Source: an optimization exercise on an open RTL-to-GDS flow (aim: small area and a short achievable clock period). Production flows keep margins and buffers that such runs may drop.
At most, simulation tests tie the RTL to the original design; equivalence was not proved.
Not every run is shown, and edits may drop behaviour that the tests do not exercise.
For runs 3, 4, 7 to 9 and 16, only the layout was checked, not whether the RTL still works.

[flow/run.sh]
#!/bin/bash
# synth_recipe.tcl (not shown) runs the flow's synth.tcl, then flattens the netlist and writes it again
# the make line also repeats each setting of config.mk as NAME=value (left out here)
make -C /OpenROAD-flow-scripts/flow DESIGN_CONFIG=/design/flow/config.mk WORK_HOME=/design/flow/orfs CLKGATE_MAP_FILE= SYNTH_SCRIPT=/design/flow/synth_recipe.tcl finish
[flow/config.mk]
export PLATFORM = sky130hd
export DESIGN_NAME = queue
export DESIGN_NICKNAME = queue
export VERILOG_FILES = /design/flow/design.v
export SDC_FILE = /design/flow/constraint.sdc
export NUM_CORES = 4
export LEC_CHECK = 0
export CAP_MARGIN = 20
export CORE_MARGIN = 2
export CORE_UTILIZATION = 40
export SLEW_MARGIN = 20
[flow/constraint.sdc]
create_clock -name core_clock -period 6.0 [get_ports {clk}]
set_input_delay 1.2000 -clock core_clock [delete_from_list [all_inputs] [get_ports {clk}]]
set_output_delay 1.2000 -clock core_clock [all_outputs]
set_load 0.01 [all_outputs]
[flow/design.v]
module queue(clk,rst,datain,rw,dataout,full,empty);
  input clk,rst,rw;
  input [7:0] datain;
  reg [8:0] readptr;
  reg [8:0] writeptr;
  output full,empty;
  output reg [7:0] dataout;
  reg [7:0] mem[255:0];
  assign empty = (writeptr == readptr);
  assign full = (writeptr[7:0] == readptr[7:0]) && (writeptr[8] != readptr[8]);
  always @(posedge clk)
  begin
    if (rst == 1)
      begin
        dataout <= 0;
        readptr <= 0;
        writeptr <= 0;
      end
    else if (rw == 1 && !full)
      begin
        mem[writeptr[7:0]] <= datain;
        writeptr <= writeptr + 1;
      end
    else if (rw == 0 && !empty)
      begin
        dataout <= mem[readptr[7:0]];
        readptr <= readptr + 1;
      end
  end
endmodule
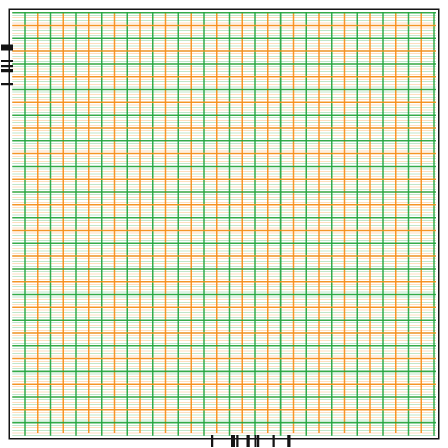
Figure 1: run 1, PDN straps and rails.
Pins as bars on the die edge.
net	color
VDD	orange
VSS	green
met4 straps	33
met1 rails	166
met5 straps	33
signal pins	21
rows	165
die width: 454 µm

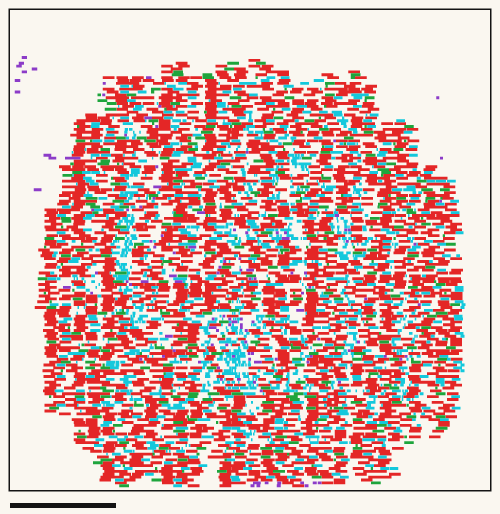
Figure 2: run 1, cells colored by class.
Bar = 100 µm.
class	color	cells	share of their area
combinational and other logic	cyan	1,553	20%
clock drivers and dummy loads	green	380	7.8%
remaining buffers and delay cells	purple	121	1.4%
sequential cells	red	2,074	71%
Final Util: 0.451
fin area: 0.0911 mm²
Core Area: 0.202 mm²

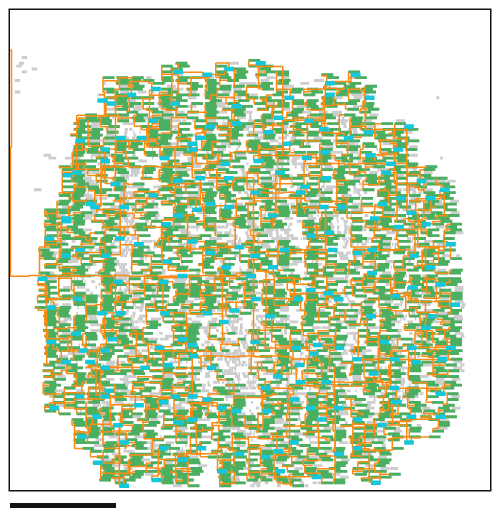
Figure 3: run 1, routed clock nets over the placement.
Bar = 100 µm.
[clock wires] orange | length: 22.6 mm
[clock drivers] cyan | count: 205
[flip-flops] green | count: 2,074
flops lie	spread over the die
Post-Route Skew: 0.0359 ns
Clock Latency Late Sink: 0.83 ns

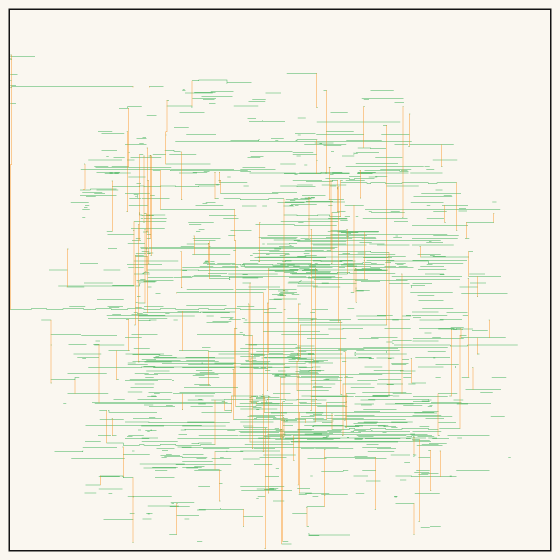
Figure 4: run 1, signal wires by layer.
Only two layers are drawn.
layer	color	wire length
metal 3	green	22.0 mm
metal 4	orange	6,310 µm
GRT Total Usage: 0.212
vias: 40,200
DR WL/cell: 32.3 µm
final WL: 220,000 µm

==> metrics.csv, run 1 <==
stage;metric;value;unit
run_status;outcome;no timing/DRC/antenna violations;
drt;# DRC;0;
yosys;Net Count, Synth;3875;
yosys;mapped cell area;0.0811;mm²
die;standard-cell rows;165;
setup_path;worst r2r src;readptr[0];
timing;fmax;204;MHz
setup_path;Worst setup SP type;register;
yosys;Main synth FF type;edfxtp_1;
setup_path;Req. time, crit path;4.80;ns
cts;htree depth;4;
cts;Clock Sinks;2074;
hold_path;Worst Hold End;readptr[8];
grt;pin count of the biggest net entering global routing;156;
timing;final number of hold-violating endpoints;0;
cts;CTS Root Buffer Type;clkbuf_16;
yosys;asr flop ratio synth;0;
timing;RSZ-0062 raised after global routing;no;
grt;vias in the first global route;39700;
hold_path;Hold Crit Class;reg2reg;
yosys;Netlist cell types;78;
finish;final std cells w/o fill;6802;
cts;clock-pin slew of the registers on the worst-case setup and hold paths;0.06;ns
yosys;number of synthesis warnings;1;
die;Die ar.;0.206;mm²
yosys;Avg Inst Size Synth;21.0;µm²
drt;Routed Antenna Nets;0;
yosys;#FFs+latches synth;2074;
timing;Slew Limit Fails;0;
die;IO Count;21;
## run 1: per-layer routing
layer  vias to the layer above  GRT usage  routed length [µm]
met5                         -          0                  41
met4                         6     0.0626                6310
met3                       309     0.0538               22000
met2                      2236      0.319              101000
met1                     21400      0.304               90400
li1                      16300          -                   -
## run 1: critical path, cell delays in order, from the launching register on
cell and delay [ns]:
dfxtp_4 0.99, xor2_1 0.13, nor4_1 0.67, nand2_1 0.15
nor2_1 0.33, clkdlybuf4s50_1 0.61
## run 1: Yosys cell counts, types with 13 or more instances
cell type  number  area [µm²]
edfxtp_1     2048       61500
mux4_2        454       10200
nor2_1        313        1170
mux2i_1       154        1540
nand2_1        88         330
buf_2          80         400
clkbuf_1       54         203
a22oi_1        42         315
a21oi_1        39         195
buf_4          38         285
o21ai_0        33         165
o22ai_1        33         206
buf_6          32         360
nand3_1        30         150
a221oi_1       27         236
dfxtp_1        26         521
a211oi_1       24         180
o221ai_1       24         210
nor2b_1        22         138
a22o_1         19         166
mux2_2         19         214
mux4_1         19         499
nor3_1         16        80.1
xor2_1         15         131
buf_8          13         195
## run 1: sequential cells by signal (all words and copies together), names as in the netlist
| name | count |
|---|---|
| mem | 2048 |
| readptr | 9 |
| dataout | 8 |
| writeptr | 9 |
## run 1: cell families (layout without fill, tap and decap cells)
| group | count (synthesis) | count (layout) | synth area share |
|---|---|---|---|
| AO/OA/AOI/OAI | 335 | 335 | 0.0303 |
| XOR/XNOR | 25 | 25 | 0.00270 |
| adder cells (fa/ha/maj) | 5 | 5 | 0.000771 |
| buffers and inverters | 241 | 510 | 0.0192 |
| flip-flops | 2074 | 2074 | 0.765 |
| multiplexers | 646 | 646 | 0.154 |
| other | 0 | 2 | 0 |
| AND/OR/NAND/NOR | 533 | 533 | 0.0285 |
## run 1: worst max-delay path by stage
stage,start,endpoint,slack (ns),cells after the start
floorplan,rw,mem[220][0],2.87,7
global placement,rw,mem[92][5],0.86,7
detailed placement,rw,mem[92][6],0.89,7
CTS,readptr[0],full,0.99,5
global route,readptr[0],full,0.87,5
finish,readptr[0],full,1.10,5
## run 1: through the flow
stage	area (µm²)	hold WS (ns)	utilization
6_report	91100	0.564	0.451
3_3_place_gp	84200	0.513	0.417
3_5_place_dp	84200	0.544	0.417
4_1_cts	91100	0.552	0.451
5_1_grt	91100	0.585	0.451
2_1_floorplan	81100	0.495	-
## run 1: final cells by class
class	instances	area, µm²	share of cell area
clock buffers	245	5370	0.0589
flip-flops and latches	2074	62000	0.681
inverters	9	38.8	0.000426
multi-input cells	1544	17600	0.193
clock inverters	135	1510	0.0166
repair buffers	121	1230	0.0135
diodes	2	5.00	0.0000549
well taps	2672	3340	0.0367
==> inputs of run 2 (changes only) <==
==> flow/design.v (replaced) <==
module queue(clk,rst,datain,rw,dataout,full,empty);
  input clk,rst,rw;
  input [7:0] datain;
  output reg full, empty;
  output reg [7:0] dataout;
  reg [7:0] wp;
  reg [15:0] rcol, rrow;
  reg [7:0] rp;
  wire push = rw & ~full;
  wire pop  = ~rw & ~empty;
  wire [7:0] wp_n = wp + 8'd1;
  wire [7:0] rp_n = rp + 8'd1;
  reg [7:0] mem [0:255];
  wire [15:0] wcol = 16'd1 << wp[3:0];
  wire [15:0] wrow = 16'd1 << wp[7:4];
  genvar i, r;
  generate
    for (i = 0; i < 256; i = i + 1) begin : g_mem
      always @(posedge clk)
        if (~full & wcol[i%16] & wrow[i/16])
          mem[i] <= datain;
    end
  endgenerate
  wire [7:0] rowdata [0:15];
  generate
    for (r = 0; r < 16; r = r + 1) begin : g_row
      integer c;
      reg [7:0] acc;
      always @* begin
        acc = 8'd0;
        for (c = 0; c < 16; c = c + 1)
          acc = acc | (mem[r*16+c] & {8{rcol[c]}});
      end
      assign rowdata[r] = acc;
    end
  endgenerate
  reg [7:0] rdata;
  integer k;
  always @* begin
    rdata = 8'd0;
    for (k = 0; k < 16; k = k + 1)
      rdata = rdata | (rowdata[k] & {8{rrow[k]}});
  end
  always @(posedge clk) begin
    if (rst) begin
      wp <= 8'd0;
      rp <= 8'd0;
      rcol <= 16'd1;
      rrow <= 16'd1;
      full <= 1'b0;
      empty <= 1'b1;
      dataout <= 8'd0;
    end else begin
      if (push) begin
        wp <= wp_n;
        empty <= 1'b0;
        full <= (wp_n == rp);
      end
      if (pop) begin
        rp <= rp_n;
        rcol <= {rcol[14:0], rcol[15]};
        if (rcol[15])
          rrow <= {rrow[14:0], rrow[15]};
        full <= 1'b0;
        empty <= (rp_n == wp);
        dataout <= rdata;
      end
    end
  end
endmodule
==> run 2 against run 1 <==
Net effect:
- cell area is 5.6% lower
- synthesized area is 5.2% lower
- critical path depth rose by 2
- sequential share of layout area increased by 4.9 points
- non-clock buffer count down 50
- final cell count is 0.34% higher
- clock-buffer cell count is 11 higher
- critical path type is now reg2reg
==> metrics.csv, run 2 <==
stage;metric;value;unit
grt;pin count of the biggest net entering global routing;160;
setup_path;Buf/Inv on CP;1;
yosys;Netlist cell types;39;
yosys;#FFs+latches synth;2106;
yosys;Synth Area in Compound Gates;0.128;
placed_design;Placed Area;0.0796;mm²
yosys;simple-gate portion of the synthesized area;0.0344;
timing;RSZ-0062 raised after global routing;no;
yosys;multiplexer share of the synthesized area;0.000390;
die;Core Area;0.191;mm²
drt;final WL;211000;µm
setup_path;slowest cell on the critical path;dfxtp_4;
die;Die ar.;0.196;mm²
timing;fmax;291;MHz
drt;DR WL/cell;30.9;µm
timing;Slew Limit Fails;0;
die;standard-cell rows;160;
yosys;largest family of logic cells by synthesized area;compound AO/OA/AOI/OAI gates;
drt;vias;42300;
finish;Ant. Diodes;0;
cts;Clock Sinks;2106;
yosys;main area contributors after synthesis;edfxtp_1 80%, a22o_1 5.8%, a221oi_1 5.8%;
die;IO Count;21;
setup_path;Req. time, crit path;6.67;ns
yosys;number of synthesis warnings;2;
cts;htree depth;4;
setup_path;Max stage delay on crit path;0.59;ns
yosys;Main synth FF type;edfxtp_1;
yosys;Post-Synth XOR/XNOR Area;0.00228;
cts;CTS Root Buffer Type;clkbuf_16;
setup_path;Worst setup SP type;register;
yosys;area leader, netlist;edfxtp_1;
hold_path;Hold Crit Class;reg2reg;
yosys;Avg Inst Size Synth;18.5;µm²
finish;max FFs per register;2048;
run_status;outcome;no timing/DRC/antenna violations;
yosys;adder-cell share of the synthesized area;0.00114;
setup_path;CP Cell Sequence;buf_12 -> a22o_1 -> a221oi_1 -> nand4_1 -> a22oi_1 -> and4_1 -> a311oi_1;
[run 2: cell type report]
type | instances | area, µm²
Clock buffer | 256 | 5480
Timing Repair Buffer | 71 | 858
Multi-Input combinational cell | 1756 | 12800
Clock inverter | 122 | 957
Sequential cell | 2106 | 62700
Fill cell | 16200 | 105000
Tap cell | 2511 | 3140
Inverter | 3 | 11.3
[run 2: routing by layer]
| metal | track usage | routed length [µm] |
|---|---|---|
| met4 | 0.0569 | 5330 |
| met2 | 0.332 | 99600 |
| met3 | 0.0358 | 18800 |
| met5 | 0 | 20 |
| met1 | 0.300 | 86800 |
[run 2: metrics by stage]
stage                     setup slack, ns  utilization
final                                2.56        0.451
after global routing                 2.54        0.451
after CTS                            2.64        0.451
after detailed placement             2.64        0.417
after global placement               2.72        0.417
after floorplan                      3.70            -
[run 2: tightest hold or removal path: stages (launching register included)]
cell	delay, ns
dfxtp_1	0.34
nand2_1	0.07
a21oi_1	0.05
[run 2: cells by family after synthesis]
family / count (synthesis)
AO/OA/AOI/OAI: 1151
XOR/XNOR: 20
adder cells (fa/ha/maj): 7
buffers and inverters: 301
flip-flops: 2106
multiplexers: 3
AND/OR/NAND/NOR: 575
[run 2: path summary, 6_finish.rpt]
path / startpoint / end / slack (ns) / cells after the start
max: rcol[0] / dataout[2] / 2.56 / 7
min: rp[1] / rp[1] / 0.51 / 2
max reg2reg: rcol[0] / dataout[2] / 2.56 / 7
min reg2reg: rp[1] / rp[1] / 0.51 / 2
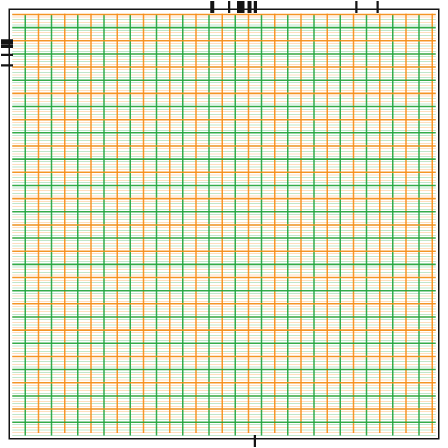
Figure 5: run 2, PDN straps and rails.
Pins as bars on the die edge.
net	color
VDD	orange
VSS	green
signal pins	21
rows	160

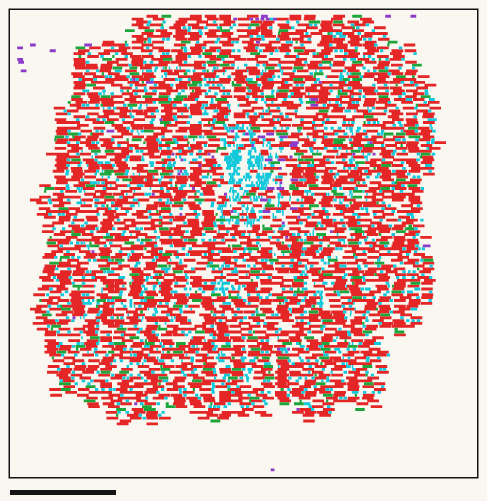
Figure 6: run 2, cells colored by class.
Bar = 100 µm.
class	color	cells	share of their area
remaining buffers and delay cells	purple	71	1.0%
clock drivers and dummy loads	green	378	7.8%
combinational and other logic	cyan	1,759	16%
sequential cells	red	2,106	76%

==> inputs of run 3 (changes only) <==
--- a/flow/design.v
+++ b/flow/design.v
@@ -5,5 +5,4 @@
   output reg [7:0] dataout;
-  reg [7:0] wp;
-  reg [15:0] rcol, rrow;
-  reg [7:0] rp;
+  reg [7:0] wp;              
+  reg [15:0] rcol, rrow;     
   wire push = rw & ~full;
@@ -11,6 +10,11 @@
   wire [7:0] wp_n = wp + 8'd1;
-  wire [7:0] rp_n = rp + 8'd1;
-  reg [7:0] mem [0:255];
   wire [15:0] wcol = 16'd1 << wp[3:0];
   wire [15:0] wrow = 16'd1 << wp[7:4];
+  wire [15:0] wcol_n = 16'd1 << wp_n[3:0];
+  wire [15:0] wrow_n = 16'd1 << wp_n[7:4];
+  wire [15:0] rcol_n = {rcol[14:0], rcol[15]};
+  wire [15:0] rrow_n = rcol[15] ? {rrow[14:0], rrow[15]} : rrow;
+  wire last_out = (|(rcol_n & wcol)) & (|(rrow_n & wrow));
+  wire last_in  = (|(wcol_n & rcol)) & (|(wrow_n & rrow));
+  reg [7:0] mem [0:255];
   genvar i, r;
@@ -46,3 +50,2 @@
       wp <= 8'd0;
-      rp <= 8'd0;
       rcol <= 16'd1;
@@ -56,11 +59,9 @@
         empty <= 1'b0;
-        full <= (wp_n == rp);
+        full <= last_in;
       end
       if (pop) begin
-        rp <= rp_n;
-        rcol <= {rcol[14:0], rcol[15]};
-        if (rcol[15])
-          rrow <= {rrow[14:0], rrow[15]};
+        rcol <= rcol_n;
+        rrow <= rrow_n;
         full <= 1'b0;
-        empty <= (rp_n == wp);
+        empty <= last_out;
         dataout <= rdata;
--- a/flow/config.mk
+++ b/flow/config.mk
@@ -10,2 +10,5 @@
 export CORE_UTILIZATION = 40
+export CTS_CLUSTER_DIAMETER = 100
+export CTS_CLUSTER_SIZE = 24
+export SETUP_SLACK_MARGIN = 3.0
 export SLEW_MARGIN = 20
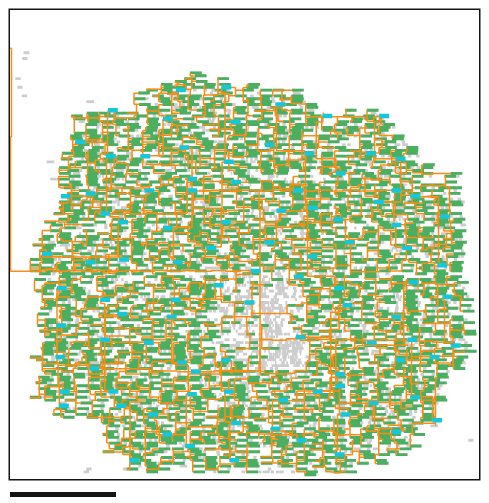
Figure 7: run 3, routed clock nets over the placement.
Bar = 100 µm.
[flip-flops] green | count: 2,098
[clock drivers] cyan | count: 99
[clock wires] orange | length: 21.1 mm
flops lie	spread over the die
Clock Latency Late Sink: 0.79 ns
Post-Route Skew: 0.0564 ns

==> run 3 against run 2 <==
Net effect:
- utilization down 1.4 points
- synthesized cell count up 2.3%
- hold slack better by 0.053 ns
- cell area down 2.2%
- register-to-register slack better by 0.34 ns
- synthesized area up 0.90%
- highest routed layer is now met4
==> metrics.csv, run 3 <==
stage;metric;value;unit
yosys;Avg Inst Size Synth;18.2;µm²
setup_path;cell family with most CP delay;compound AO/OA/AOI/OAI gates;
run_status;outcome;no timing/DRC/antenna violations;
cts;Clock Sinks;2098;
hold_path;hold_sp;dataout[1];
yosys;mapped cell area;0.0776;mm²
setup_path;slowest cell on the critical path;dfxtp_4;
drt;vias;44000;
cts;clock-pin slew of the registers on the worst-case setup and hold paths;0.11;ns
finish;multi-input logic area;0.0141;mm²
yosys;number of synthesis warnings;2;
timing;fmax;323;MHz
yosys;area leader, netlist;edfxtp_1;
drt;DR WL/cell;35.4;µm
yosys;#FFs+latches synth;2098;
setup_path;reg2reg end;dataout[1];
hold_path;Hold Crit Class;reg2reg;
finish;register area;0.0626;mm²
timing;Slew Limit Fails;0;
finish;fin area;0.0841;mm²
setup_path;critical path depth;7;
setup_path;CP Cell Sequence;buf_12 -> a22o_1 -> a221oi_1 -> nand4_1 -> a22oi_2 -> and4_2 -> a311oi_1;
setup_path;worst r2r src;rcol[12];
setup_path;Worst setup SP type;register;
die;IO Count;21;
yosys;most common cell in the netlist;edfxtp_1;
cts;htree depth;3;
yosys;share of the synthesized area in the top cell type;0.792;
cts;CTS Root Buffer Type;clkbuf_16;
timing;final number of hold-violating endpoints;0;
hold_path;hold depth;2;
hold_path;Worst Hold End;dataout[1];
finish;Layout fillers;16600;
grt;pin count of the biggest net entering global routing;151;
setup_path;worst reg2reg path depth;7;
drt;final WL;238000;µm
grt;vias in the first global route;41300;
yosys;Netlist cell types;61;
yosys;Main synth FF type;edfxtp_1;
die;standard-cell rows;161;
drt;Routed Antenna Nets;0;
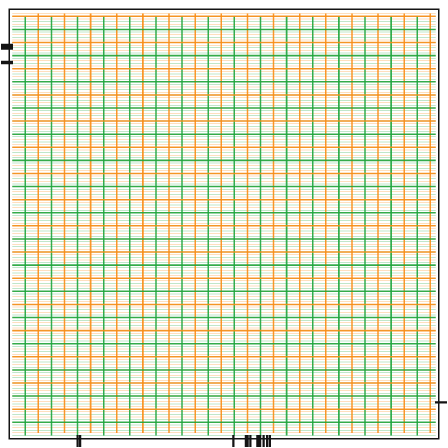
Figure 8: run 3, PDN straps and rails.
Pins as bars on the die edge.
net	color
VDD	orange
VSS	green
rows	161
met1 rails	162
met5 straps	32
signal pins	21
Core Area: 0.193 mm²
die height: 444 µm
die width: 444 µm

[run 3: changes by cell type in the layout (fill, tap and decap cells not counted), moves of 21 or more]
cell,before,now
dfxtp_1,42,21
clkbuf_16,211,101
clkinv_2,40,0
a22oi_1,48,79
clkinv_1,50,0
nor2_4,0,23
nor2_1,281,58
a221oi_1,509,481
nor2_2,2,195
[run 3: cell type report]
cell class / count / share of cell area
sequential: 2098 / 0.744
multi-input combinational: 1817 / 0.168
tap: 2526 / 0.0376
clock buffer: 146 / 0.0318
timing repair buffer: 107 / 0.0161
clock inverter: 8 / 0.00155
inverter: 15 / 0.000669
antenna: 1 / 0.0000297
[run 3: repair_timing]
item                                    4_1_cts  5_1_grt
buffers inserted                              1        9
cloned                                        0        1
resized for setup                           198      108
pin swaps                                     7       13
endpoints found under the setup margin     1698     1480
hold buffers                                  0        0
[run 3: cell families (layout without fill, tap and decap cells)]
family,Yosys count,after routing,synth area share
AND/OR/NAND/NOR,586,586,0.0358
XOR/XNOR,7,7,0.000790
buffers and inverters,344,276,0.0243
other,0,1,0
flip-flops,2098,2098,0.805
adder cells (fa/ha/maj),7,7,0.00113
multiplexers,8,8,0.00105
AO/OA/AOI/OAI,1209,1209,0.132
[run 3: stage by stage]
stage / hold WS [ns] / util / instances / setup slack, ns
4_1_cts: 0.561 / 0.434 / 6707 / 2.72
6_report: 0.561 / 0.437 / 6718 / 2.90
3_3_place_gp: 0.583 / 0.416 / 6552 / 2.65
2_1_floorplan: 0.518 / - / 4259 / 3.61
3_5_place_dp: 0.579 / 0.416 / 6552 / 2.53
5_1_grt: 0.575 / 0.437 / 6718 / 2.85
[run 3: per-layer routing]
layer	GRT usage	vias to the layer above	wire [µm]
met4	0.0702	0	8640
li1	-	17700	-
met1	0.329	23100	93900
met3	0.0406	404	24700
met2	0.359	2829	111000
met5	0	-	0
[run 3: worst register-to-register path: stages, from the launching register on]
cell      delay (ns)
dfxtp_4         0.51
buf_12          0.26
a22o_1          0.50
a221oi_1        0.39
nand4_1         0.26
a22oi_2         0.49
and4_2          0.42
a311oi_1        0.12
[run 3: worst max path at each step]
stage	startpoint	end	slack, ns
5_1_grt	wp[3]	mem[9][2]	2.85
3_3_place_gp	wp[6]	mem[106][7]	2.65
6_report	rcol[12]	dataout[1]	2.90
4_1_cts	wp[4]	mem[26][6]	2.72
2_1_floorplan	rw	rcol[8]	3.61
3_5_place_dp	wp[3]	mem[47][3]	2.53
Figure 9. Signal wires by layer (run 3).
Only two layers are drawn.
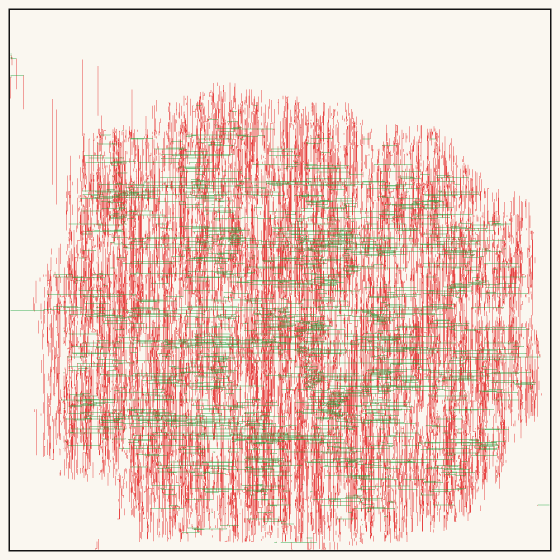

==> inputs of run 4 (changes only) <==
--- a/flow/config.mk
+++ b/flow/config.mk
@@ -12,3 +12,3 @@
 export CTS_CLUSTER_SIZE = 24
-export SETUP_SLACK_MARGIN = 3.0
+export SETUP_SLACK_MARGIN = 3.6
 export SLEW_MARGIN = 20
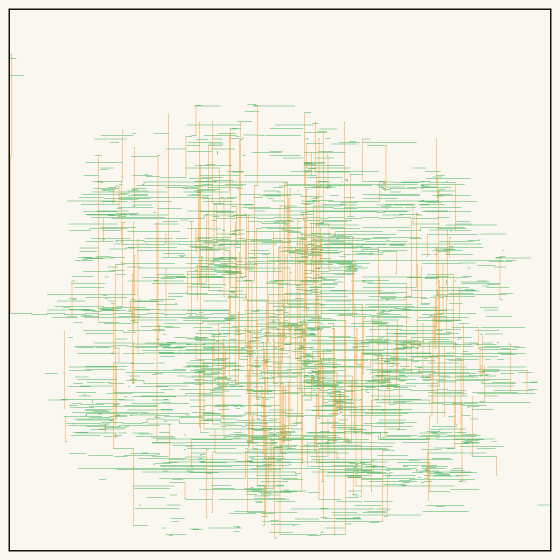
Figure 10: run 4, signal wires by layer.
Only two layers are drawn.
layer	color	wire length
metal 3	green	34.4 mm
metal 4	orange	14,700 µm

==> run 4 against run 3 <==
Net effect:
- synthesized cell count unchanged
- utilization increased by 3.1 points
- hold slack improved by 0.013 ns
- still clean on timing, DRC and antenna
- via count increased by 6.7%
- sequential cell count unchanged
- sequential share of layout area decreased by 4.9 points
- worst setup slack improved by 0.35 ns
- critical path depth decreased by 1
==> metrics.csv, run 4 <==
stage;metric;value;unit
finish;max FFs per register;2048;
setup_path;reg2reg end;dataout[5];
yosys;Net Count, Synth;4277;
timing;final number of hold-violating endpoints;0;
die;Starting Density;0.403;
setup_path;worst reg2reg path depth;6;
yosys;area leader, netlist;edfxtp_1;
finish;fin area;0.0901;mm²
timing;RSZ-0062 raised after global routing;yes;
yosys;Avg Inst Size Synth;18.2;µm²
hold_path;hold_sp;dataout[1];
yosys;Main synth FF type;edfxtp_1;
timing;final hold slack;0.574;ns
yosys;most common cell in the netlist;edfxtp_1;
timing;fmax;364;MHz
drt;TritonRoute pass-1 iters;7;
run_status;outcome;no timing/DRC/antenna violations;
yosys;mapped cell area;0.0776;mm²
placed_design;Place WS;2.53;ns
cts;Clock Sinks;2098;
setup_path;Req. time, crit path;6.63;ns
grt;pin count of the biggest net entering global routing;151;
setup_path;Worst setup SP type;register;
timing;Slew Limit Fails;0;
yosys;synth cell count leaders;2,048 x edfxtp_1, 497 x a22o_1, 492 x a221oi_1;
cts;Clock Latency Late Sink;0.79;ns
setup_path;Max stage delay on crit path;1.05;ns
grt;GRT Total Usage;0.258;
timing;fin worst setup slack;3.25;ns
yosys;share of the synthesized area in the top cell type;0.792;
drt;final WL;270000;µm
hold_path;Worst Hold End;dataout[1];
yosys;#FFs+latches synth;2098;
cts;htree depth;3;
setup_path;reg2reg setup slack;3.25;ns
placed_design;Placed Area;0.0802;mm²
grt;vias in the first global route;43200;
yosys;number of synthesis warnings;2;
setup_path;worst r2r src;rcol[1];
cts;clock-pin slew of the registers on the worst-case setup and hold paths;0.11;ns
setup_path;CP Cell Sequence;buf_6 -> a22o_1 -> a221oi_2 -> nand4_1 -> a222oi_1 -> a311oi_1;
setup_path;slowest cell on the critical path;a222oi_1;
yosys;asr flop ratio synth;0;
drt;DR WL/cell;39.1;µm
die;die width;444;µm
die;IO Count;21;
die;standard-cell rows;161;
drt;# DRC;0;
yosys;Netlist cell types;61;
setup_path;CP Capture Type;register;
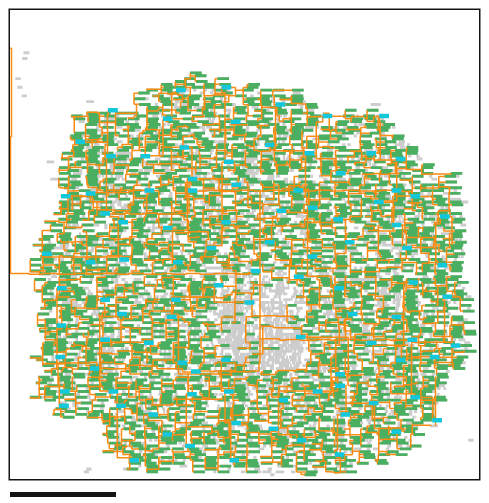
Figure 11: run 4, routed clock nets over the placement.
Bar = 100 µm.
[flip-flops] green | count: 2,098
[clock drivers] cyan | count: 99
[clock wires] orange | length: 21.2 mm
routed clock nets	100
Post-Route Skew: 0.0623 ns

run 4: cell types whose count changed in the layout (fill, tap and decap cells not counted), moves of 39 or more:
cell,before,now
nor2_4,23,238
nor2_2,195,20
a221oi_1,481,345
a221oi_2,16,142
buf_4,48,106
buf_12,33,75
nor2_1,58,18
buf_16,2,41
run 4: layer usage:
metal,track usage,part of all wire
met3,0.0635,0.13
met4,0.109,0.054
met5,0,0.00043
met2,0.393,0.45
met1,0.353,0.37
run 4: repair_timing:
item	CTS	global route
buffers inserted	108	57
hold buffers	0	0
setup endpoints to repair	2070	1188
cloned	24	14
pin swaps	94	105
gates resized for setup	803	125
run 4: layout make-up:
cell class	instances	area, µm²
timing repair buffer	299	4770
sequential	2098	62600
clock inverter	8	130
clock buffer	146	2680
antenna	5	12.5
inverter	15	56.3
fill	15900	103000
tap	2526	3160
multi-input combinational	1817	16600
run 4: metrics by stage:
stage / std cells / utilization
detailed placement: 6552 / 0.416
finish: 6914 / 0.468
CTS: 6838 / 0.459
global route: 6910 / 0.468
floorplan: 4259 / -
global placement: 6552 / 0.416
run 4: worst max-delay path, delay by kind of cell, from the launching register on:
family / cells / cell delay (ns)
AND/OR/NAND/NOR: 1 / 0.25
flip-flops: 1 / 0.43
buffers and inverters: 1 / 0.16
AO/OA/AOI/OAI: 4 / 1.73
run 4: how the worst max path moves through the flow:
stage | start | endpoint | slack [ns]
after global placement | wp[6] | mem[106][7] | 2.65
final | rcol[1] | dataout[5] | 3.25
after floorplan | rw | rcol[8] | 3.61
after global routing | rcol[11] | dataout[0] | 3.35
after CTS | rcol[11] | dataout[5] | 3.40
after detailed placement | wp[3] | mem[47][3] | 2.53
run 4: cell families after synthesis:
| family | share of synthesized area |
|---|---|
| simple gates | 0.0358 |
| flops | 0.805 |
| mux | 0.00105 |
| buf+inv | 0.0243 |
| compound gates | 0.132 |
| xor+xnor | 0.000790 |
| fa+ha+maj | 0.00113 |
==> inputs of run 5 (changes only) <==
--- a/flow/design.v
+++ b/flow/design.v
@@ -5,3 +5,3 @@
   output reg [7:0] dataout;
-  reg [7:0] wp;              
+  reg [15:0] wcol, wrow;     
   reg [15:0] rcol, rrow;     
@@ -9,7 +9,4 @@
   wire pop  = ~rw & ~empty;
-  wire [7:0] wp_n = wp + 8'd1;
-  wire [15:0] wcol = 16'd1 << wp[3:0];
-  wire [15:0] wrow = 16'd1 << wp[7:4];
-  wire [15:0] wcol_n = 16'd1 << wp_n[3:0];
-  wire [15:0] wrow_n = 16'd1 << wp_n[7:4];
+  wire [15:0] wcol_n = {wcol[14:0], wcol[15]};
+  wire [15:0] wrow_n = wcol[15] ? {wrow[14:0], wrow[15]} : wrow;
   wire [15:0] rcol_n = {rcol[14:0], rcol[15]};
@@ -18,2 +15,3 @@
   wire last_in  = (|(wcol_n & rcol)) & (|(wrow_n & rrow));
+  wire [15:0] wcol_en = wcol & {16{~full}};
   reg [7:0] mem [0:255];
@@ -23,3 +21,3 @@
       always @(posedge clk)
-        if (~full & wcol[i%16] & wrow[i/16])
+        if (wrow[i/16] & wcol_en[i%16])
           mem[i] <= datain;
@@ -49,3 +47,4 @@
     if (rst) begin
-      wp <= 8'd0;
+      wcol <= 16'd1;
+      wrow <= 16'd1;
       rcol <= 16'd1;
@@ -57,3 +56,4 @@
       if (push) begin
-        wp <= wp_n;
+        wcol <= wcol_n;
+        wrow <= wrow_n;
         empty <= 1'b0;
--- a/flow/config.mk
+++ b/flow/config.mk
@@ -9,3 +9,3 @@
 export CORE_MARGIN = 2
-export CORE_UTILIZATION = 40
+export CORE_UTILIZATION = 55
 export CTS_CLUSTER_DIAMETER = 100
@@ -14 +14,2 @@
 export SLEW_MARGIN = 20
+export TNS_END_PERCENT = 5
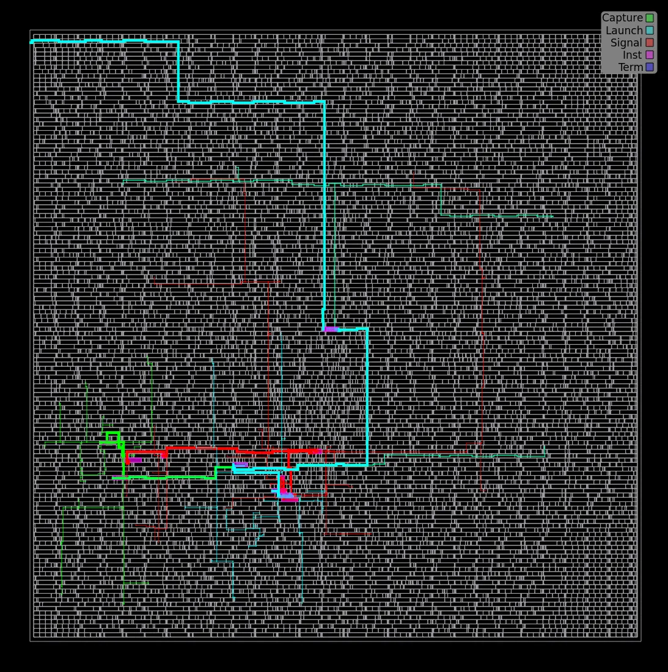
Figure 12: run 5, the worst timing path.
fin crit period: 2.63 ns
fin worst setup slack: 3.37 ns
setup TNS: 0 ns

==> run 5 against run 4 <==
Net effect:
- still clean on timing, DRC and antenna
- synthesized area up 0.66%
- first-iteration DRC count down 29%
- cell area down 3.8%
- highest routed layer unchanged
==> metrics.csv, run 5 <==
stage;metric;value;unit
cts;htree depth;3;
placed_design;Post-Place Cells;5885;
timing;Slew Limit Fails;0;
yosys;synth cell count leaders;2,048 x edfxtp_1, 523 x a221oi_1, 523 x a22o_1;
timing;final number of hold-violating endpoints;0;
cts;Max clock buf depth;3;
setup_path;Worst setup SP type;register;
drt;Routed Antenna Nets;0;
grt;vias in the first global route;41000;
yosys;Avg Inst Size Synth;18.4;µm²
finish;final std cells w/o fill;6144;
yosys;Syn Inst Count;4240;
grt;pin count of the biggest net entering global routing;149;
yosys;most common cell in the netlist;edfxtp_1;
finish;max FFs per register;2048;
cts;clock-pin slew of the registers on the worst-case setup and hold paths;0.11;ns
die;die height;381;µm
drt;DR WL/cell;37.2;µm
yosys;main area contributors after synthesis;edfxtp_1 79%, a221oi_1 5.9%, a22o_1 5.9%;
yosys;Main synth FF type;edfxtp_1;
yosys;share of the synthesized area in the top cell type;0.787;
timing;fmax;380;MHz
finish;most frequent cells in the layout;2,048 x edfxtp_1, 520 x a22o_1, 344 x a221oi_1, 257 x and2_1, 165 x a221oi_2;
setup_path;CP Capture Type;register;
yosys;number of synthesis warnings;2;
die;die width;381;µm
yosys;asr flop ratio synth;0;
cts;CTS Root Buffer Type;clkbuf_16;
timing;Post-Route Skew;0.0504;ns
run_status;outcome;no timing/DRC/antenna violations;
yosys;mapped cell area;0.0781;mm²
drt;vias;43500;
die;IO Count;21;
hold_path;Hold Crit Class;reg2reg;
yosys;Netlist cell types;32;
yosys;Net Count, Synth;4251;
cts;Clock Sinks;2122;
grt;met3 global-route usage;0.0554;
finish;Layout fillers;10100;
grt;met2 global-route usage;0.477;
timing;final hold slack;0.524;ns
grt;met1 GRT Util;0.455;
setup_path;Req. time, crit path;6.40;ns
drt;# DRC;0;
yosys;#FFs+latches synth;2122;
cts;Clock Latency Late Sink;0.77;ns
drt;final WL;228000;µm
yosys;area leader, netlist;edfxtp_1;
drt;TritonRoute pass-1 iters;8;
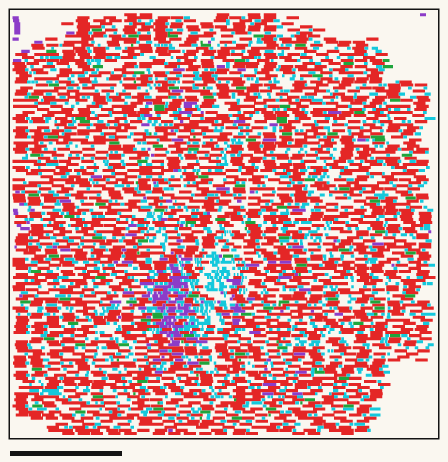
Figure 13: run 5, cells colored by class.
Bar = 100 µm.
class	color	cells	share of their area
combinational and other logic	cyan	1,787	18%
sequential cells	red	2,122	75%
remaining buffers and delay cells	purple	194	3.8%
clock drivers and dummy loads	green	135	3.2%
Final Util: 0.613
Core Area: 0.141 mm²
Seq/total area: 0.728
fin area: 0.0866 mm²
standard-cell rows: 138

==> run 5: changes by cell type in the layout (fill, tap and decap cells not counted), moves of 20 or more <==
cell	before	now
a221oi_2	142	165
dfxtp_1	17	47
a22o_1	494	520
buf_4	106	55
and2_1	2	257
a21oi_1	49	69
nand2_1	76	131
a22oi_1	63	22
buf_12	75	54
nor2_4	238	0
==> run 5: final timing paths <==
path / start / to / cells after the start
hold reg to reg: wcol[1] / wcol[1] / 2
setup reg to reg: full / mem[218][2] / 4
setup / recovery: full / mem[218][2] / 4
hold / removal: wcol[1] / wcol[1] / 2
==> run 5: area by class of cell <==
cell class / count / area, µm² / area share
Tap cell: 1890 / 2360 / 0.0273
Timing Repair Buffer: 194 / 3210 / 0.0371
Clock buffer: 132 / 2640 / 0.0305
Clock inverter: 3 / 33.8 / 0.000390
Multi-Input combinational cell: 1787 / 15300 / 0.176
Antenna cell: 16 / 40.0 / 0.000462
Sequential cell: 2122 / 63100 / 0.728
==> run 5: cells by family (layout without fill, tap and decap cells) <==
family / count (synthesis) / after routing / share of synthesized area
flops: 2122 / 2122 / 0.806
compound gates: 1204 / 1204 / 0.131
buf+inv: 331 / 329 / 0.0202
simple gates: 573 / 573 / 0.0416
mux: 10 / 10 / 0.00144
other cells: 0 / 16 / 0
==> run 5: through the flow <==
step / worst slack, ns / cell area [µm²]
after detailed placement: 2.25 / 80000
after CTS: 3.37 / 86400
after floorplan: 3.60 / 78100
after global routing: 3.38 / 86600
after global placement: 2.31 / 79900
final: 3.37 / 86600
==> run 5: routing by layer <==
metal,share of wire,wire length (µm)
met5,0.00021,48
met1,0.41,93100
met3,0.089,20300
met4,0.039,9010
met2,0.46,106000
==> run 5: timing repair <==
item,4_1_cts,5_1_grt
buffers inserted,80,4
gates resized for setup,409,26
cloned,22,2
setup endpoints to repair,1038,695
pin swaps,104,26
==> run 5: worst max-delay path, stage by stage, from the launching register on <==
cell,delay [ns]
dfxtp_4,0.37
buf_4,0.24
buf_16,0.21
nor2b_4,0.88
and2_1,0.55
Figure 14. Signal wires by layer (run 5).
Only two layers are drawn.
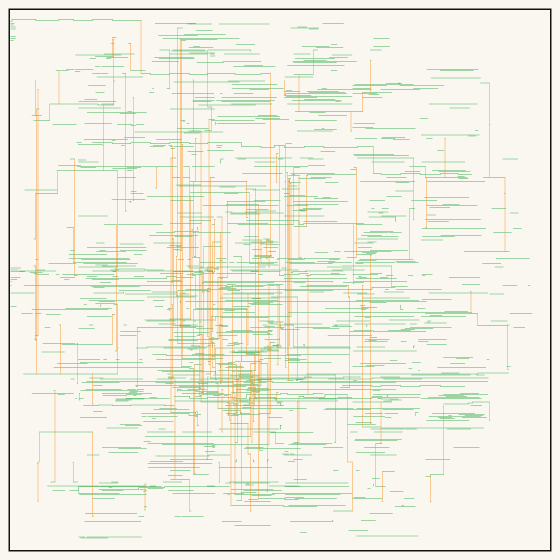

==> inputs of run 6 (changes only) <==
--- a/flow/config.mk
+++ b/flow/config.mk
@@ -12,4 +12,3 @@
 export CTS_CLUSTER_SIZE = 24
-export SETUP_SLACK_MARGIN = 3.6
+export SETUP_SLACK_MARGIN = 3.5
 export SLEW_MARGIN = 20
-export TNS_END_PERCENT = 5
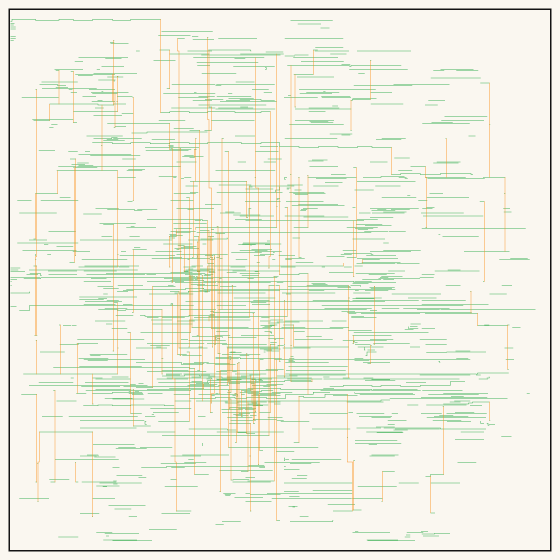
Figure 15: run 6, signal wires by layer.
Only two layers are drawn.
layer	color	wire length
metal 4	orange	7,590 µm
metal 3	green	19,800 µm
DR WL/cell: 36.4 µm
GRT Total Usage: 0.303

==> run 6 against run 5 <==
Net effect:
- utilization shrank 0.39 points
- clock-buffer cell count is the same
- clock skew shrank 0.0051 ns
- worst setup slack gained 0.0019 ns
- register-to-register slack is essentially flat
- first-iteration DRC count grew 2.4%
- hold slack lost 0.0018 ns
- via count shrank 1.3%
- critical endpoint is now dataout[0]
==> metrics.csv, run 6 <==
stage;metric;value;unit
run_status;outcome;no timing/DRC/antenna violations;
finish;Layout fillers;10200;
setup_path;Max stage delay on crit path;0.55;ns
placed_design;Post-Place Cells;5885;
yosys;Main synth FF type;edfxtp_1;
hold_path;hold depth;2;
die;die height;381;µm
cts;CTS Root Buffer Type;clkbuf_16;
yosys;Net Count, Synth;4251;
yosys;Avg Inst Size Synth;18.4;µm²
finish;register area;0.0631;mm²
setup_path;Worst setup SP type;register;
cts;Clock Latency Late Sink;0.76;ns
setup_path;worst reg2reg path depth;6;
drt;final WL;223000;µm
finish;multi-input logic area;0.0151;mm²
setup_path;cell family with most CP delay;compound AO/OA/AOI/OAI gates;
timing;final number of hold-violating endpoints;0;
timing;fmax;381;MHz
finish;most frequent cells in the layout;2,048 x edfxtp_1, 521 x a22o_1, 359 x a221oi_1, 252 x and2_1, 157 x a221oi_2;
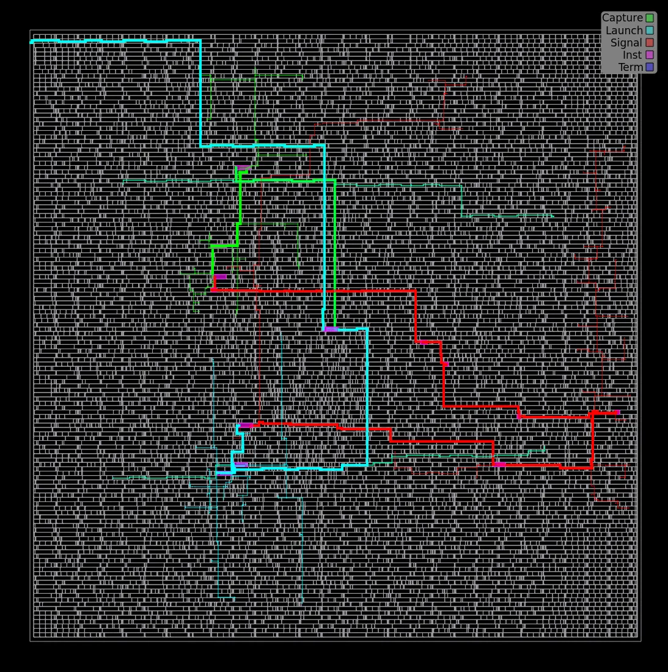
Figure 16: run 6, the worst timing path.
final std cells w/o fill: 6,123
fin worst setup slack: 3.37 ns

## run 6: cell counts after synthesis
Identical to the previous run, type by type.
## run 6: worst register-to-register path, delay by kind of cell (launching register included)
| family | cells | cell delay (ns) |
|---|---|---|
| and+or+nand+nor | 2 | 0.67 |
| AOI/OAI and AO/OA | 3 | 0.98 |
| DFF | 1 | 0.52 |
| buffers and inverters | 1 | 0.30 |
## run 6: per-stage QoR
stage | area [µm²] | hold WS (ns) | worst slack [ns]
2_1_floorplan | 78100 | 0.465 | 3.60
3_3_place_gp | 79900 | 0.497 | 2.31
3_5_place_dp | 80000 | 0.503 | 2.25
4_1_cts | 85400 | 0.516 | 3.37
5_1_grt | 86100 | 0.543 | 3.36
6_report | 86100 | 0.522 | 3.37
## run 6: area by class of cell
class                           instances  share of cell area
Antenna cell                            5            0.000145
Clock buffer                          132              0.0307
Clock inverter                          3            0.000392
Multi-Input combinational cell       1787               0.175
Sequential cell                      2122               0.733
Tap cell                             1890              0.0275
Timing Repair Buffer                  184              0.0334
## run 6: per-layer routing
metal  vias up  track usage  part of all wire
met5         -            0           0.00026
met4        10       0.0981             0.034
met3       340       0.0489             0.089
met2      2172        0.465              0.47
met1     22700        0.448              0.41
li1      17700            -                 -
## run 6: timing repair
item,4_1_cts,5_1_grt
hold endpoints to repair,0,0
setup buffers,76,8
setup endpoints to repair,559,144
pin swaps,65,44
cloned,11,3
gates resized for setup,308,89
## run 6: path summary, 6_finish.rpt
kind                            startpoint          to  slack, ns
worst min register to register     wcol[1]     wcol[1]       0.52
worst max-delay path              rcol[12]  dataout[0]       3.37
worst min-delay path               wcol[1]     wcol[1]       0.52
worst max register to register    rcol[12]  dataout[0]       3.37
## run 6: logic make-up (layout without fill, tap and decap cells)
family / count (synthesis) / in the layout / synth area share
DFF: 2122 / 2122 / 0.806
AOI/OAI and AO/OA: 1204 / 1204 / 0.131
and+or+nand+nor: 573 / 573 / 0.0416
buffers and inverters: 331 / 319 / 0.0202
muxes: 10 / 10 / 0.00144
other: 0 / 5 / 0
==> inputs of run 7 (changes only) <==
--- a/flow/design.v
+++ b/flow/design.v
@@ -7,4 +7,5 @@
   reg [15:0] rcol, rrow;     
-  wire push = rw & ~full;
-  wire pop  = ~rw & ~empty;
+  reg nfull, nempty;         
+  wire push = rw & nfull;
+  wire pop  = ~rw & nempty;
   wire [15:0] wcol_n = {wcol[14:0], wcol[15]};
@@ -15,3 +16,3 @@
   wire last_in  = (|(wcol_n & rcol)) & (|(wrow_n & rrow));
-  wire [15:0] wcol_en = wcol & {16{~full}};
+  wire [15:0] wcol_en = wcol & {16{nfull}};
   reg [7:0] mem [0:255];
@@ -53,2 +54,4 @@
       empty <= 1'b1;
+      nfull <= 1'b1;
+      nempty <= 1'b0;
       dataout <= 8'd0;
@@ -60,2 +63,4 @@
         full <= last_in;
+        nempty <= 1'b1;
+        nfull <= ~last_in;
       end
@@ -66,2 +71,4 @@
         empty <= last_out;
+        nfull <= 1'b1;
+        nempty <= ~last_out;
         dataout <= rdata;
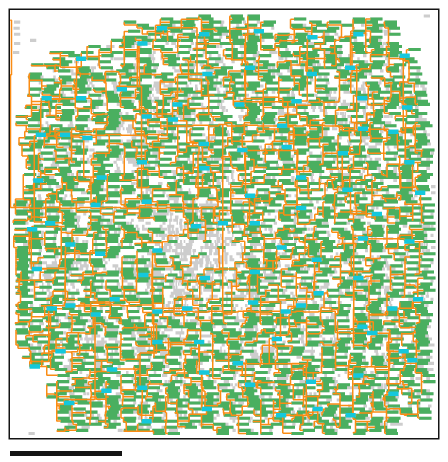
Figure 17: run 7, routed clock nets over the placement.
Bar = 100 µm.
[flip-flops] green | count: 2,124
[clock drivers] cyan | count: 98
[clock wires] orange | length: 20.4 mm
routed clock nets	99

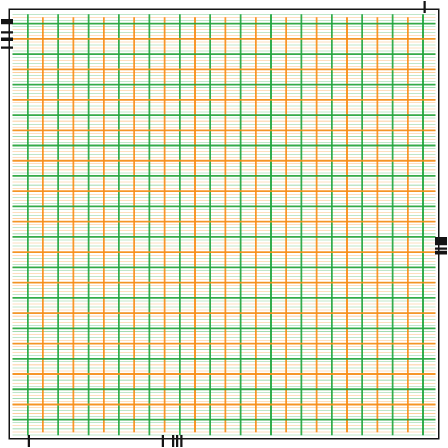
Figure 18: run 7, PDN straps and rails.
Pins as bars on the die edge.
net	color
VDD	orange
VSS	green
signal pins	21
met1 rails	139
met4 straps	27
met5 straps	27

==> run 7 against run 6 <==
Net effect:
- still clean
- clock skew shrank 0.011 ns
- register-to-register slack lost 0.35 ns
- clock-buffer cell count grew 33
- via count grew 3.1%
- hold slack gained 0.0055 ns
- non-clock buffer count shrank 23
- fmax shrank 12%
- die area grew 0.64%
- critical path depth grew 1
- sequential cell count grew 2
- critical endpoint is now dataout[6]
- largest cell class unchanged
==> metrics.csv, run 7 <==
stage;metric;value;unit
run_status;outcome;no timing/DRC/antenna violations;
timing;Slew Limit Fails;0;
cts;Clock Latency Late Sink;0.75;ns
yosys;most common cell in the netlist;edfxtp_1;
setup_path;CP Cell Sequence;buf_6 -> a22oi_1 -> nand4_1 -> o31ai_4 -> nand4_1 -> nor4_2 -> a211oi_1;
die;die width;382;µm
setup_path;reg2reg setup slack;3.02;ns
placed_design;Placed Area;0.0801;mm²
finish;multi-input logic area;0.0147;mm²
finish;most frequent cells in the layout;2,048 x edfxtp_1, 737 x a22oi_1, 321 x nand2_1, 257 x and3_1, 156 x nand4_1;
finish;register area;0.0631;mm²
die;die height;382;µm
die;Die ar.;0.146;mm²
yosys;Net Count, Synth;4534;
timing;Post-Route Skew;0.0339;ns
grt;met3 global-route usage;0.0466;
setup_path;slowest cell on the critical path;nand4_1;
cts;CTS Root Buffer Type;clkbuf_16;
yosys;synth cell count leaders;2,048 x edfxtp_1, 780 x a22oi_1, 324 x nand2_1;
finish;max FFs per register;2048;
finish;Layout fillers;10300;
yosys;#FFs+latches synth;2124;
grt;met2 global-route usage;0.479;
drt;vias;44300;
finish;Final Util;0.603;
yosys;area leader, netlist;edfxtp_1;
yosys;main area contributors after synthesis;edfxtp_1 78%, a22oi_1 7.4%, and3_1 2.0%;
setup_path;Buf/Inv on CP;1;
hold_path;Hold Crit Class;reg2reg;
yosys;Netlist cell types;39;
drt;DR WL/cell;35.1;µm
drt;# DRC;0;
drt;Routed Antenna Nets;0;
die;Core Area;0.142;mm²
grt;Most Crowded Layer GR;met2;
grt;met1 GRT Util;0.443;
run 7: cell count changes in the layout (fill, tap and decap cells not counted), moves of 19 or more:
cell / previous run / this run
a221oi_2: 157 / 15
a221oi_1: 359 / 120
o31ai_2: 0 / 37
nand4_1: 132 / 156
a22oi_1: 23 / 737
o31ai_4: 0 / 34
nand2_1: 131 / 321
diode_2: 5 / 24
o31ai_1: 1 / 25
clkbuf_1: 31 / 63
and2_1: 252 / 2
and3_1: 4 / 257
a22o_1: 521 / 134
run 7: worst register-to-register path, cell delays in order (launching register included):
cell and delay [ns]:
dfxtp_4 0.41, buf_6 0.26, a22oi_1 0.44, nand4_1 0.24, o31ai_4 0.42, nand4_1 0.49, nor4_2 0.47, a211oi_1 0.12
run 7: layer usage:
layer,vias up,wire (µm)
met3,329,20600
met1,23100,90300
met5,-,13
li1,18400,-
met2,2362,107000
met4,2,6950
run 7: worst min path at each step:
stage	from	endpoint	slack, ns	depth (start not counted)
floorplan	nempty	nempty	0.46	1
global placement	nempty	nempty	0.47	1
detailed placement	nempty	nempty	0.53	1
CTS	dataout[7]	dataout[7]	0.53	2
global route	dataout[7]	dataout[7]	0.54	2
finish	dataout[7]	dataout[7]	0.53	2
run 7: timing repair:
item / 4_1_cts / 5_1_grt
gates resized for setup: 250 / 89
endpoints found under the setup margin: 677 / 449
endpoints found under the hold margin: 0 / 0
setup buffers: 49 / 9
cloned: 5 / 3
pin swaps: 53 / 64
run 7: cell families (layout without fill, tap and decap cells):
kind of cell,Yosys count,in the layout,share of synthesized area
compound gates,1251,1251,0.123
buf+inv,373,328,0.0242
flops,2124,2124,0.802
mux,10,10,0.00145
other cells,0,24,0
simple gates,765,765,0.0503
run 7: per-stage QoR:
step,hold slack [ns],cells
final,0.528,6392
after detailed placement,0.530,6135
after floorplan,0.456,4523
after global placement,0.470,6134
after global routing,0.539,6369
after CTS,0.525,6356
run 7: layout make-up:
type	instances	share of cell area
clock buffer	165	0.0326
sequential	2124	0.739
multi-input combinational	2026	0.172
timing repair buffer	161	0.0275
clock inverter	2	0.000381
antenna	24	0.000703
tap	1890	0.0277
==> inputs of run 8 (changes only) <==
--- a/flow/design.v
+++ b/flow/design.v
@@ -5,4 +5,5 @@
   output reg [7:0] dataout;
-  reg [15:0] wcol, wrow;     
+  reg [15:0] nwcol, nwrow;   
   reg [15:0] rcol, rrow;     
+  reg [15:0] nrcol;          
   reg nfull, nempty;         
@@ -10,10 +11,10 @@
   wire pop  = ~rw & nempty;
-  wire [15:0] wcol_n = {wcol[14:0], wcol[15]};
-  wire [15:0] wrow_n = wcol[15] ? {wrow[14:0], wrow[15]} : wrow;
+  wire [15:0] nwcol_n = {nwcol[14:0], nwcol[15]};
+  wire [15:0] nwrow_n = nwcol[15] ? nwrow : {nwrow[14:0], nwrow[15]};
   wire [15:0] rcol_n = {rcol[14:0], rcol[15]};
   wire [15:0] rrow_n = rcol[15] ? {rrow[14:0], rrow[15]} : rrow;
-  wire last_out = (|(rcol_n & wcol)) & (|(rrow_n & wrow));
-  wire last_in  = (|(wcol_n & rcol)) & (|(wrow_n & rrow));
-  wire [15:0] wcol_en = wcol & {16{nfull}};
-  reg [7:0] mem [0:255];
+  wire last_out = (|(rcol_n & ~nwcol)) & (|(rrow_n & ~nwrow));
+  wire last_in  = (|(~nwcol_n & rcol)) & (|(~nwrow_n & rrow));
+  wire [15:0] nwcol_en = nwcol | {16{~nfull}};
+  reg [7:0] nmem [0:255];
   genvar i, r;
@@ -22,4 +23,4 @@
       always @(posedge clk)
-        if (wrow[i/16] & wcol_en[i%16])
-          mem[i] <= datain;
+        if (~(nwrow[i/16] | nwcol_en[i%16]))
+          nmem[i] <= ~datain;
     end
@@ -34,3 +35,3 @@
         for (c = 0; c < 16; c = c + 1)
-          acc = acc | (mem[r*16+c] & {8{rcol[c]}});
+          acc = acc | (~nmem[r*16+c] & {{4{~nrcol[c]}}, {4{rcol[c]}}});
       end
@@ -48,5 +49,6 @@
     if (rst) begin
-      wcol <= 16'd1;
-      wrow <= 16'd1;
+      nwcol <= ~16'd1;
+      nwrow <= ~16'd1;
       rcol <= 16'd1;
+      nrcol <= ~16'd1;
       rrow <= 16'd1;
@@ -59,4 +61,4 @@
       if (push) begin
-        wcol <= wcol_n;
-        wrow <= wrow_n;
+        nwcol <= nwcol_n;
+        nwrow <= nwrow_n;
         empty <= 1'b0;
@@ -68,2 +70,3 @@
         rcol <= rcol_n;
+        nrcol <= {nrcol[14:0], nrcol[15]};
         rrow <= rrow_n;
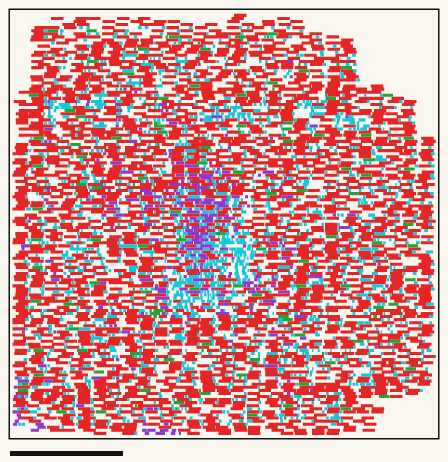
Figure 19: run 8, cells colored by class.
Bar = 100 µm.
class	color	cells	share of their area
clock drivers and dummy loads	green	149	3.3%
remaining buffers and delay cells	purple	322	4.9%
combinational and other logic	cyan	2,051	17%
sequential cells	red	2,140	75%

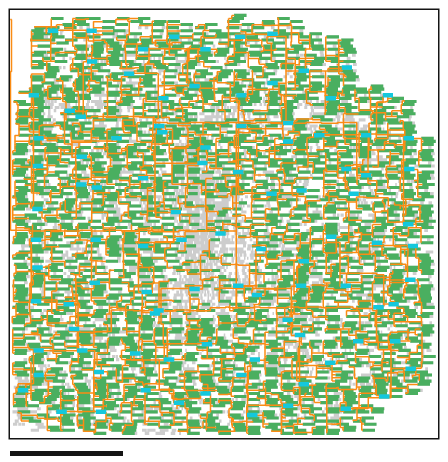
Figure 20: run 8, routed clock nets over the placement.
Bar = 100 µm.
[clock drivers] cyan | count: 99
[flip-flops] green | count: 2,140
[clock wires] orange | length: 20.6 mm
flops lie	spread over the die
routed clock nets	100

==> run 8 against run 7 <==
Net effect:
- clock-buffer cell count down 22
- cell area rose by 1.9%
- via count is 5.5% higher
- sequential cell count grew 16
- still clean on timing, DRC and antenna
- critical endpoint is now dataout[7]
- fmax is 9.5% lower
- non-clock buffer count is 161 higher
==> metrics.csv, run 8 <==
stage;metric;value;unit
cts;clock-pin slew of the registers on the worst-case setup and hold paths;0.11;ns
setup_path;Req. time, crit path;6.62;ns
timing;final number of hold-violating endpoints;0;
run_status;outcome;no timing/DRC/antenna violations;
setup_path;cell family with most CP delay;simple AND/OR/NAND/NOR gates;
finish;fin area;0.0871;mm²
finish;max FFs per register;2048;
timing;Slew Limit Fails;0;
drt;DR WL/cell;39.3;µm
yosys;most common cell in the netlist;edfxtp_1;
placed_design;Placed Area;0.0796;mm²
timing;Post-Route Skew;0.0368;ns
drt;TritonRoute pass-1 iters;7;
yosys;mapped cell area;0.0772;mm²
yosys;Syn Inst Count;4507;
setup_path;CP Capture Type;register;
drt;Routed Antenna Nets;0;
cts;hold_buf cts;0;
die;standard-cell rows;137;
timing;final hold slack;0.475;ns
yosys;number of synthesis warnings;2;
setup_path;most frequent CP cell;buf_6;
setup_path;worst r2r src;nrcol[11];
drt;final WL;257000;µm
cts;Clock Sinks;2140;
hold_path;Hold Crit Class;reg2reg;
cts;Clock Latency Late Sink;0.77;ns
die;Starting Density;0.554;
die;die height;379;µm
drt;vias;46700;
timing;fmax;304;MHz
yosys;main area contributors after synthesis;edfxtp_1 80%, o22ai_1 7.0%, dfxtp_1 2.4%;
finish;Layout fillers;9982;
die;die width;379;µm
cts;Max clock buf depth;3;
grt;vias in the first global route;43400;
yosys;Netlist cell types;44;
yosys;Net Count, Synth;4518;
cts;htree depth;3;
yosys;Avg Inst Size Synth;17.1;µm²
grt;pin count of the biggest net entering global routing;204;
yosys;Main synth FF type;edfxtp_1;
die;IO Count;21;
finish;register area;0.0635;mm²
die;Core Area;0.140;mm²
setup_path;Max stage delay on crit path;0.59;ns
yosys;#FFs+latches synth;2140;
yosys;synth cell count leaders;2,048 x edfxtp_1, 869 x o22ai_1, 358 x nor2_1;
drt;# DRC;0;
timing;setup TNS;0;ns
setup_path;Worst setup SP type;register;
setup_path;CP Cell Sequence;buf_6 -> o22ai_1 -> or4_4 -> o41ai_4 -> nand4_1 -> a2111oi_4 -> buf_6 -> and3_1 -> nor3_1;
setup_path;slowest cell on the critical path;nand4_1;
yosys;area leader, netlist;edfxtp_1;
setup_path;Buf/Inv on CP;2;
die;Die ar.;0.143;mm²
finish;final std cells w/o fill;6543;
run 8: cells by family after synthesis:
kind of cell / after synthesis / share of synthesized area
AO/OA/AOI/OAI: 1245 / 0.111
buffers and inverters: 373 / 0.0205
flip-flops: 2140 / 0.820
multiplexers: 23 / 0.00298
AND/OR/NAND/NOR: 726 / 0.0453
run 8: routing by layer:
layer | wire length [µm] | track usage
met1 | 94900 | 0.498
met4 | 15700 | 0.178
met2 | 113000 | 0.525
met5 | 57 | 0
met3 | 33500 | 0.0966
run 8: metrics by stage:
step            util  setup WS, ns
6_report       0.624          2.71
5_1_grt        0.624          2.73
4_1_cts        0.619          2.83
3_5_place_dp   0.570          1.34
3_3_place_gp   0.570        0.0985
2_1_floorplan      -          2.40
run 8: area by class of cell:
class | count | share of cell area
Sequential cell | 2140 | 0.729
Inverter | 42 | 0.00411
Tap cell | 1876 | 0.0270
Timing Repair inverter | 14 | 0.00129
Antenna cell | 5 | 0.000144
Clock inverter | 6 | 0.000920
Multi-Input combinational cell | 1995 | 0.159
Timing Repair Buffer | 322 | 0.0475
Clock buffer | 143 | 0.0311
run 8: what timing repair did:
item	CTS	global route
setup endpoints to repair	1525	755
buffers inserted	152	23
cloned	29	1
resized for setup	413	116
pin swaps	41	31
run 8: final timing paths:
| check | end | depth (start not counted) | slack [ns] |
|---|---|---|---|
| setup / recovery | dataout[7] | 9 | 2.71 |
| hold / removal | nwcol[8] | 1 | 0.47 |
| setup reg to reg | dataout[7] | 9 | 2.71 |
| hold reg to reg | nwcol[8] | 1 | 0.47 |
Figure 21. PDN straps and rails (run 8).
Pins as bars on the die edge.
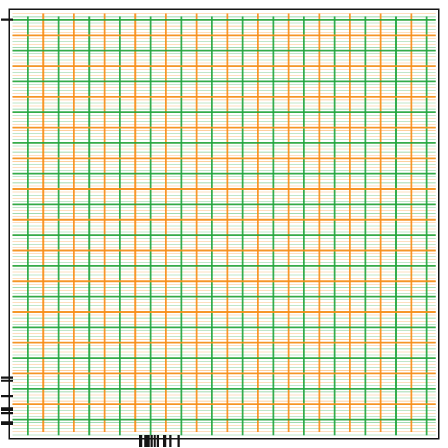

==> inputs of run 9 (changes only) <==
==> flow/design.v (replaced) <==
module queue(clk,rst,datain,rw,dataout,full,empty);
  input clk,rst,rw;
  input [7:0] datain;
  output reg full, empty;
  output reg [7:0] dataout;
  reg wb;                    
  reg [15:0] nwcol;          
  reg [7:0] nwrow;           
  reg [15:0] nwce, nwco;     
  reg rb;
  reg [15:0] rcol;           
  reg [7:0] rrow;            
  reg [15:0] ecol;           
  reg [7:0] erow;            
  reg nfull, nempty;         
  reg [7:0] ndout;           
  wire push = rw & nfull;
  wire pop  = ~rw & nempty;
  wire [15:0] wcol = ~nwcol;
  wire [7:0] wrow = ~nwrow;
  wire [15:0] wcol_n = {wcol[14:0], wcol[15]};
  wire [7:0] wrow_n = wcol[15] ? {wrow[6:0], wrow[7]} : wrow;
  wire [15:0] rcol_n = {rcol[14:0], rcol[15]};
  wire [7:0] rrow_n = rcol[15] ? {rrow[6:0], rrow[7]} : rrow;
  wire same_cr    = (|(rcol & wcol)) & (|(rrow & wrow));
  wire r_next_cr  = (|(rcol_n & wcol)) & (|(rrow_n & wrow));   
  wire w_next_cr  = (|(wcol_n & rcol)) & (|(wrow_n & rrow));   
  wire last_out = rb ? (~wb & r_next_cr) : (wb & same_cr);
  wire last_in  = wb ? (~rb & w_next_cr) : (rb & same_cr);
  wire wb_nx = push ? ~wb : wb;
  wire [15:0] wcol_nx = (push & wb) ? wcol_n : wcol;
  wire full_nx = push ? last_in : (pop ? 1'b0 : ~nfull);
  wire [15:0] nwcol_e = nwce;
  wire [15:0] nwcol_o = nwco;
  reg [7:0] nmem_e [0:127];
  reg [7:0] nmem_o [0:127];
  genvar i, r;
  generate
    for (i = 0; i < 128; i = i + 1) begin : g_mem
      always @(posedge clk) begin
        if (~(nwrow[i/16] | nwcol_e[i%16]))
          nmem_e[i] <= ~datain;
        if (~(nwrow[i/16] | nwcol_o[i%16]))
          nmem_o[i] <= ~datain;
      end
    end
  endgenerate
  wire [15:0] ecol_n = {ecol[14:0], ecol[15]};
  wire [7:0] erow_n = ecol[15] ? {erow[6:0], erow[7]} : erow;
  wire [7:0] rowdata_e [0:7];
  wire [7:0] rowdata_o [0:7];
  generate
    for (r = 0; r < 8; r = r + 1) begin : g_row
      integer c;
      reg [7:0] acc_e, acc_o;
      always @* begin
        acc_e = 8'd0;
        acc_o = 8'd0;
        for (c = 0; c < 16; c = c + 1) begin
          acc_e = acc_e | (~nmem_e[r*16+c] & {8{ecol[c]}});
          acc_o = acc_o | (~nmem_o[r*16+c] & {8{rcol[c]}});
        end
      end
      assign rowdata_e[r] = acc_e;
      assign rowdata_o[r] = acc_o;
    end
  endgenerate
  reg [7:0] rdata_e, rdata_o;
  integer k;
  always @* begin
    rdata_e = 8'd0;
    rdata_o = 8'd0;
    for (k = 0; k < 8; k = k + 1) begin
      rdata_e = rdata_e | (rowdata_e[k] & {8{erow[k]}});
      rdata_o = rdata_o | (rowdata_o[k] & {8{rrow[k]}});
    end
  end
  reg [7:0] head_e, head_o;   
  reg [7:0] last_in_byte;     
  reg bypass;                 
  always @(posedge clk) begin
    head_e <= rdata_e;
    head_o <= rdata_o;
    last_in_byte <= datain;
  end
  always @(posedge clk) begin
    if (rst) begin
      wb <= 1'b0;
      nwcol <= ~16'd1;
      nwrow <= ~8'd1;
      nwce <= ~16'd1;
      nwco <= ~16'd0;
      rb <= 1'b0;
      rcol <= 16'd1;
      rrow <= 8'd1;
      ecol <= 16'd1;
      erow <= 8'd1;
      full <= 1'b0;
      empty <= 1'b1;
      nfull <= 1'b1;
      nempty <= 1'b0;
      bypass <= 1'b0;
      ndout <= 8'hff;
      dataout <= 8'd0;
    end else begin
      bypass <= push & ~nempty;
      nwce <= ~(wcol_nx & {16{~wb_nx & ~full_nx}});
      nwco <= ~(wcol_nx & {16{wb_nx & ~full_nx}});
      full <= ~nfull;
      empty <= ~nempty;
      dataout <= ~ndout;
      if (push) begin
        wb <= ~wb;
        if (wb) begin
          nwcol <= ~wcol_n;
          nwrow <= ~wrow_n;
        end
        empty <= 1'b0;
        full <= last_in;
        nempty <= 1'b1;
        nfull <= ~last_in;
      end
      if (pop) begin
        rb <= ~rb;
        if (rb) begin
          rcol <= rcol_n;
          rrow <= rrow_n;
        end else begin
          ecol <= ecol_n;
          erow <= erow_n;
        end
        full <= 1'b0;
        empty <= last_out;
        nfull <= 1'b1;
        nempty <= ~last_out;
        ndout <= ~(bypass ? last_in_byte : (rb ? head_o : head_e));
        dataout <= bypass ? last_in_byte : (rb ? head_o : head_e);
      end
    end
  end
endmodule
--- a/flow/config.mk
+++ b/flow/config.mk
@@ -12,3 +12,3 @@
 export CTS_CLUSTER_SIZE = 24
-export SETUP_SLACK_MARGIN = 3.5
+export SETUP_SLACK_MARGIN = 3.6
 export SLEW_MARGIN = 20
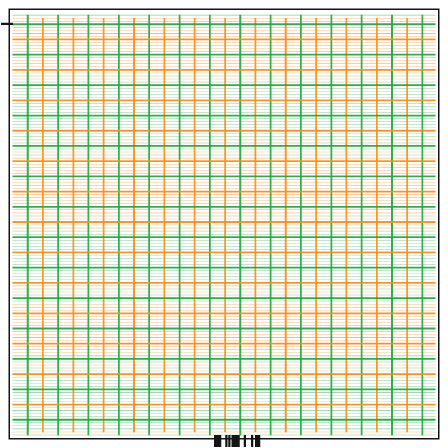
Figure 22: run 9, PDN straps and rails.
Pins as bars on the die edge.
net	color
VDD	orange
VSS	green
met4 straps	27
met5 straps	27
die width: 383 µm
Core Area: 0.142 mm²

==> run 9 against run 8 <==
Net effect:
- still clean on timing, DRC and antenna
- die area grew 2.1%
- non-clock buffer count is 172 lower
- global-route usage decreased by 3.9 points
- first-iteration DRC count shrank 6.6%
- via count fell by 0.88%
- clock skew down 0.0080 ns
- routed wire length shrank 6.8%
- final cell count rose by 4.3%
- worst setup slack improved by 0.69 ns
- sequential cell count up 59
- critical endpoint is now nmem_o[27][3]
==> metrics.csv, run 9 <==
stage;metric;value;unit
yosys;asr flop ratio synth;0;
drt;DR WL/cell;35.1;µm
hold_path;Hold Crit Class;reg2reg;
setup_path;worst r2r src;ecol[0];
hold_path;hold_sp;ecol[9];
die;Die ar.;0.146;mm²
finish;Layout fillers;10600;
drt;TritonRoute pass-1 iters;5;
yosys;area leader, netlist;edfxtp_1;
cts;hold_buf cts;0;
grt;GRT Total Usage;0.319;
drt;Routed Antenna Nets;0;
yosys;share of the synthesized area in the top cell type;0.780;
drt;vias;46300;
run_status;outcome;no timing/DRC/antenna violations;
yosys;synth cell count leaders;2,048 x edfxtp_1, 1,038 x o22ai_1, 786 x nor2_1;
yosys;Netlist cell types;40;
setup_path;CP Capture Type;register;
setup_path;reg2reg setup slack;3.47;ns
timing;final hold slack;0.483;ns
yosys;most common cell in the netlist;edfxtp_1;
setup_path;slowest cell on the critical path;clkdlybuf4s50_1;
timing;fmax;384;MHz
cts;Max clock buf depth;3;
cts;htree depth;3;
finish;most frequent cells in the layout;2,048 x edfxtp_1, 1,038 x o22ai_1, 762 x nor2_1, 144 x nand4_1, 128 x dfxtp_1;
setup_path;Worst setup SP type;input pin;
yosys;#FFs+latches synth;2199;
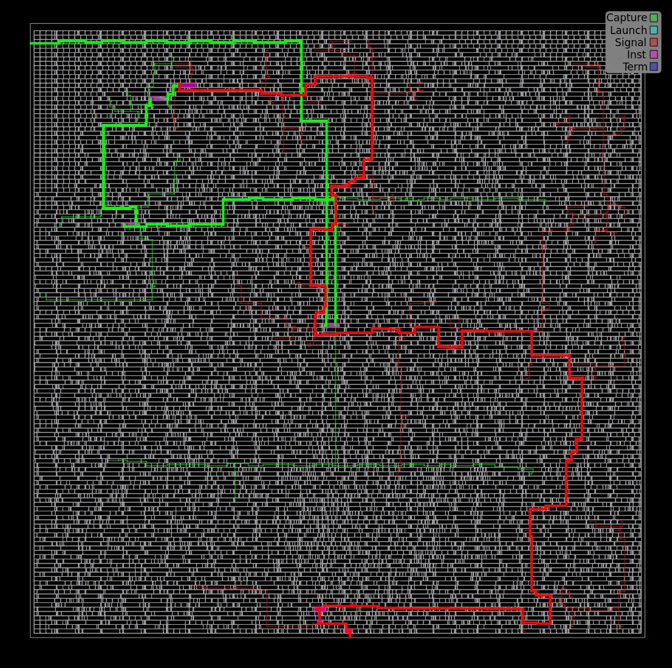
Figure 23: run 9, the worst timing path.
final std cells w/o fill: 6,826
fin worst setup slack: 3.40 ns
fin crit period: 2.60 ns

-- run 9: final cells by class --
| type | count | area [µm²] | share of cell area |
|---|---|---|---|
| Multi-Input combinational cell | 2370 | 13100 | 0.153 |
| Timing Repair inverter | 6 | 43.8 | 0.000511 |
| Antenna cell | 1 | 2.50 | 0.0000292 |
| Timing Repair Buffer | 150 | 2310 | 0.0270 |
| Tap cell | 1890 | 2360 | 0.0276 |
| Inverter | 72 | 536 | 0.00625 |
| Clock buffer | 132 | 2670 | 0.0311 |
| Clock inverter | 6 | 62.6 | 0.000730 |
| Sequential cell | 2199 | 64600 | 0.754 |
-- run 9: cells by family after synthesis --
logic type / synth area share
flip-flops: 0.818
AO/OA/AOI/OAI: 0.0971
AND/OR/NAND/NOR: 0.0621
multiplexers: 0.00317
buffers and inverters: 0.0194
adder cells (fa/ha/maj): 0.000159
-- run 9: worst max-delay path by stage --
| stage | from | slack, ns | to | cells past startpoint |
|---|---|---|---|---|
| floorplan | datain[0] | 2.40 | nmem_e[0][0] | 1 |
| global placement | rw | 2.05 | erow[4] | 6 |
| detailed placement | rw | 1.96 | erow[6] | 6 |
| CTS | datain[0] | 3.51 | nmem_e[56][0] | 2 |
| global route | ecol[0] | 3.44 | head_e[5] | 7 |
| finish | datain[3] | 3.40 | nmem_o[27][3] | 3 |
-- run 9: per-layer routing --
layer	vias to the layer above	routed length, µm	track usage	share of wire
met5	-	0	0	0
met4	0	12900	0.145	0.054
met3	515	21000	0.0425	0.088
met2	2601	113000	0.506	0.47
met1	23800	92700	0.446	0.39
li1	19400	-	-	-
-- run 9: worst reg2reg max path: cells and delay by family (launching register included) --
family          cells  cell delay [ns]
flops               1             0.38
buf+inv             2             0.52
simple gates        3             0.78
compound gates      2             0.63
-- run 9: stage by stage --
step / setup slack (ns) / instance area, µm² / util / cells
final: 3.40 / 85700 / 0.604 / 6826
after detailed placement: 1.96 / 81300 / 0.573 / 6641
after global routing: 3.44 / 85700 / 0.604 / 6825
after floorplan: 2.40 / 79000 / - / 4960
after CTS: 3.51 / 85200 / 0.600 / 6807
after global placement: 2.05 / 81200 / 0.572 / 6637
-- run 9: what timing repair did --
| action | CTS | global route |
|---|---|---|
| gates resized for setup | 224 | 54 |
| endpoints found under the hold margin | 0 | 0 |
| endpoints found under the setup margin | 747 | 441 |
| pin swaps | 10 | 14 |
| cloned | 20 | 6 |
| setup buffers | 8 | 8 |
==> inputs of run 10 (changes only) <==
--- a/flow/design.v
+++ b/flow/design.v
@@ -34,4 +34,4 @@
   wire [15:0] nwcol_o = nwco;
-  reg [7:0] nmem_e [0:127];
-  reg [7:0] nmem_o [0:127];
+  reg [7:0] mem_e [0:127];
+  reg [7:0] mem_o [0:127];
   genvar i, r;
@@ -41,5 +41,5 @@
         if (~(nwrow[i/16] | nwcol_e[i%16]))
-          nmem_e[i] <= ~datain;
+          mem_e[i] <= datain;
         if (~(nwrow[i/16] | nwcol_o[i%16]))
-          nmem_o[i] <= ~datain;
+          mem_o[i] <= datain;
       end
@@ -59,4 +59,4 @@
         for (c = 0; c < 16; c = c + 1) begin
-          acc_e = acc_e | (~nmem_e[r*16+c] & {8{ecol[c]}});
-          acc_o = acc_o | (~nmem_o[r*16+c] & {8{rcol[c]}});
+          acc_e = acc_e | (mem_e[r*16+c] & {8{ecol[c]}});
+          acc_o = acc_o | (mem_o[r*16+c] & {8{rcol[c]}});
         end
--- a/flow/config.mk
+++ b/flow/config.mk
@@ -9,3 +9,3 @@
 export CORE_MARGIN = 2
-export CORE_UTILIZATION = 55
+export CORE_UTILIZATION = 60
 export CTS_CLUSTER_DIAMETER = 100
==> run 10 against run 9 <==
Net effect:
- still clean
- global-route usage grew 1.8 points
- worst setup slack gained 0.12 ns
- final cell count shrank 9.8%
- critical path type is now reg2out
==> metrics.csv, run 10 <==
stage;metric;value;unit
yosys;Netlist cell types;41;
die;IO Count;21;
finish;final std cells w/o fill;6159;
yosys;mapped cell area;0.0795;mm²
setup_path;Req. time, crit path;4.80;ns
drt;Routed Antenna Nets;0;
setup_path;CP Capture Type;output port;
grt;pin count of the biggest net entering global routing;159;
setup_path;CP Cell Sequence;buf_6;
setup_path;slowest cell on the critical path;dfxtp_4;
drt;# DRC;0;
setup_path;Buf/Inv on CP;1;
cts;Clock Latency Late Sink;0.76;ns
setup_path;reg2reg setup slack;3.56;ns
finish;multi-input logic area;0.0140;mm²
grt;vias in the first global route;41600;
cts;Max clock buf depth;3;
cts;htree depth;3;
timing;fmax;402;MHz
finish;Layout fillers;9038;
placed_design;Place WS;2.21;ns
cts;Clock Sinks;2199;
yosys;synth cell count leaders;2,048 x edfxtp_1, 512 x a221oi_1, 512 x a22o_1;
die;Die ar.;0.136;mm²
timing;setup TNS;0;ns
placed_design;Post-Place Cells;5946;
yosys;main area contributors after synthesis;edfxtp_1 77%, a221oi_1 5.6%, a22o_1 5.6%;
run_status;outcome;no timing/DRC/antenna violations;
timing;final number of hold-violating endpoints;0;
yosys;Syn Inst Count;4453;
yosys;share of the synthesized area in the top cell type;0.773;
yosys;Avg Inst Size Synth;17.9;µm²
yosys;Main synth FF type;edfxtp_1;
==> run 10: cell types whose count changed after synthesis, moves of 30 or more <==
| cell | change |
|---|---|
| clkbuf_1 | +45 |
| nor2_1 | -515 |
| a221oi_1 | +512 |
| nand4_1 | +30 |
| a22o_1 | +512 |
| o22ai_1 | -1031 |
| nand3_1 | -32 |
==> run 10: final timing paths <==
check,start,end,cells after the start
setup / recovery,empty,empty,1
hold reg to reg,nempty,bypass,1
hold / removal,nempty,bypass,1
setup reg to reg,rcol[3],head_o[4],6
==> run 10: area by class of cell <==
class,count,area share
Tap cell,1755,0.0256
Antenna cell,6,0.000175
Sequential cell,2199,0.755
Inverter,37,0.00162
Clock buffer,143,0.0318
Timing Repair Buffer,141,0.0212
Clock inverter,6,0.000643
Multi-Input combinational cell,1872,0.164
==> run 10: cells by family after synthesis <==
family                     synth area share
AOI/OAI and AO/OA                     0.128
muxes                               0.00266
adders and majority gates          0.000157
buffers and inverters                0.0186
and+or+nand+nor                      0.0392
DFF                                   0.811
==> run 10: stage by stage <==
step                 util  hold slack, ns  cell area [µm²]
finish              0.652           0.540            85700
global route        0.651           0.551            85600
CTS                 0.647           0.525            85100
detailed placement  0.619           0.483            81400
global placement    0.619           0.488            81400
floorplan               -           0.414            79600
==> run 10: timing repair <==
action / CTS / global route
pin swaps: 21 / 22
gates resized for setup: 173 / 45
gates cloned: 0 / 1
buffers inserted: 27 / 29
endpoints found under the setup margin: 101 / 71
==> run 10: per-layer routing <==
layer,GRT usage,routed length [µm],share of wire
met1,0.524,96500,0.41
met4,0.0894,6700,0.029
met5,0,31,0.00013
met2,0.493,104000,0.45
met3,0.0669,25500,0.11
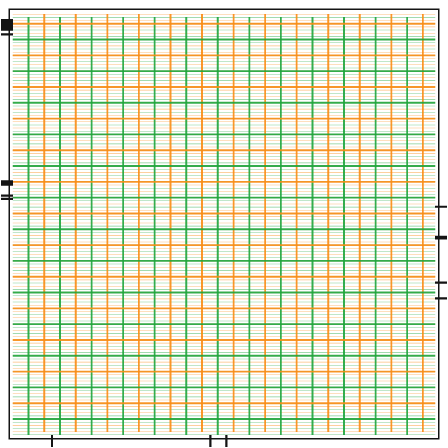
Figure 24: run 10, PDN straps and rails.
Pins as bars on the die edge.
net	color
VSS	green
VDD	orange
signal pins	21
met4 straps	26
met1 rails	134
Core Area: 0.131 mm²
die height: 368 µm

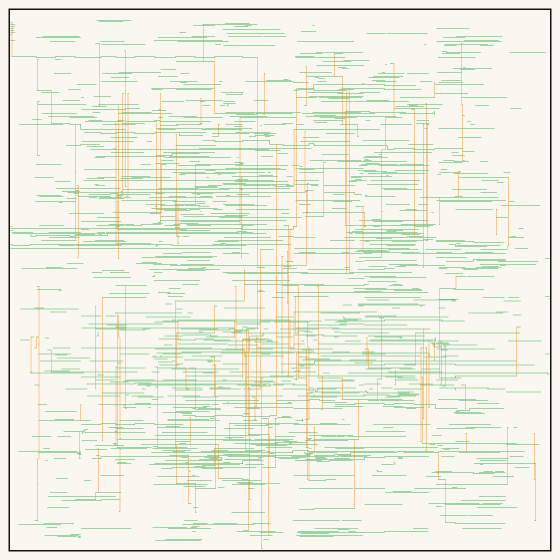
Figure 25: run 10, signal wires by layer.
Only two layers are drawn.
layer	color	wire length
metal 3	green	25.5 mm
metal 4	orange	6,700 µm
DR WL/cell: 37.8 µm
vias: 45,000

Figure 26. The worst timing path (run 10).
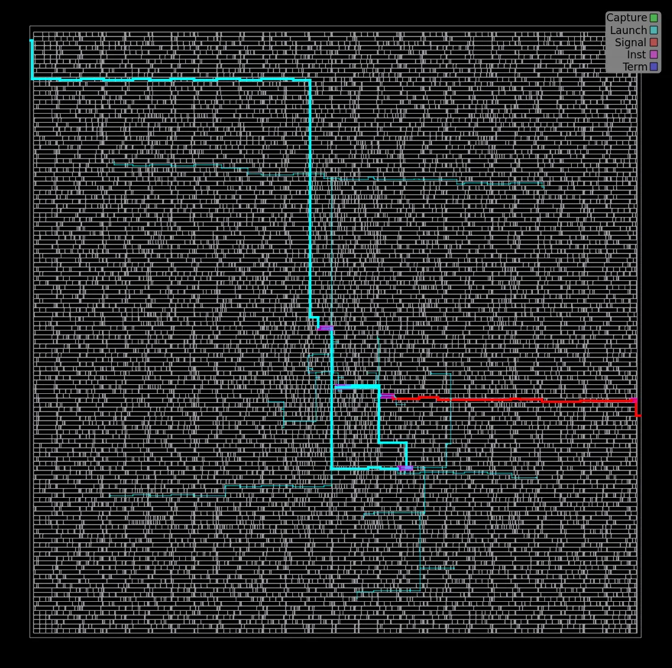

==> inputs of run 11 (changes only) <==
--- a/flow/config.mk
+++ b/flow/config.mk
@@ -12,3 +12,3 @@
 export CTS_CLUSTER_SIZE = 24
-export SETUP_SLACK_MARGIN = 3.6
+export SETUP_SLACK_MARGIN = 3.75
 export SLEW_MARGIN = 20
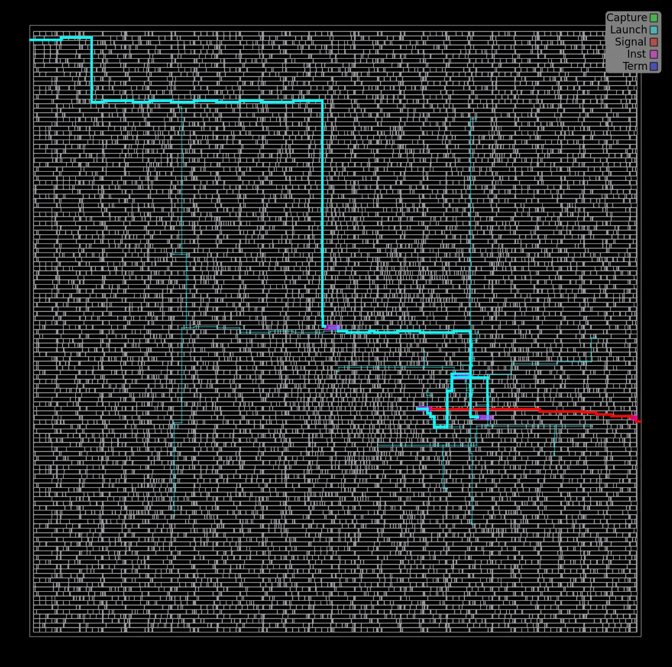
Figure 27: run 11, the worst timing path.
fin crit period: 2.46 ns
Final Util: 0.660
final std cells w/o fill: 6,206

==> run 11 against run 10 <==
Net effect:
- global-route usage grew 0.87 points
- non-clock buffer count grew 31
- synthesized area is the same
- worst setup slack gained 0.030 ns
- first-iteration DRC count shrank 2.7%
- fmax grew 1.2%
==> metrics.csv, run 11 <==
stage;metric;value;unit
run_status;outcome;no timing/DRC/antenna violations;
drt;Routed Antenna Nets;0;
cts;Clock Latency Late Sink;0.75;ns
grt;vias in the first global route;42200;
setup_path;Req. time, crit path;4.80;ns
drt;# DRC;0;
cts;CTS Root Buffer Type;clkbuf_16;
yosys;share of the synthesized area in the top cell type;0.773;
placed_design;Post-Place Cells;5947;
cts;htree depth;3;
cts;Max clock buf depth;3;
yosys;Avg Inst Size Synth;17.9;µm²
yosys;#FFs+latches synth;2199;
grt;GRT Total Usage;0.346;
timing;Post-Route Skew;0.0364;ns
setup_path;CP Cell Sequence;buf_6;
timing;final number of hold-violating endpoints;0;
die;Die ar.;0.136;mm²
yosys;Netlist cell types;41;
yosys;number of synthesis warnings;3;
timing;Slew Limit Fails;0;
yosys;synth cell count leaders;2,048 x edfxtp_1, 512 x a221oi_1, 512 x a22o_1;
yosys;Syn Inst Count;4453;
yosys;area leader, netlist;edfxtp_1;
die;die height;368;µm
timing;RSZ-0062 raised after global routing;yes;
die;die width;368;µm
die;IO Count;21;
timing;setup TNS;0;ns
drt;final WL;237000;µm
setup_path;Worst setup SP type;register;
yosys;main area contributors after synthesis;edfxtp_1 77%, a221oi_1 5.6%, a22o_1 5.6%;
setup_path;Max stage delay on crit path;0.40;ns
die;Core Area;0.131;mm²
setup_path;CP Capture Type;output port;
setup_path;reg2reg setup slack;3.69;ns
placed_design;Place WS;2.17;ns
hold_path;Hold Crit Class;reg2reg;
cts;clock-pin slew of the registers on the worst-case setup and hold paths;0.10;ns
yosys;Main synth FF type;edfxtp_1;
cts;hold_buf cts;0;
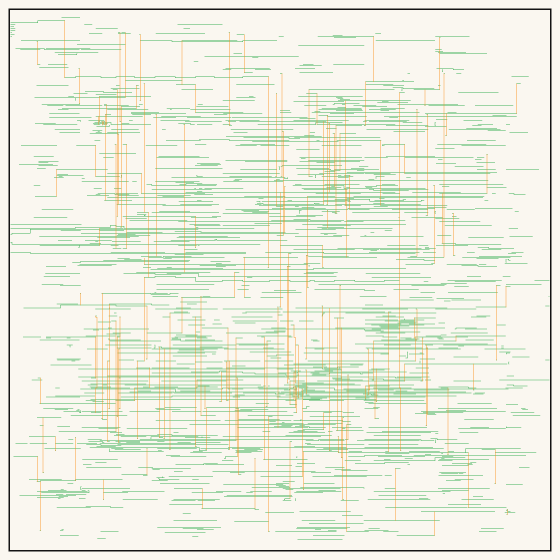
Figure 28: run 11, signal wires by layer.
Only two layers are drawn.
layer	color	wire length
metal 4	orange	7,000 µm
metal 3	green	27.9 mm

## run 11: cell count changes in the layout (fill, tap and decap cells not counted), sizes merged
cell	delta
buf	+29
clkbuf	+24
inv	-5
diode	-2
bufbuf	+1
dlygate4sd2	+1
dlymetal6s2s	-1
## run 11: worst paths after layout
kind,start,end,cells past startpoint
worst min register to register,nempty,bypass,1
worst max register to register,ecol[15],head_e[4],6
worst max-delay path,empty,empty,1
worst min-delay path,nempty,bypass,1
## run 11: repair_timing
action / CTS / global route
buffers inserted: 59 / 24
endpoints found under the setup margin: 121 / 259
pin swaps: 42 / 41
resized for setup: 235 / 67
gates cloned: 2 / 2
## run 11: area by class of cell
type / count / area (µm²)
antenna: 4 / 10.0
clock buffer: 166 / 2860
clock inverter: 1 / 11.3
fill: 8853 / 44700
inverter: 37 / 139
multi-input combinational: 1872 / 14400
sequential: 2199 / 64700
tap: 1755 / 2200
timing repair buffer: 172 / 2450
## run 11: per-stage QoR
stage	instance area, µm²
global placement	81400
global route	86700
CTS	86000
finish	86700
detailed placement	81400
floorplan	79700
## run 11: metal layers
layer	share of wire	wire, µm	vias to the layer above	GRT usage
li1	-	-	18400	-
met1	0.40	95600	23700	0.529
met2	0.45	106000	2724	0.507
met3	0.12	27900	364	0.0735
met4	0.030	7000	4	0.102
met5	0.00064	151	-	0
## run 11: cells by family (layout without fill, tap and decap cells)
kind of cell,count (synthesis),after routing,share of synthesized area
adder cells (fa/ha/maj),1,1,0.000157
buffers and inverters,383,376,0.0186
other,0,4,0
AND/OR/NAND/NOR,644,645,0.0392
AO/OA/AOI/OAI,1205,1205,0.128
flip-flops,2199,2199,0.811
multiplexers,21,21,0.00266
==> inputs of run 12 (changes only) <==
--- a/flow/config.mk
+++ b/flow/config.mk
@@ -9,3 +9,3 @@
 export CORE_MARGIN = 2
-export CORE_UTILIZATION = 60
+export CORE_UTILIZATION = 57
 export CTS_CLUSTER_DIAMETER = 100
==> run 12 against run 11 <==
Net effect:
- fmax is 1.3% lower
- non-clock buffer count is 12 higher
- clock-buffer cell count stayed put
- routed wire length is 2.5% higher
- still clean on timing, DRC and antenna
- die area is 5.2% higher
- highest routed layer unchanged
- utilization is 3.3 points lower
- final cell count is 2.2% higher
- via count is 1.3% higher
==> metrics.csv, run 12 <==
stage;metric;value;unit
run_status;outcome;no timing/DRC/antenna violations;
yosys;main area contributors after synthesis;edfxtp_1 77%, a221oi_1 5.6%, a22o_1 5.6%;
drt;# DRC;0;
finish;Layout fillers;9833;
yosys;mapped cell area;0.0795;mm²
drt;Max Used Layer;met5;
finish;multi-input logic area;0.0144;mm²
drt;wire length on met1;99500;µm
setup_path;critical path depth;1;
die;Core Area;0.139;mm²
yosys;most common cell in the netlist;edfxtp_1;
grt;pin count of the biggest net entering global routing;162;
grt;vias in the first global route;42300;
yosys;share of the synthesized area in the top cell type;0.773;
yosys;Synth Area in Compound Gates;0.128;
die;IO Count;21;
drt;vias;45800;
yosys;number of synthesis warnings;3;
setup_path;slowest cell on the critical path;dfxtp_4;
setup_path;Max stage delay on crit path;0.42;ns
timing;Post-Route Skew;0.0244;ns
drt;met3 WL post-DR;27300;µm
yosys;largest family of logic cells by synthesized area;compound AO/OA/AOI/OAI gates;
setup_path;Critical path origin;dataout[0];
finish;register area;0.0647;mm²
yosys;adder-cell share of the synthesized area;0.000157;
setup_path;cell family with most CP delay;flip-flops;
cts;CTS Root Buffer Type;clkbuf_16;
hold_path;hold_sp;ecol[4];
setup_path;Req. time, crit path;4.80;ns
die;standard-cell rows;137;
cts;clock-pin slew of the registers on the worst-case setup and hold paths;0.10;ns
yosys;asr flop ratio synth;0;
yosys;synth cell count leaders;2,048 x edfxtp_1, 512 x a221oi_1, 512 x a22o_1;
cts;Clock Latency Late Sink;0.75;ns
yosys;simple-gate portion of the synthesized area;0.0392;
setup_path;Worst setup SP type;register;
yosys;Post-Synth XOR/XNOR Area;0;
timing;RSZ-0062 raised after global routing;yes;
yosys;Syn Inst Count;4453;
cts;Clock Sinks;2199;
yosys;Avg Inst Size Synth;17.9;µm²
placed_design;Place WS;2.63;ns
yosys;#FFs+latches synth;2199;
drt;Routed Antenna Nets;0;
hold_path;Hold Crit Class;reg2reg;
setup_path;CP Cell Sequence;buf_6;
yosys;area leader, netlist;edfxtp_1;
yosys;Netlist cell types;41;
drt;DR WL/cell;38.3;µm
setup_path;Buf/Inv on CP;1;
setup_path;worst r2r src;rcol[11];
timing;final number of hold-violating endpoints;0;
die;die height;378;µm
setup_path;CP Capture Type;output port;
run 12: cell counts after synthesis:
Identical to the previous run, type by type.
run 12: stage by stage:
stage | hold slack, ns | cell area [µm²] | instances
floorplan | 0.414 | 79700 | 4453
global route | 0.522 | 87100 | 6342
global placement | 0.449 | 81600 | 6065
CTS | 0.474 | 86400 | 6321
finish | 0.481 | 87100 | 6345
detailed placement | 0.451 | 81600 | 6066
run 12: logic make-up after synthesis:
kind of cell	after synthesis
compound gates	1205
simple gates	644
mux	21
flops	2199
buf+inv	383
fa+ha+maj	1
run 12: final timing paths:
path / slack [ns] / endpoint
max: 3.51 / dataout[0]
min: 0.48 / ecol[4]
min reg2reg: 0.48 / ecol[4]
max reg2reg: 3.71 / head_o[1]
run 12: repair_timing:
action	4_1_cts	5_1_grt
gates cloned	2	2
pin swaps	35	36
endpoints found under the setup margin	90	139
setup buffers	80	18
hold buffers	0	0
resized for setup	212	78
endpoints found under the hold margin	0	0
run 12: cell type report:
cell class / instances / share of cell area
Sequential cell: 2199 / 0.743
Multi-Input combinational cell: 1873 / 0.166
Clock buffer: 166 / 0.0323
Timing Repair Buffer: 184 / 0.0294
Tap cell: 1876 / 0.0270
Inverter: 37 / 0.00159
Clock inverter: 7 / 0.00119
Antenna cell: 3 / 0.0000862
run 12: per-layer routing:
metal / track usage / up-vias
li1: - / 18400
met1: 0.524 / 24000
met2: 0.497 / 2870
met3: 0.0589 / 408
met4: 0.0998 / 10
met5: 0 / -
run 12: tightest hold or removal path: stages (launching register included):
cell     delay (ns)
dfxtp_2        0.34
nand2_1        0.05
a21oi_1        0.05
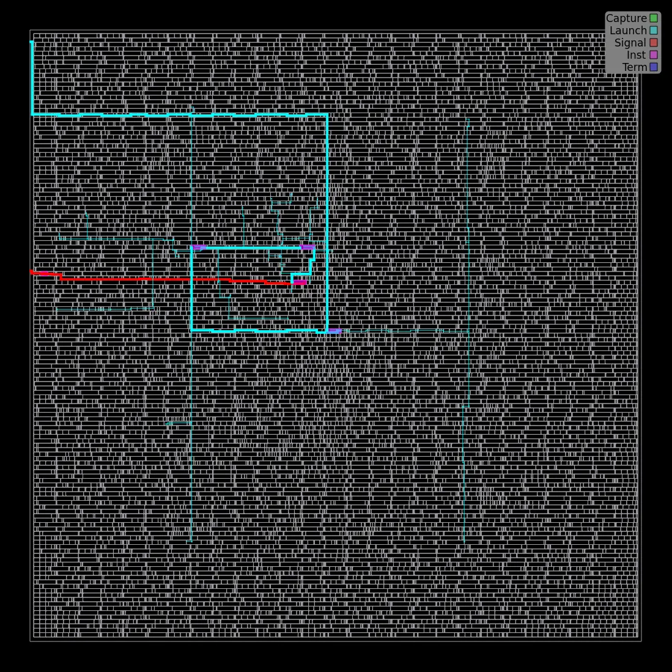
Figure 29: run 12, the worst timing path.
final std cells w/o fill: 6,345
fin crit period: 2.49 ns

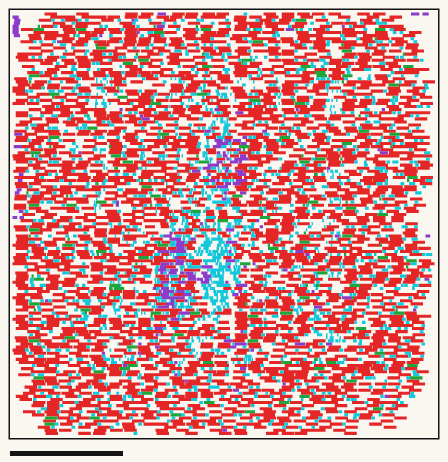
Figure 30: run 12, cells colored by class.
Bar = 100 µm.
class	color	cells	share of their area
sequential cells	red	2,199	76%
remaining buffers and delay cells	purple	184	3.0%
combinational and other logic	cyan	1,910	17%
clock drivers and dummy loads	green	173	3.4%

==> inputs of run 13 (changes only) <==
--- a/flow/config.mk
+++ b/flow/config.mk
@@ -9,6 +9,6 @@
 export CORE_MARGIN = 2
-export CORE_UTILIZATION = 57
+export CORE_UTILIZATION = 55
 export CTS_CLUSTER_DIAMETER = 100
 export CTS_CLUSTER_SIZE = 24
-export SETUP_SLACK_MARGIN = 3.75
+export SETUP_SLACK_MARGIN = 3.7
 export SLEW_MARGIN = 20
==> run 13 against run 12 <==
Net effect:
- largest cell class unchanged
- critical path depth unchanged
- hold slack better by 0.042 ns
- synthesized area unchanged
- worst setup slack worse by 0.035 ns
- clock skew up 0.0019 ns
- sequential share of layout area up 0.16 points
- synthesized cell count unchanged
- global-route usage down 1.7 points
==> metrics.csv, run 13 <==
stage;metric;value;unit
setup_path;Worst setup SP type;register;
cts;htree depth;3;
drt;# DRC;0;
cts;Clock Latency Late Sink;0.76;ns
cts;Max clock buf depth;3;
yosys;number of synthesis warnings;3;
setup_path;CP Cell Sequence;buf_6;
hold_path;hold_sp;nempty;
timing;fmax;396;MHz
run_status;outcome;no timing/DRC/antenna violations;
finish;multi-input logic area;0.0143;mm²
yosys;#FFs+latches synth;2199;
finish;register area;0.0647;mm²
drt;vias;45500;
yosys;mapped cell area;0.0795;mm²
yosys;Main synth FF type;edfxtp_1;
timing;final number of hold-violating endpoints;0;
drt;DR WL/cell;38.0;µm
die;Die ar.;0.148;mm²
yosys;asr flop ratio synth;0;
timing;setup TNS;0;ns
timing;fin crit period;2.53;ns
drt;TritonRoute pass-1 iters;17;
die;Core Area;0.144;mm²
die;standard-cell rows;139;
cts;CTS Root Buffer Type;clkbuf_16;
hold_path;Hold Crit Class;reg2reg;
setup_path;worst r2r src;rcol[14];
drt;final WL;242000;µm
cts;hold_buf cts;0;
yosys;synth cell count leaders;2,048 x edfxtp_1, 512 x a221oi_1, 512 x a22o_1;
yosys;main area contributors after synthesis;edfxtp_1 77%, a221oi_1 5.6%, a22o_1 5.6%;
timing;Post-Route Skew;0.0262;ns
placed_design;Post-Place Cells;6099;
yosys;Avg Inst Size Synth;17.9;µm²
run 13: changes by cell type in the layout (fill, tap and decap cells not counted), moves of 6 or more:
cell	previous run	this run
a22oi_1	21	29
a22oi_2	43	35
dfxtp_2	15	7
buf_4	69	76
buf_12	54	48
run 13: repair_timing:
action,in CTS,in global routing
endpoints found under the hold margin,0,0
resized for setup,210,43
setup endpoints to repair,101,54
pin swaps,38,38
setup buffers,64,34
cloned,1,1
run 13: metrics by stage:
step	worst slack (ns)	hold slack [ns]	area, µm²
floorplan	3.69	0.414	79700
global placement	2.67	0.481	81700
detailed placement	2.57	0.469	81700
CTS	3.45	0.506	86200
global route	3.44	0.531	86900
finish	3.47	0.523	86900
run 13: path summary, 6_finish.rpt:
kind,slack (ns),cells past startpoint,end
max,3.47,1,dataout[4]
min reg2reg,0.52,1,bypass
max reg2reg,3.62,6,head_o[1]
min,0.52,1,bypass
run 13: cell type report:
type	instances	share of cell area
clock buffer	166	0.0325
timing repair buffer	190	0.0288
sequential	2199	0.744
clock inverter	5	0.000677
inverter	37	0.00160
multi-input combinational	1872	0.165
tap	1903	0.0274
antenna	2	0.0000576
run 13: metal layers:
metal,GRT usage,vias to the layer above,part of all wire,wire (µm)
met5,0,-,0.00014,35
met4,0.0828,6,0.025,6070
met3,0.0705,336,0.12,29300
met2,0.474,2712,0.44,108000
met1,0.490,24100,0.41,99200
li1,-,18400,-,-
run 13: kinds of logic after synthesis:
group,Yosys count,share of synthesized area
muxes,21,0.00266
DFF,2199,0.811
buffers and inverters,383,0.0186
adders and majority gates,1,0.000157
and+or+nand+nor,644,0.0392
AOI/OAI and AO/OA,1205,0.128
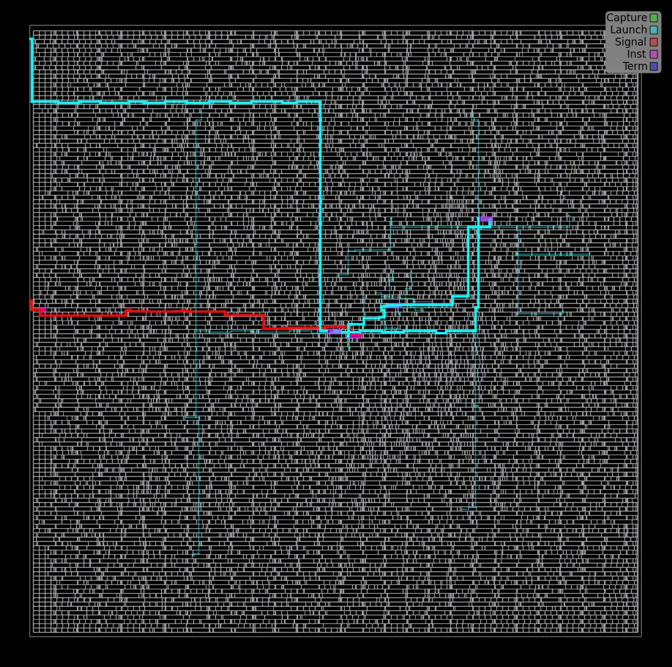
Figure 31: run 13, the worst timing path.
final std cells w/o fill: 6,374
fin worst setup slack: 3.47 ns
Final Util: 0.605

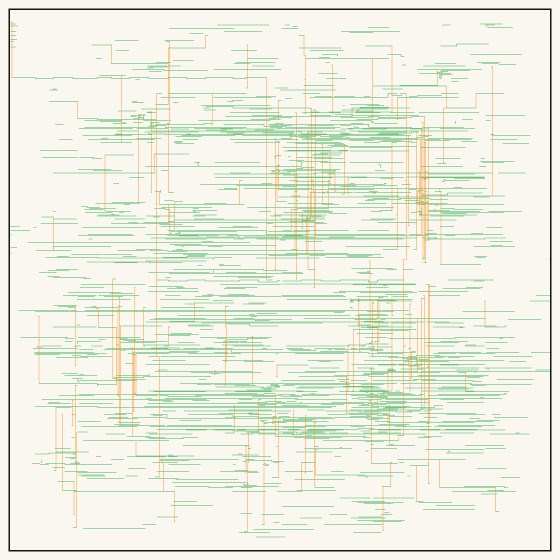
Figure 32: run 13, signal wires by layer.
Only two layers are drawn.
layer	color	wire length
metal 3	green	29.3 mm
metal 4	orange	6,070 µm

==> inputs of run 14 (changes only) <==
--- a/flow/config.mk
+++ b/flow/config.mk
@@ -9,3 +9,3 @@
 export CORE_MARGIN = 2
-export CORE_UTILIZATION = 55
+export CORE_UTILIZATION = 66
 export CTS_CLUSTER_DIAMETER = 100
==> run 14 against run 13 <==
Net effect:
- still clean
- via count up 1.1%
- utilization grew 12 points
==> metrics.csv, run 14 <==
stage;metric;value;unit
run_status;outcome;no timing/DRC/antenna violations;
die;die width;351;µm
timing;RSZ-0062 raised after global routing;yes;
placed_design;DP HPWL;123000;µm
drt;# DRC;0;
drt;DR WL/cell;38.8;µm
grt;vias in the first global route;42300;
setup_path;CP Cell Sequence;buf_6;
setup_path;Critical path origin;empty;
cts;Clock Sinks;2199;
drt;TritonRoute pass-1 iters;8;
hold_path;Worst Hold End;bypass;
yosys;main area contributors after synthesis;edfxtp_1 77%, a221oi_1 5.6%, a22o_1 5.6%;
yosys;Netlist cell types;41;
timing;setup TNS;0;ns
setup_path;cell family with most CP delay;flip-flops;
yosys;Net Count, Synth;4465;
drt;Routed Antenna Nets;0;
timing;Post-Route Skew;0.0286;ns
grt;pin count of the biggest net entering global routing;155;
finish;Layout fillers;7377;
setup_path;reg2reg setup slack;3.61;ns
die;standard-cell rows;127;
finish;most frequent cells in the layout;2,048 x edfxtp_1, 512 x a22o_1, 438 x a221oi_1, 266 x nor2_1, 174 x nand4_1;
setup_path;worst r2r src;rcol[10];
hold_path;Hold Crit Class;reg2reg;
setup_path;CP Capture Type;output port;
placed_design;Placed Area;0.0812;mm²
die;Die ar.;0.123;mm²
setup_path;reg2reg end;head_o[3];
grt;GRT Total Usage;0.380;
cts;CTS Root Buffer Type;clkbuf_16;
yosys;#FFs+latches synth;2199;
die;die height;351;µm
setup_path;Max stage delay on crit path;0.43;ns
hold_path;hold_sp;nempty;
yosys;Main synth FF type;edfxtp_1;
timing;fin crit period;2.50;ns
setup_path;Req. time, crit path;4.80;ns
hold_path;hold depth;1;
drt;vias;46000;
cts;htree depth;3;
yosys;most common cell in the netlist;edfxtp_1;
setup_path;worst reg2reg path depth;6;
cts;Clock Latency Late Sink;0.74;ns
yosys;share of the synthesized area in the top cell type;0.773;
yosys;Syn Inst Count;4453;
setup_path;Buf/Inv on CP;1;
timing;final number of hold-violating endpoints;0;
yosys;Avg Inst Size Synth;17.9;µm²
setup_path;Worst setup SP type;register;
yosys;area leader, netlist;edfxtp_1;
yosys;mapped cell area;0.0795;mm²
die;Starting Density;0.664;
cts;Max clock buf depth;3;
yosys;number of synthesis warnings;3;
-- run 14: final cells by class --
class | count | area [µm²] | share of cell area
clock inverter | 1 | 11.3 | 0.000130
timing repair buffer | 175 | 2510 | 0.0289
tap | 1612 | 2020 | 0.0233
inverter | 37 | 139 | 0.00160
sequential | 2199 | 64700 | 0.746
multi-input combinational | 1873 | 14400 | 0.166
antenna | 10 | 25.0 | 0.000289
clock buffer | 178 | 2900 | 0.0335
-- run 14: metal layers --
metal	track usage	up-vias	routed length [µm]
met3	0.0962	462	33700
met4	0.112	8	7690
met2	0.554	3444	106000
met5	0	-	102
met1	0.576	23700	88800
li1	-	18400	-
-- run 14: logic make-up (layout without fill, tap and decap cells) --
group                      after synthesis  count (layout)  share of synthesized area
and+or+nand+nor                        644             646                     0.0392
adders and majority gates                1               1                   0.000157
DFF                                   2199            2199                      0.811
other                                    0              10                          0
AOI/OAI and AO/OA                     1205            1205                      0.128
muxes                                   21              21                    0.00266
buffers and inverters                  383             391                     0.0186
-- run 14: what timing repair did --
action                     4_1_cts  5_1_grt
buffers inserted                60       25
cloned                           2        4
hold buffers                     0        0
pin swaps                       34       47
resized for setup              217       77
setup endpoints to repair      153      100
-- run 14: stage by stage --
step           std cells  hold slack [ns]  worst slack [ns]  utilization
2_1_floorplan       4453            0.414              3.69            -
3_3_place_gp        5802            0.468              2.49        0.678
3_5_place_dp        5804            0.453              2.45        0.678
4_1_cts             6045            0.485              3.50        0.717
5_1_grt             6076            0.535              3.49        0.724
6_report            6085            0.494              3.50        0.724
-- run 14: worst max-delay path by stage --
stage,end,slack [ns],depth (start not counted)
5_1_grt,dataout[5],3.49,1
6_report,empty,3.50,1
4_1_cts,empty,3.50,1
3_3_place_gp,nwce[3],2.49,6
2_1_floorplan,nwco[10],3.69,6
3_5_place_dp,nwce[11],2.45,6
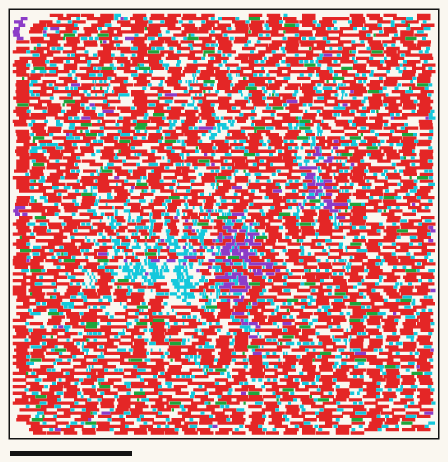
Figure 33: run 14, cells colored by class.
Bar = 100 µm.
class	color	cells	share of their area
sequential cells	red	2,199	76%
remaining buffers and delay cells	purple	175	3.0%
clock drivers and dummy loads	green	179	3.4%
combinational and other logic	cyan	1,910	17%
Seq/total area: 0.746
fin area: 0.0867 mm²
Core Area: 0.120 mm²
Final Util: 0.724

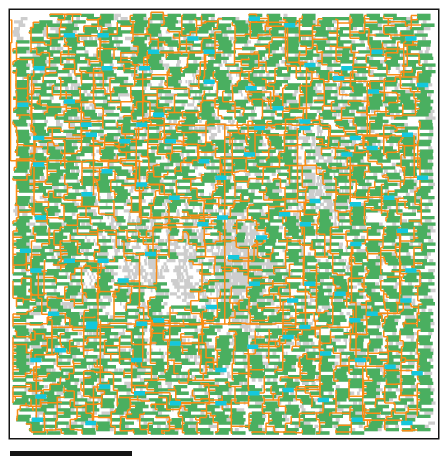
Figure 34: run 14, routed clock nets over the placement.
Bar = 100 µm.
[clock drivers] cyan | count: 101
[flip-flops] green | count: 2,199
[clock wires] orange | length: 20.2 mm
routed clock nets	102

==> inputs of run 15 (changes only) <==
--- a/flow/config.mk
+++ b/flow/config.mk
@@ -9,6 +9,6 @@
 export CORE_MARGIN = 2
-export CORE_UTILIZATION = 66
+export CORE_UTILIZATION = 60
 export CTS_CLUSTER_DIAMETER = 100
 export CTS_CLUSTER_SIZE = 24
-export SETUP_SLACK_MARGIN = 3.7
+export SETUP_SLACK_MARGIN = 3.85
 export SLEW_MARGIN = 20
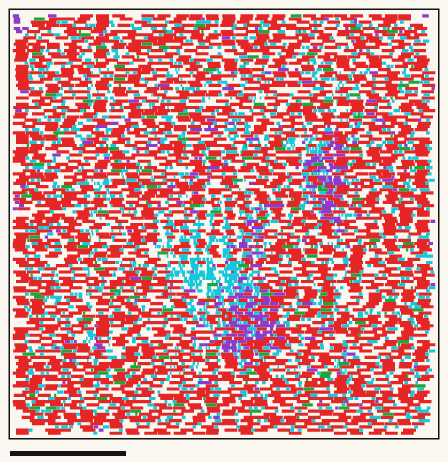
Figure 35: run 15, cells colored by class.
Bar = 100 µm.
class	color	cells	share of their area
clock drivers and dummy loads	green	192	3.4%
sequential cells	red	2,199	74%
combinational and other logic	cyan	1,911	18%
remaining buffers and delay cells	purple	294	5.0%

==> run 15 against run 14 <==
Net effect:
- final cell count rose by 4.5%
- first-iteration DRC count is 1.5% lower
- clock skew fell by 0.0070 ns
- register-to-register slack better by 0.07 ns
- clock-buffer cell count rose by 9
- still clean on timing, DRC and antenna
- largest cell class unchanged
- via count increased by 2.6%
- routed wire length is 8.6% higher
- hold slack got worse by 0.028 ns
- non-clock buffer count rose by 119
==> metrics.csv, run 15 <==
stage;metric;value;unit
run_status;outcome;no timing/DRC/antenna violations;
drt;Routed Antenna Nets;0;
finish;most frequent cells in the layout;2,048 x edfxtp_1, 509 x a22o_1, 327 x a221oi_1, 262 x nor2_1, 176 x a221oi_2;
yosys;area leader, netlist;edfxtp_1;
timing;fmax;396;MHz
yosys;main area contributors after synthesis;edfxtp_1 77%, a221oi_1 5.6%, a22o_1 5.6%;
timing;final number of hold-violating endpoints;0;
cts;clock-pin slew of the registers on the worst-case setup and hold paths;0.10;ns
yosys;Net Count, Synth;4465;
grt;vias in the first global route;43500;
die;die width;368;µm
timing;setup TNS;0;ns
setup_path;Worst setup SP type;register;
drt;final WL;257000;µm
setup_path;Max stage delay on crit path;0.44;ns
timing;fin crit period;2.53;ns
setup_path;Req. time, crit path;4.80;ns
die;Starting Density;0.605;
timing;Slew Limit Fails;0;
cts;Max clock buf depth;3;
yosys;Syn Inst Count;4453;
yosys;Netlist cell types;41;
cts;Clock Latency Late Sink;0.76;ns
yosys;mapped cell area;0.0795;mm²
die;Core Area;0.131;mm²
grt;pin count of the biggest net entering global routing;148;
die;IO Count;21;
placed_design;DP HPWL;128000;µm
yosys;Main synth FF type;edfxtp_1;
hold_path;Hold Crit Class;reg2reg;
cts;htree depth;3;
setup_path;slowest cell on the critical path;dfxtp_4;
yosys;asr flop ratio synth;0;
die;Die ar.;0.136;mm²
cts;Clock Sinks;2199;
grt;GRT Total Usage;0.368;
setup_path;Buf/Inv on CP;1;
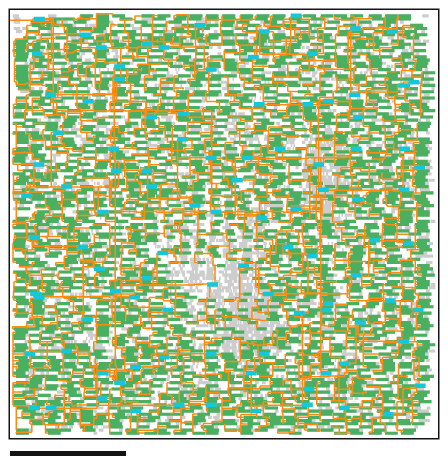
Figure 36: run 15, routed clock nets over the placement.
Bar = 100 µm.
[flip-flops] green | count: 2,199
[clock drivers] cyan | count: 101
[clock wires] orange | length: 21.2 mm
flops lie	spread over the die
routed clock nets	102

==> run 15: cell counts after synthesis <==
No cell type changed its count.
==> run 15: routing by layer <==
metal,global-route usage,vias up,wire [µm]
met1,0.552,24800,100000
met5,0,-,73
met4,0.108,10,8570
met3,0.101,456,34800
li1,-,18700,-
met2,0.533,3231,113000
==> run 15: logic make-up (layout without fill, tap and decap cells) <==
kind of cell	Yosys count	in the layout	share of synthesized area
AO/OA/AOI/OAI	1205	1206	0.128
adder cells (fa/ha/maj)	1	1	0.000157
buffers and inverters	383	523	0.0186
flip-flops	2199	2199	0.811
multiplexers	21	21	0.00266
other	0	5	0
AND/OR/NAND/NOR	644	646	0.0392
==> run 15: worst paths after layout <==
| path | depth (start not counted) | from | slack [ns] | endpoint |
|---|---|---|---|---|
| max reg2reg | 7 | rcol[1] | 3.68 | head_o[1] |
| min | 1 | nempty | 0.47 | bypass |
| max | 1 | dataout[5] | 3.47 | dataout[5] |
| min reg2reg | 1 | nempty | 0.47 | bypass |
==> run 15: layout make-up <==
| type | count | area [µm²] | area share |
|---|---|---|---|
| antenna | 5 | 12.5 | 0.000139 |
| inverter | 37 | 139 | 0.00155 |
| sequential | 2199 | 64700 | 0.720 |
| multi-input combinational | 1874 | 15500 | 0.172 |
| timing repair buffer | 294 | 4360 | 0.0485 |
| clock buffer | 187 | 2920 | 0.0325 |
| clock inverter | 5 | 51.3 | 0.000571 |
| tap | 1755 | 2200 | 0.0244 |
==> run 15: stage by stage <==
stage	area, µm²	hold slack, ns	setup WS (ns)	cells
final	89900	0.466	3.47	6356
after global routing	89800	0.501	3.48	6352
after CTS	88000	0.461	3.47	6276
after detailed placement	81500	0.436	2.59	5948
after global placement	81500	0.454	2.62	5948
after floorplan	79800	0.414	3.71	4453
==> run 15: repair_timing <==
item / CTS / global route
buffers inserted: 124 / 60
pin swaps: 80 / 108
gates resized for setup: 342 / 176
hold endpoints to repair: 0 / 0
hold buffers: 0 / 0
gates cloned: 12 / 13
endpoints found under the setup margin: 162 / 474
==> inputs of run 16 (changes only) <==
--- a/flow/design.v
+++ b/flow/design.v
@@ -8,3 +8,2 @@
   reg [7:0] nwrow;           
-  reg [15:0] nwce, nwco;     
   reg rb;
@@ -29,7 +28,4 @@
   wire last_in  = wb ? (~rb & w_next_cr) : (rb & same_cr);
-  wire wb_nx = push ? ~wb : wb;
-  wire [15:0] wcol_nx = (push & wb) ? wcol_n : wcol;
-  wire full_nx = push ? last_in : (pop ? 1'b0 : ~nfull);
-  wire [15:0] nwcol_e = nwce;
-  wire [15:0] nwcol_o = nwco;
+  wire [15:0] nwcol_e = nwcol | {16{wb | ~nfull}};
+  wire [15:0] nwcol_o = nwcol | {16{~wb | ~nfull}};
   reg [7:0] mem_e [0:127];
@@ -90,4 +86,2 @@
       nwrow <= ~8'd1;
-      nwce <= ~16'd1;
-      nwco <= ~16'd0;
       rb <= 1'b0;
@@ -106,4 +100,2 @@
       bypass <= push & ~nempty;
-      nwce <= ~(wcol_nx & {16{~wb_nx & ~full_nx}});
-      nwco <= ~(wcol_nx & {16{wb_nx & ~full_nx}});
       full <= ~nfull;
--- a/flow/config.mk
+++ b/flow/config.mk
@@ -9,6 +9,7 @@
 export CORE_MARGIN = 2
-export CORE_UTILIZATION = 60
+export CORE_UTILIZATION = 55
 export CTS_CLUSTER_DIAMETER = 100
 export CTS_CLUSTER_SIZE = 24
-export SETUP_SLACK_MARGIN = 3.85
+export SETUP_SLACK_MARGIN = 3.5
 export SLEW_MARGIN = 20
+export TNS_END_PERCENT = 5
==> run 16 against run 15 <==
Net effect:
- sequential share of layout area up 4.1 points
- fmax down 12%
- utilization down 9.0 points
- final cell count down 2.4%
- largest cell class unchanged
- hold slack better by 0.017 ns
- first-iteration DRC count down 16%
- critical path type is now reg2reg
==> metrics.csv, run 16 <==
stage;metric;value;unit
grt;pin count of the biggest net entering global routing;141;
setup_path;CP Cell Sequence;buf_4 -> a22o_1 -> a221oi_1 -> nand4_1 -> a22oi_1 -> nand4_1;
cts;htree depth;3;
yosys;asr flop ratio synth;0;
timing;final number of hold-violating endpoints;0;
yosys;#FFs+latches synth;2167;
drt;final WL;225000;µm
cts;CTS Root Buffer Type;clkbuf_16;
setup_path;Req. time, crit path;6.56;ns
timing;fmax;350;MHz
yosys;number of synthesis warnings;3;
drt;Routed Antenna Nets;0;
setup_path;cell family with most CP delay;compound AO/OA/AOI/OAI gates;
setup_path;worst reg2reg path depth;6;
die;Starting Density;0.555;
setup_path;most frequent CP cell;nand4_1;
timing;Post-Route Skew;0.0371;ns
hold_path;Hold Crit Class;reg2reg;
setup_path;Max stage delay on crit path;0.46;ns
hold_path;hold depth;2;
timing;RSZ-0062 raised after global routing;yes;
timing;fin worst setup slack;3.14;ns
run_status;outcome;no timing/DRC/antenna violations;
yosys;Main synth FF type;edfxtp_1;
cts;Clock Latency Late Sink;0.75;ns
timing;Slew Limit Fails;0;
-- run 16: per-layer routing --
layer	wire, µm	up-vias	global-route usage	part of all wire
li1	-	18000	-	-
met1	94500	23200	0.471	0.42
met2	102000	2535	0.452	0.45
met3	24000	289	0.0603	0.11
met4	4840	4	0.0705	0.021
met5	15	-	0	0.000067
-- run 16: timing repair --
action / CTS / global route
setup endpoints to repair: 1635 / 1865
pin swaps: 3 / 1
resized for setup: 107 / 120
buffers inserted: 1 / 0
-- run 16: stage by stage --
step	utilization	hold slack, ns	instance area (µm²)	instances
after floorplan	-	0.439	78700	4412
after global placement	0.570	0.459	80800	6055
after detailed placement	0.570	0.466	80800	6055
after CTS	0.591	0.480	83700	6203
after global routing	0.594	0.513	84200	6204
final	0.594	0.482	84200	6206
-- run 16: tightest hold or removal path: stages, from the launching register on --
cell and delay [ns]:
dfxtp_1 0.34, nand2_1 0.06, a21oi_1 0.05
-- run 16: worst max path at each step --
stage,start,to,slack [ns],cells after the start
2_1_floorplan,rw,rcol[0],3.63,6
3_3_place_gp,rw,erow[0],2.13,6
3_5_place_dp,rw,erow[1],2.13,6
4_1_cts,nwcol[15],mem_o[31][3],3.05,3
5_1_grt,rw,nwrow[0],3.11,5
6_report,ecol[10],head_e[0],3.14,6
-- run 16: final cells by class --
cell class	instances	area, µm²
flip-flops and latches	2167	64000
fillers	10300	57600
multi-input cells	1881	14000
clock buffers	146	2780
well taps	1890	2360
repair buffers	94	888
inverters	25	97.6
clock inverters	1	20.0
diodes	2	5.00
-- run 16: logic make-up after synthesis --
kind of cell,count (synthesis),synth area share
AOI/OAI and AO/OA,1205,0.130
buffers and inverters,364,0.0176
DFF,2167,0.811
muxes,17,0.00216
and+or+nand+nor,658,0.0389
xor gates and xnor gates,1,0.000111
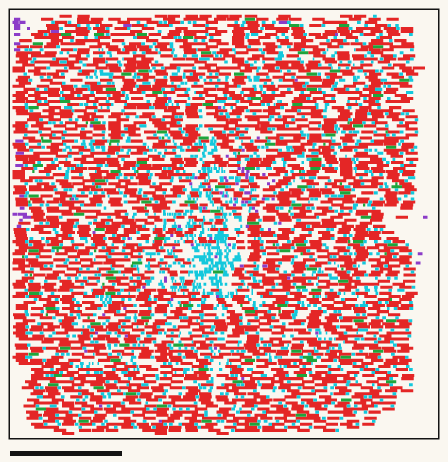
Figure 37: run 16, cells colored by class.
Bar = 100 µm.
class	color	cells	share of their area
combinational and other logic	cyan	1,906	17%
clock drivers and dummy loads	green	147	3.4%
sequential cells	red	2,167	78%
remaining buffers and delay cells	purple	94	1.1%
Core Area: 0.142 mm²
fin area: 0.0842 mm²
Seq/total area: 0.761
Final Util: 0.594

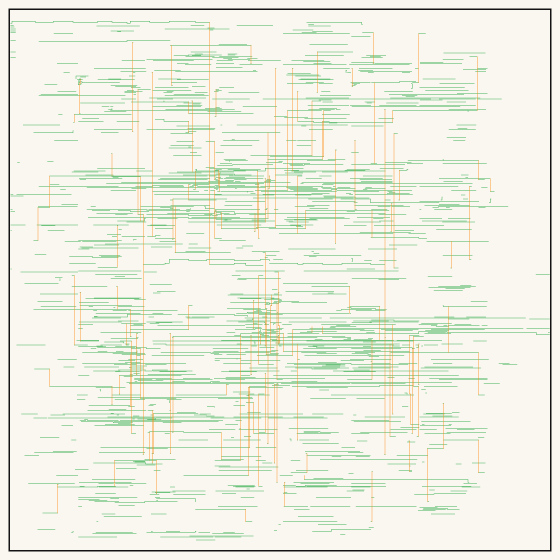
Figure 38: run 16, signal wires by layer.
Only two layers are drawn.
layer	color	wire length
metal 4	orange	4,840 µm
metal 3	green	24.0 mm
GRT Total Usage: 0.305
DR WL/cell: 36.3 µm
vias: 44,000

[afterwards: timing with drivers on the ports]
The flow's constraints put no driver on any port. The routed layouts listed below were extracted and timed again, unchanged, in two steps.
Step 1, drivers: a clkbuf_16 drives clk and a buf_2 each remaining input, both assumed.
Step 2 moves the port delays by t, midway between the first and last clock arrival at a register: inputs arrive t later, outputs are due t later. That takes back most of the time a late clock gives input paths.
Slacks: no drivers / after step 1 / after step 2; pairs: no drivers / after step 1.
| run | t, ns | setup WS [ns] | worst data-port slew with drivers (ns) |
|---|---|---|---|
| run 1 | 0.899 | 1.102 / 1.019 / 0.854 | 0.11 |
| run 2 | 0.913 | 2.560 / 2.560 / 2.560 | 0.10 |
| run 3 | 0.847 | 2.901 / 2.901 / 2.761 | 0.09 |
| run 4 | 0.852 | 3.251 / 3.251 / 2.831 | 0.09 |
| run 5 | 0.832 | 3.370 / 3.370 / 2.797 | 0.09 |
| run 6 | 0.824 | 3.372 / 3.372 / 2.728 | 0.09 |
| run 7 | 0.817 | 3.020 / 3.020 / 2.628 | 0.13 |
| run 8 | 0.835 | 2.707 / 2.707 / 2.707 | 0.10 |
| run 9 | 0.827 | 3.395 / 3.449 / 2.622 | 0.04 |
| run 10 | 0.831 | 3.511 / 3.427 / 3.013 | 0.15 |
| run 11 | 0.818 | 3.541 / 3.460 / 2.999 | 0.16 |
| run 12 | 0.833 | 3.508 / 3.418 / 2.975 | 0.17 |
| run 13 | 0.835 | 3.472 / 3.387 / 2.938 | 0.13 |
| run 14 | 0.804 | 3.500 / 3.426 / 2.890 | 0.13 |
| run 15 | 0.832 | 3.474 / 3.391 / 3.089 | 0.19 |
| run 16 | 0.821 | 3.139 / 3.107 / 2.303 | 0.18 |
After both steps every run listed still meets setup and hold. For run 16, which loses most, drivers alone change the setup slack by -0.032 ns; drivers and shift together by -0.836 ns.
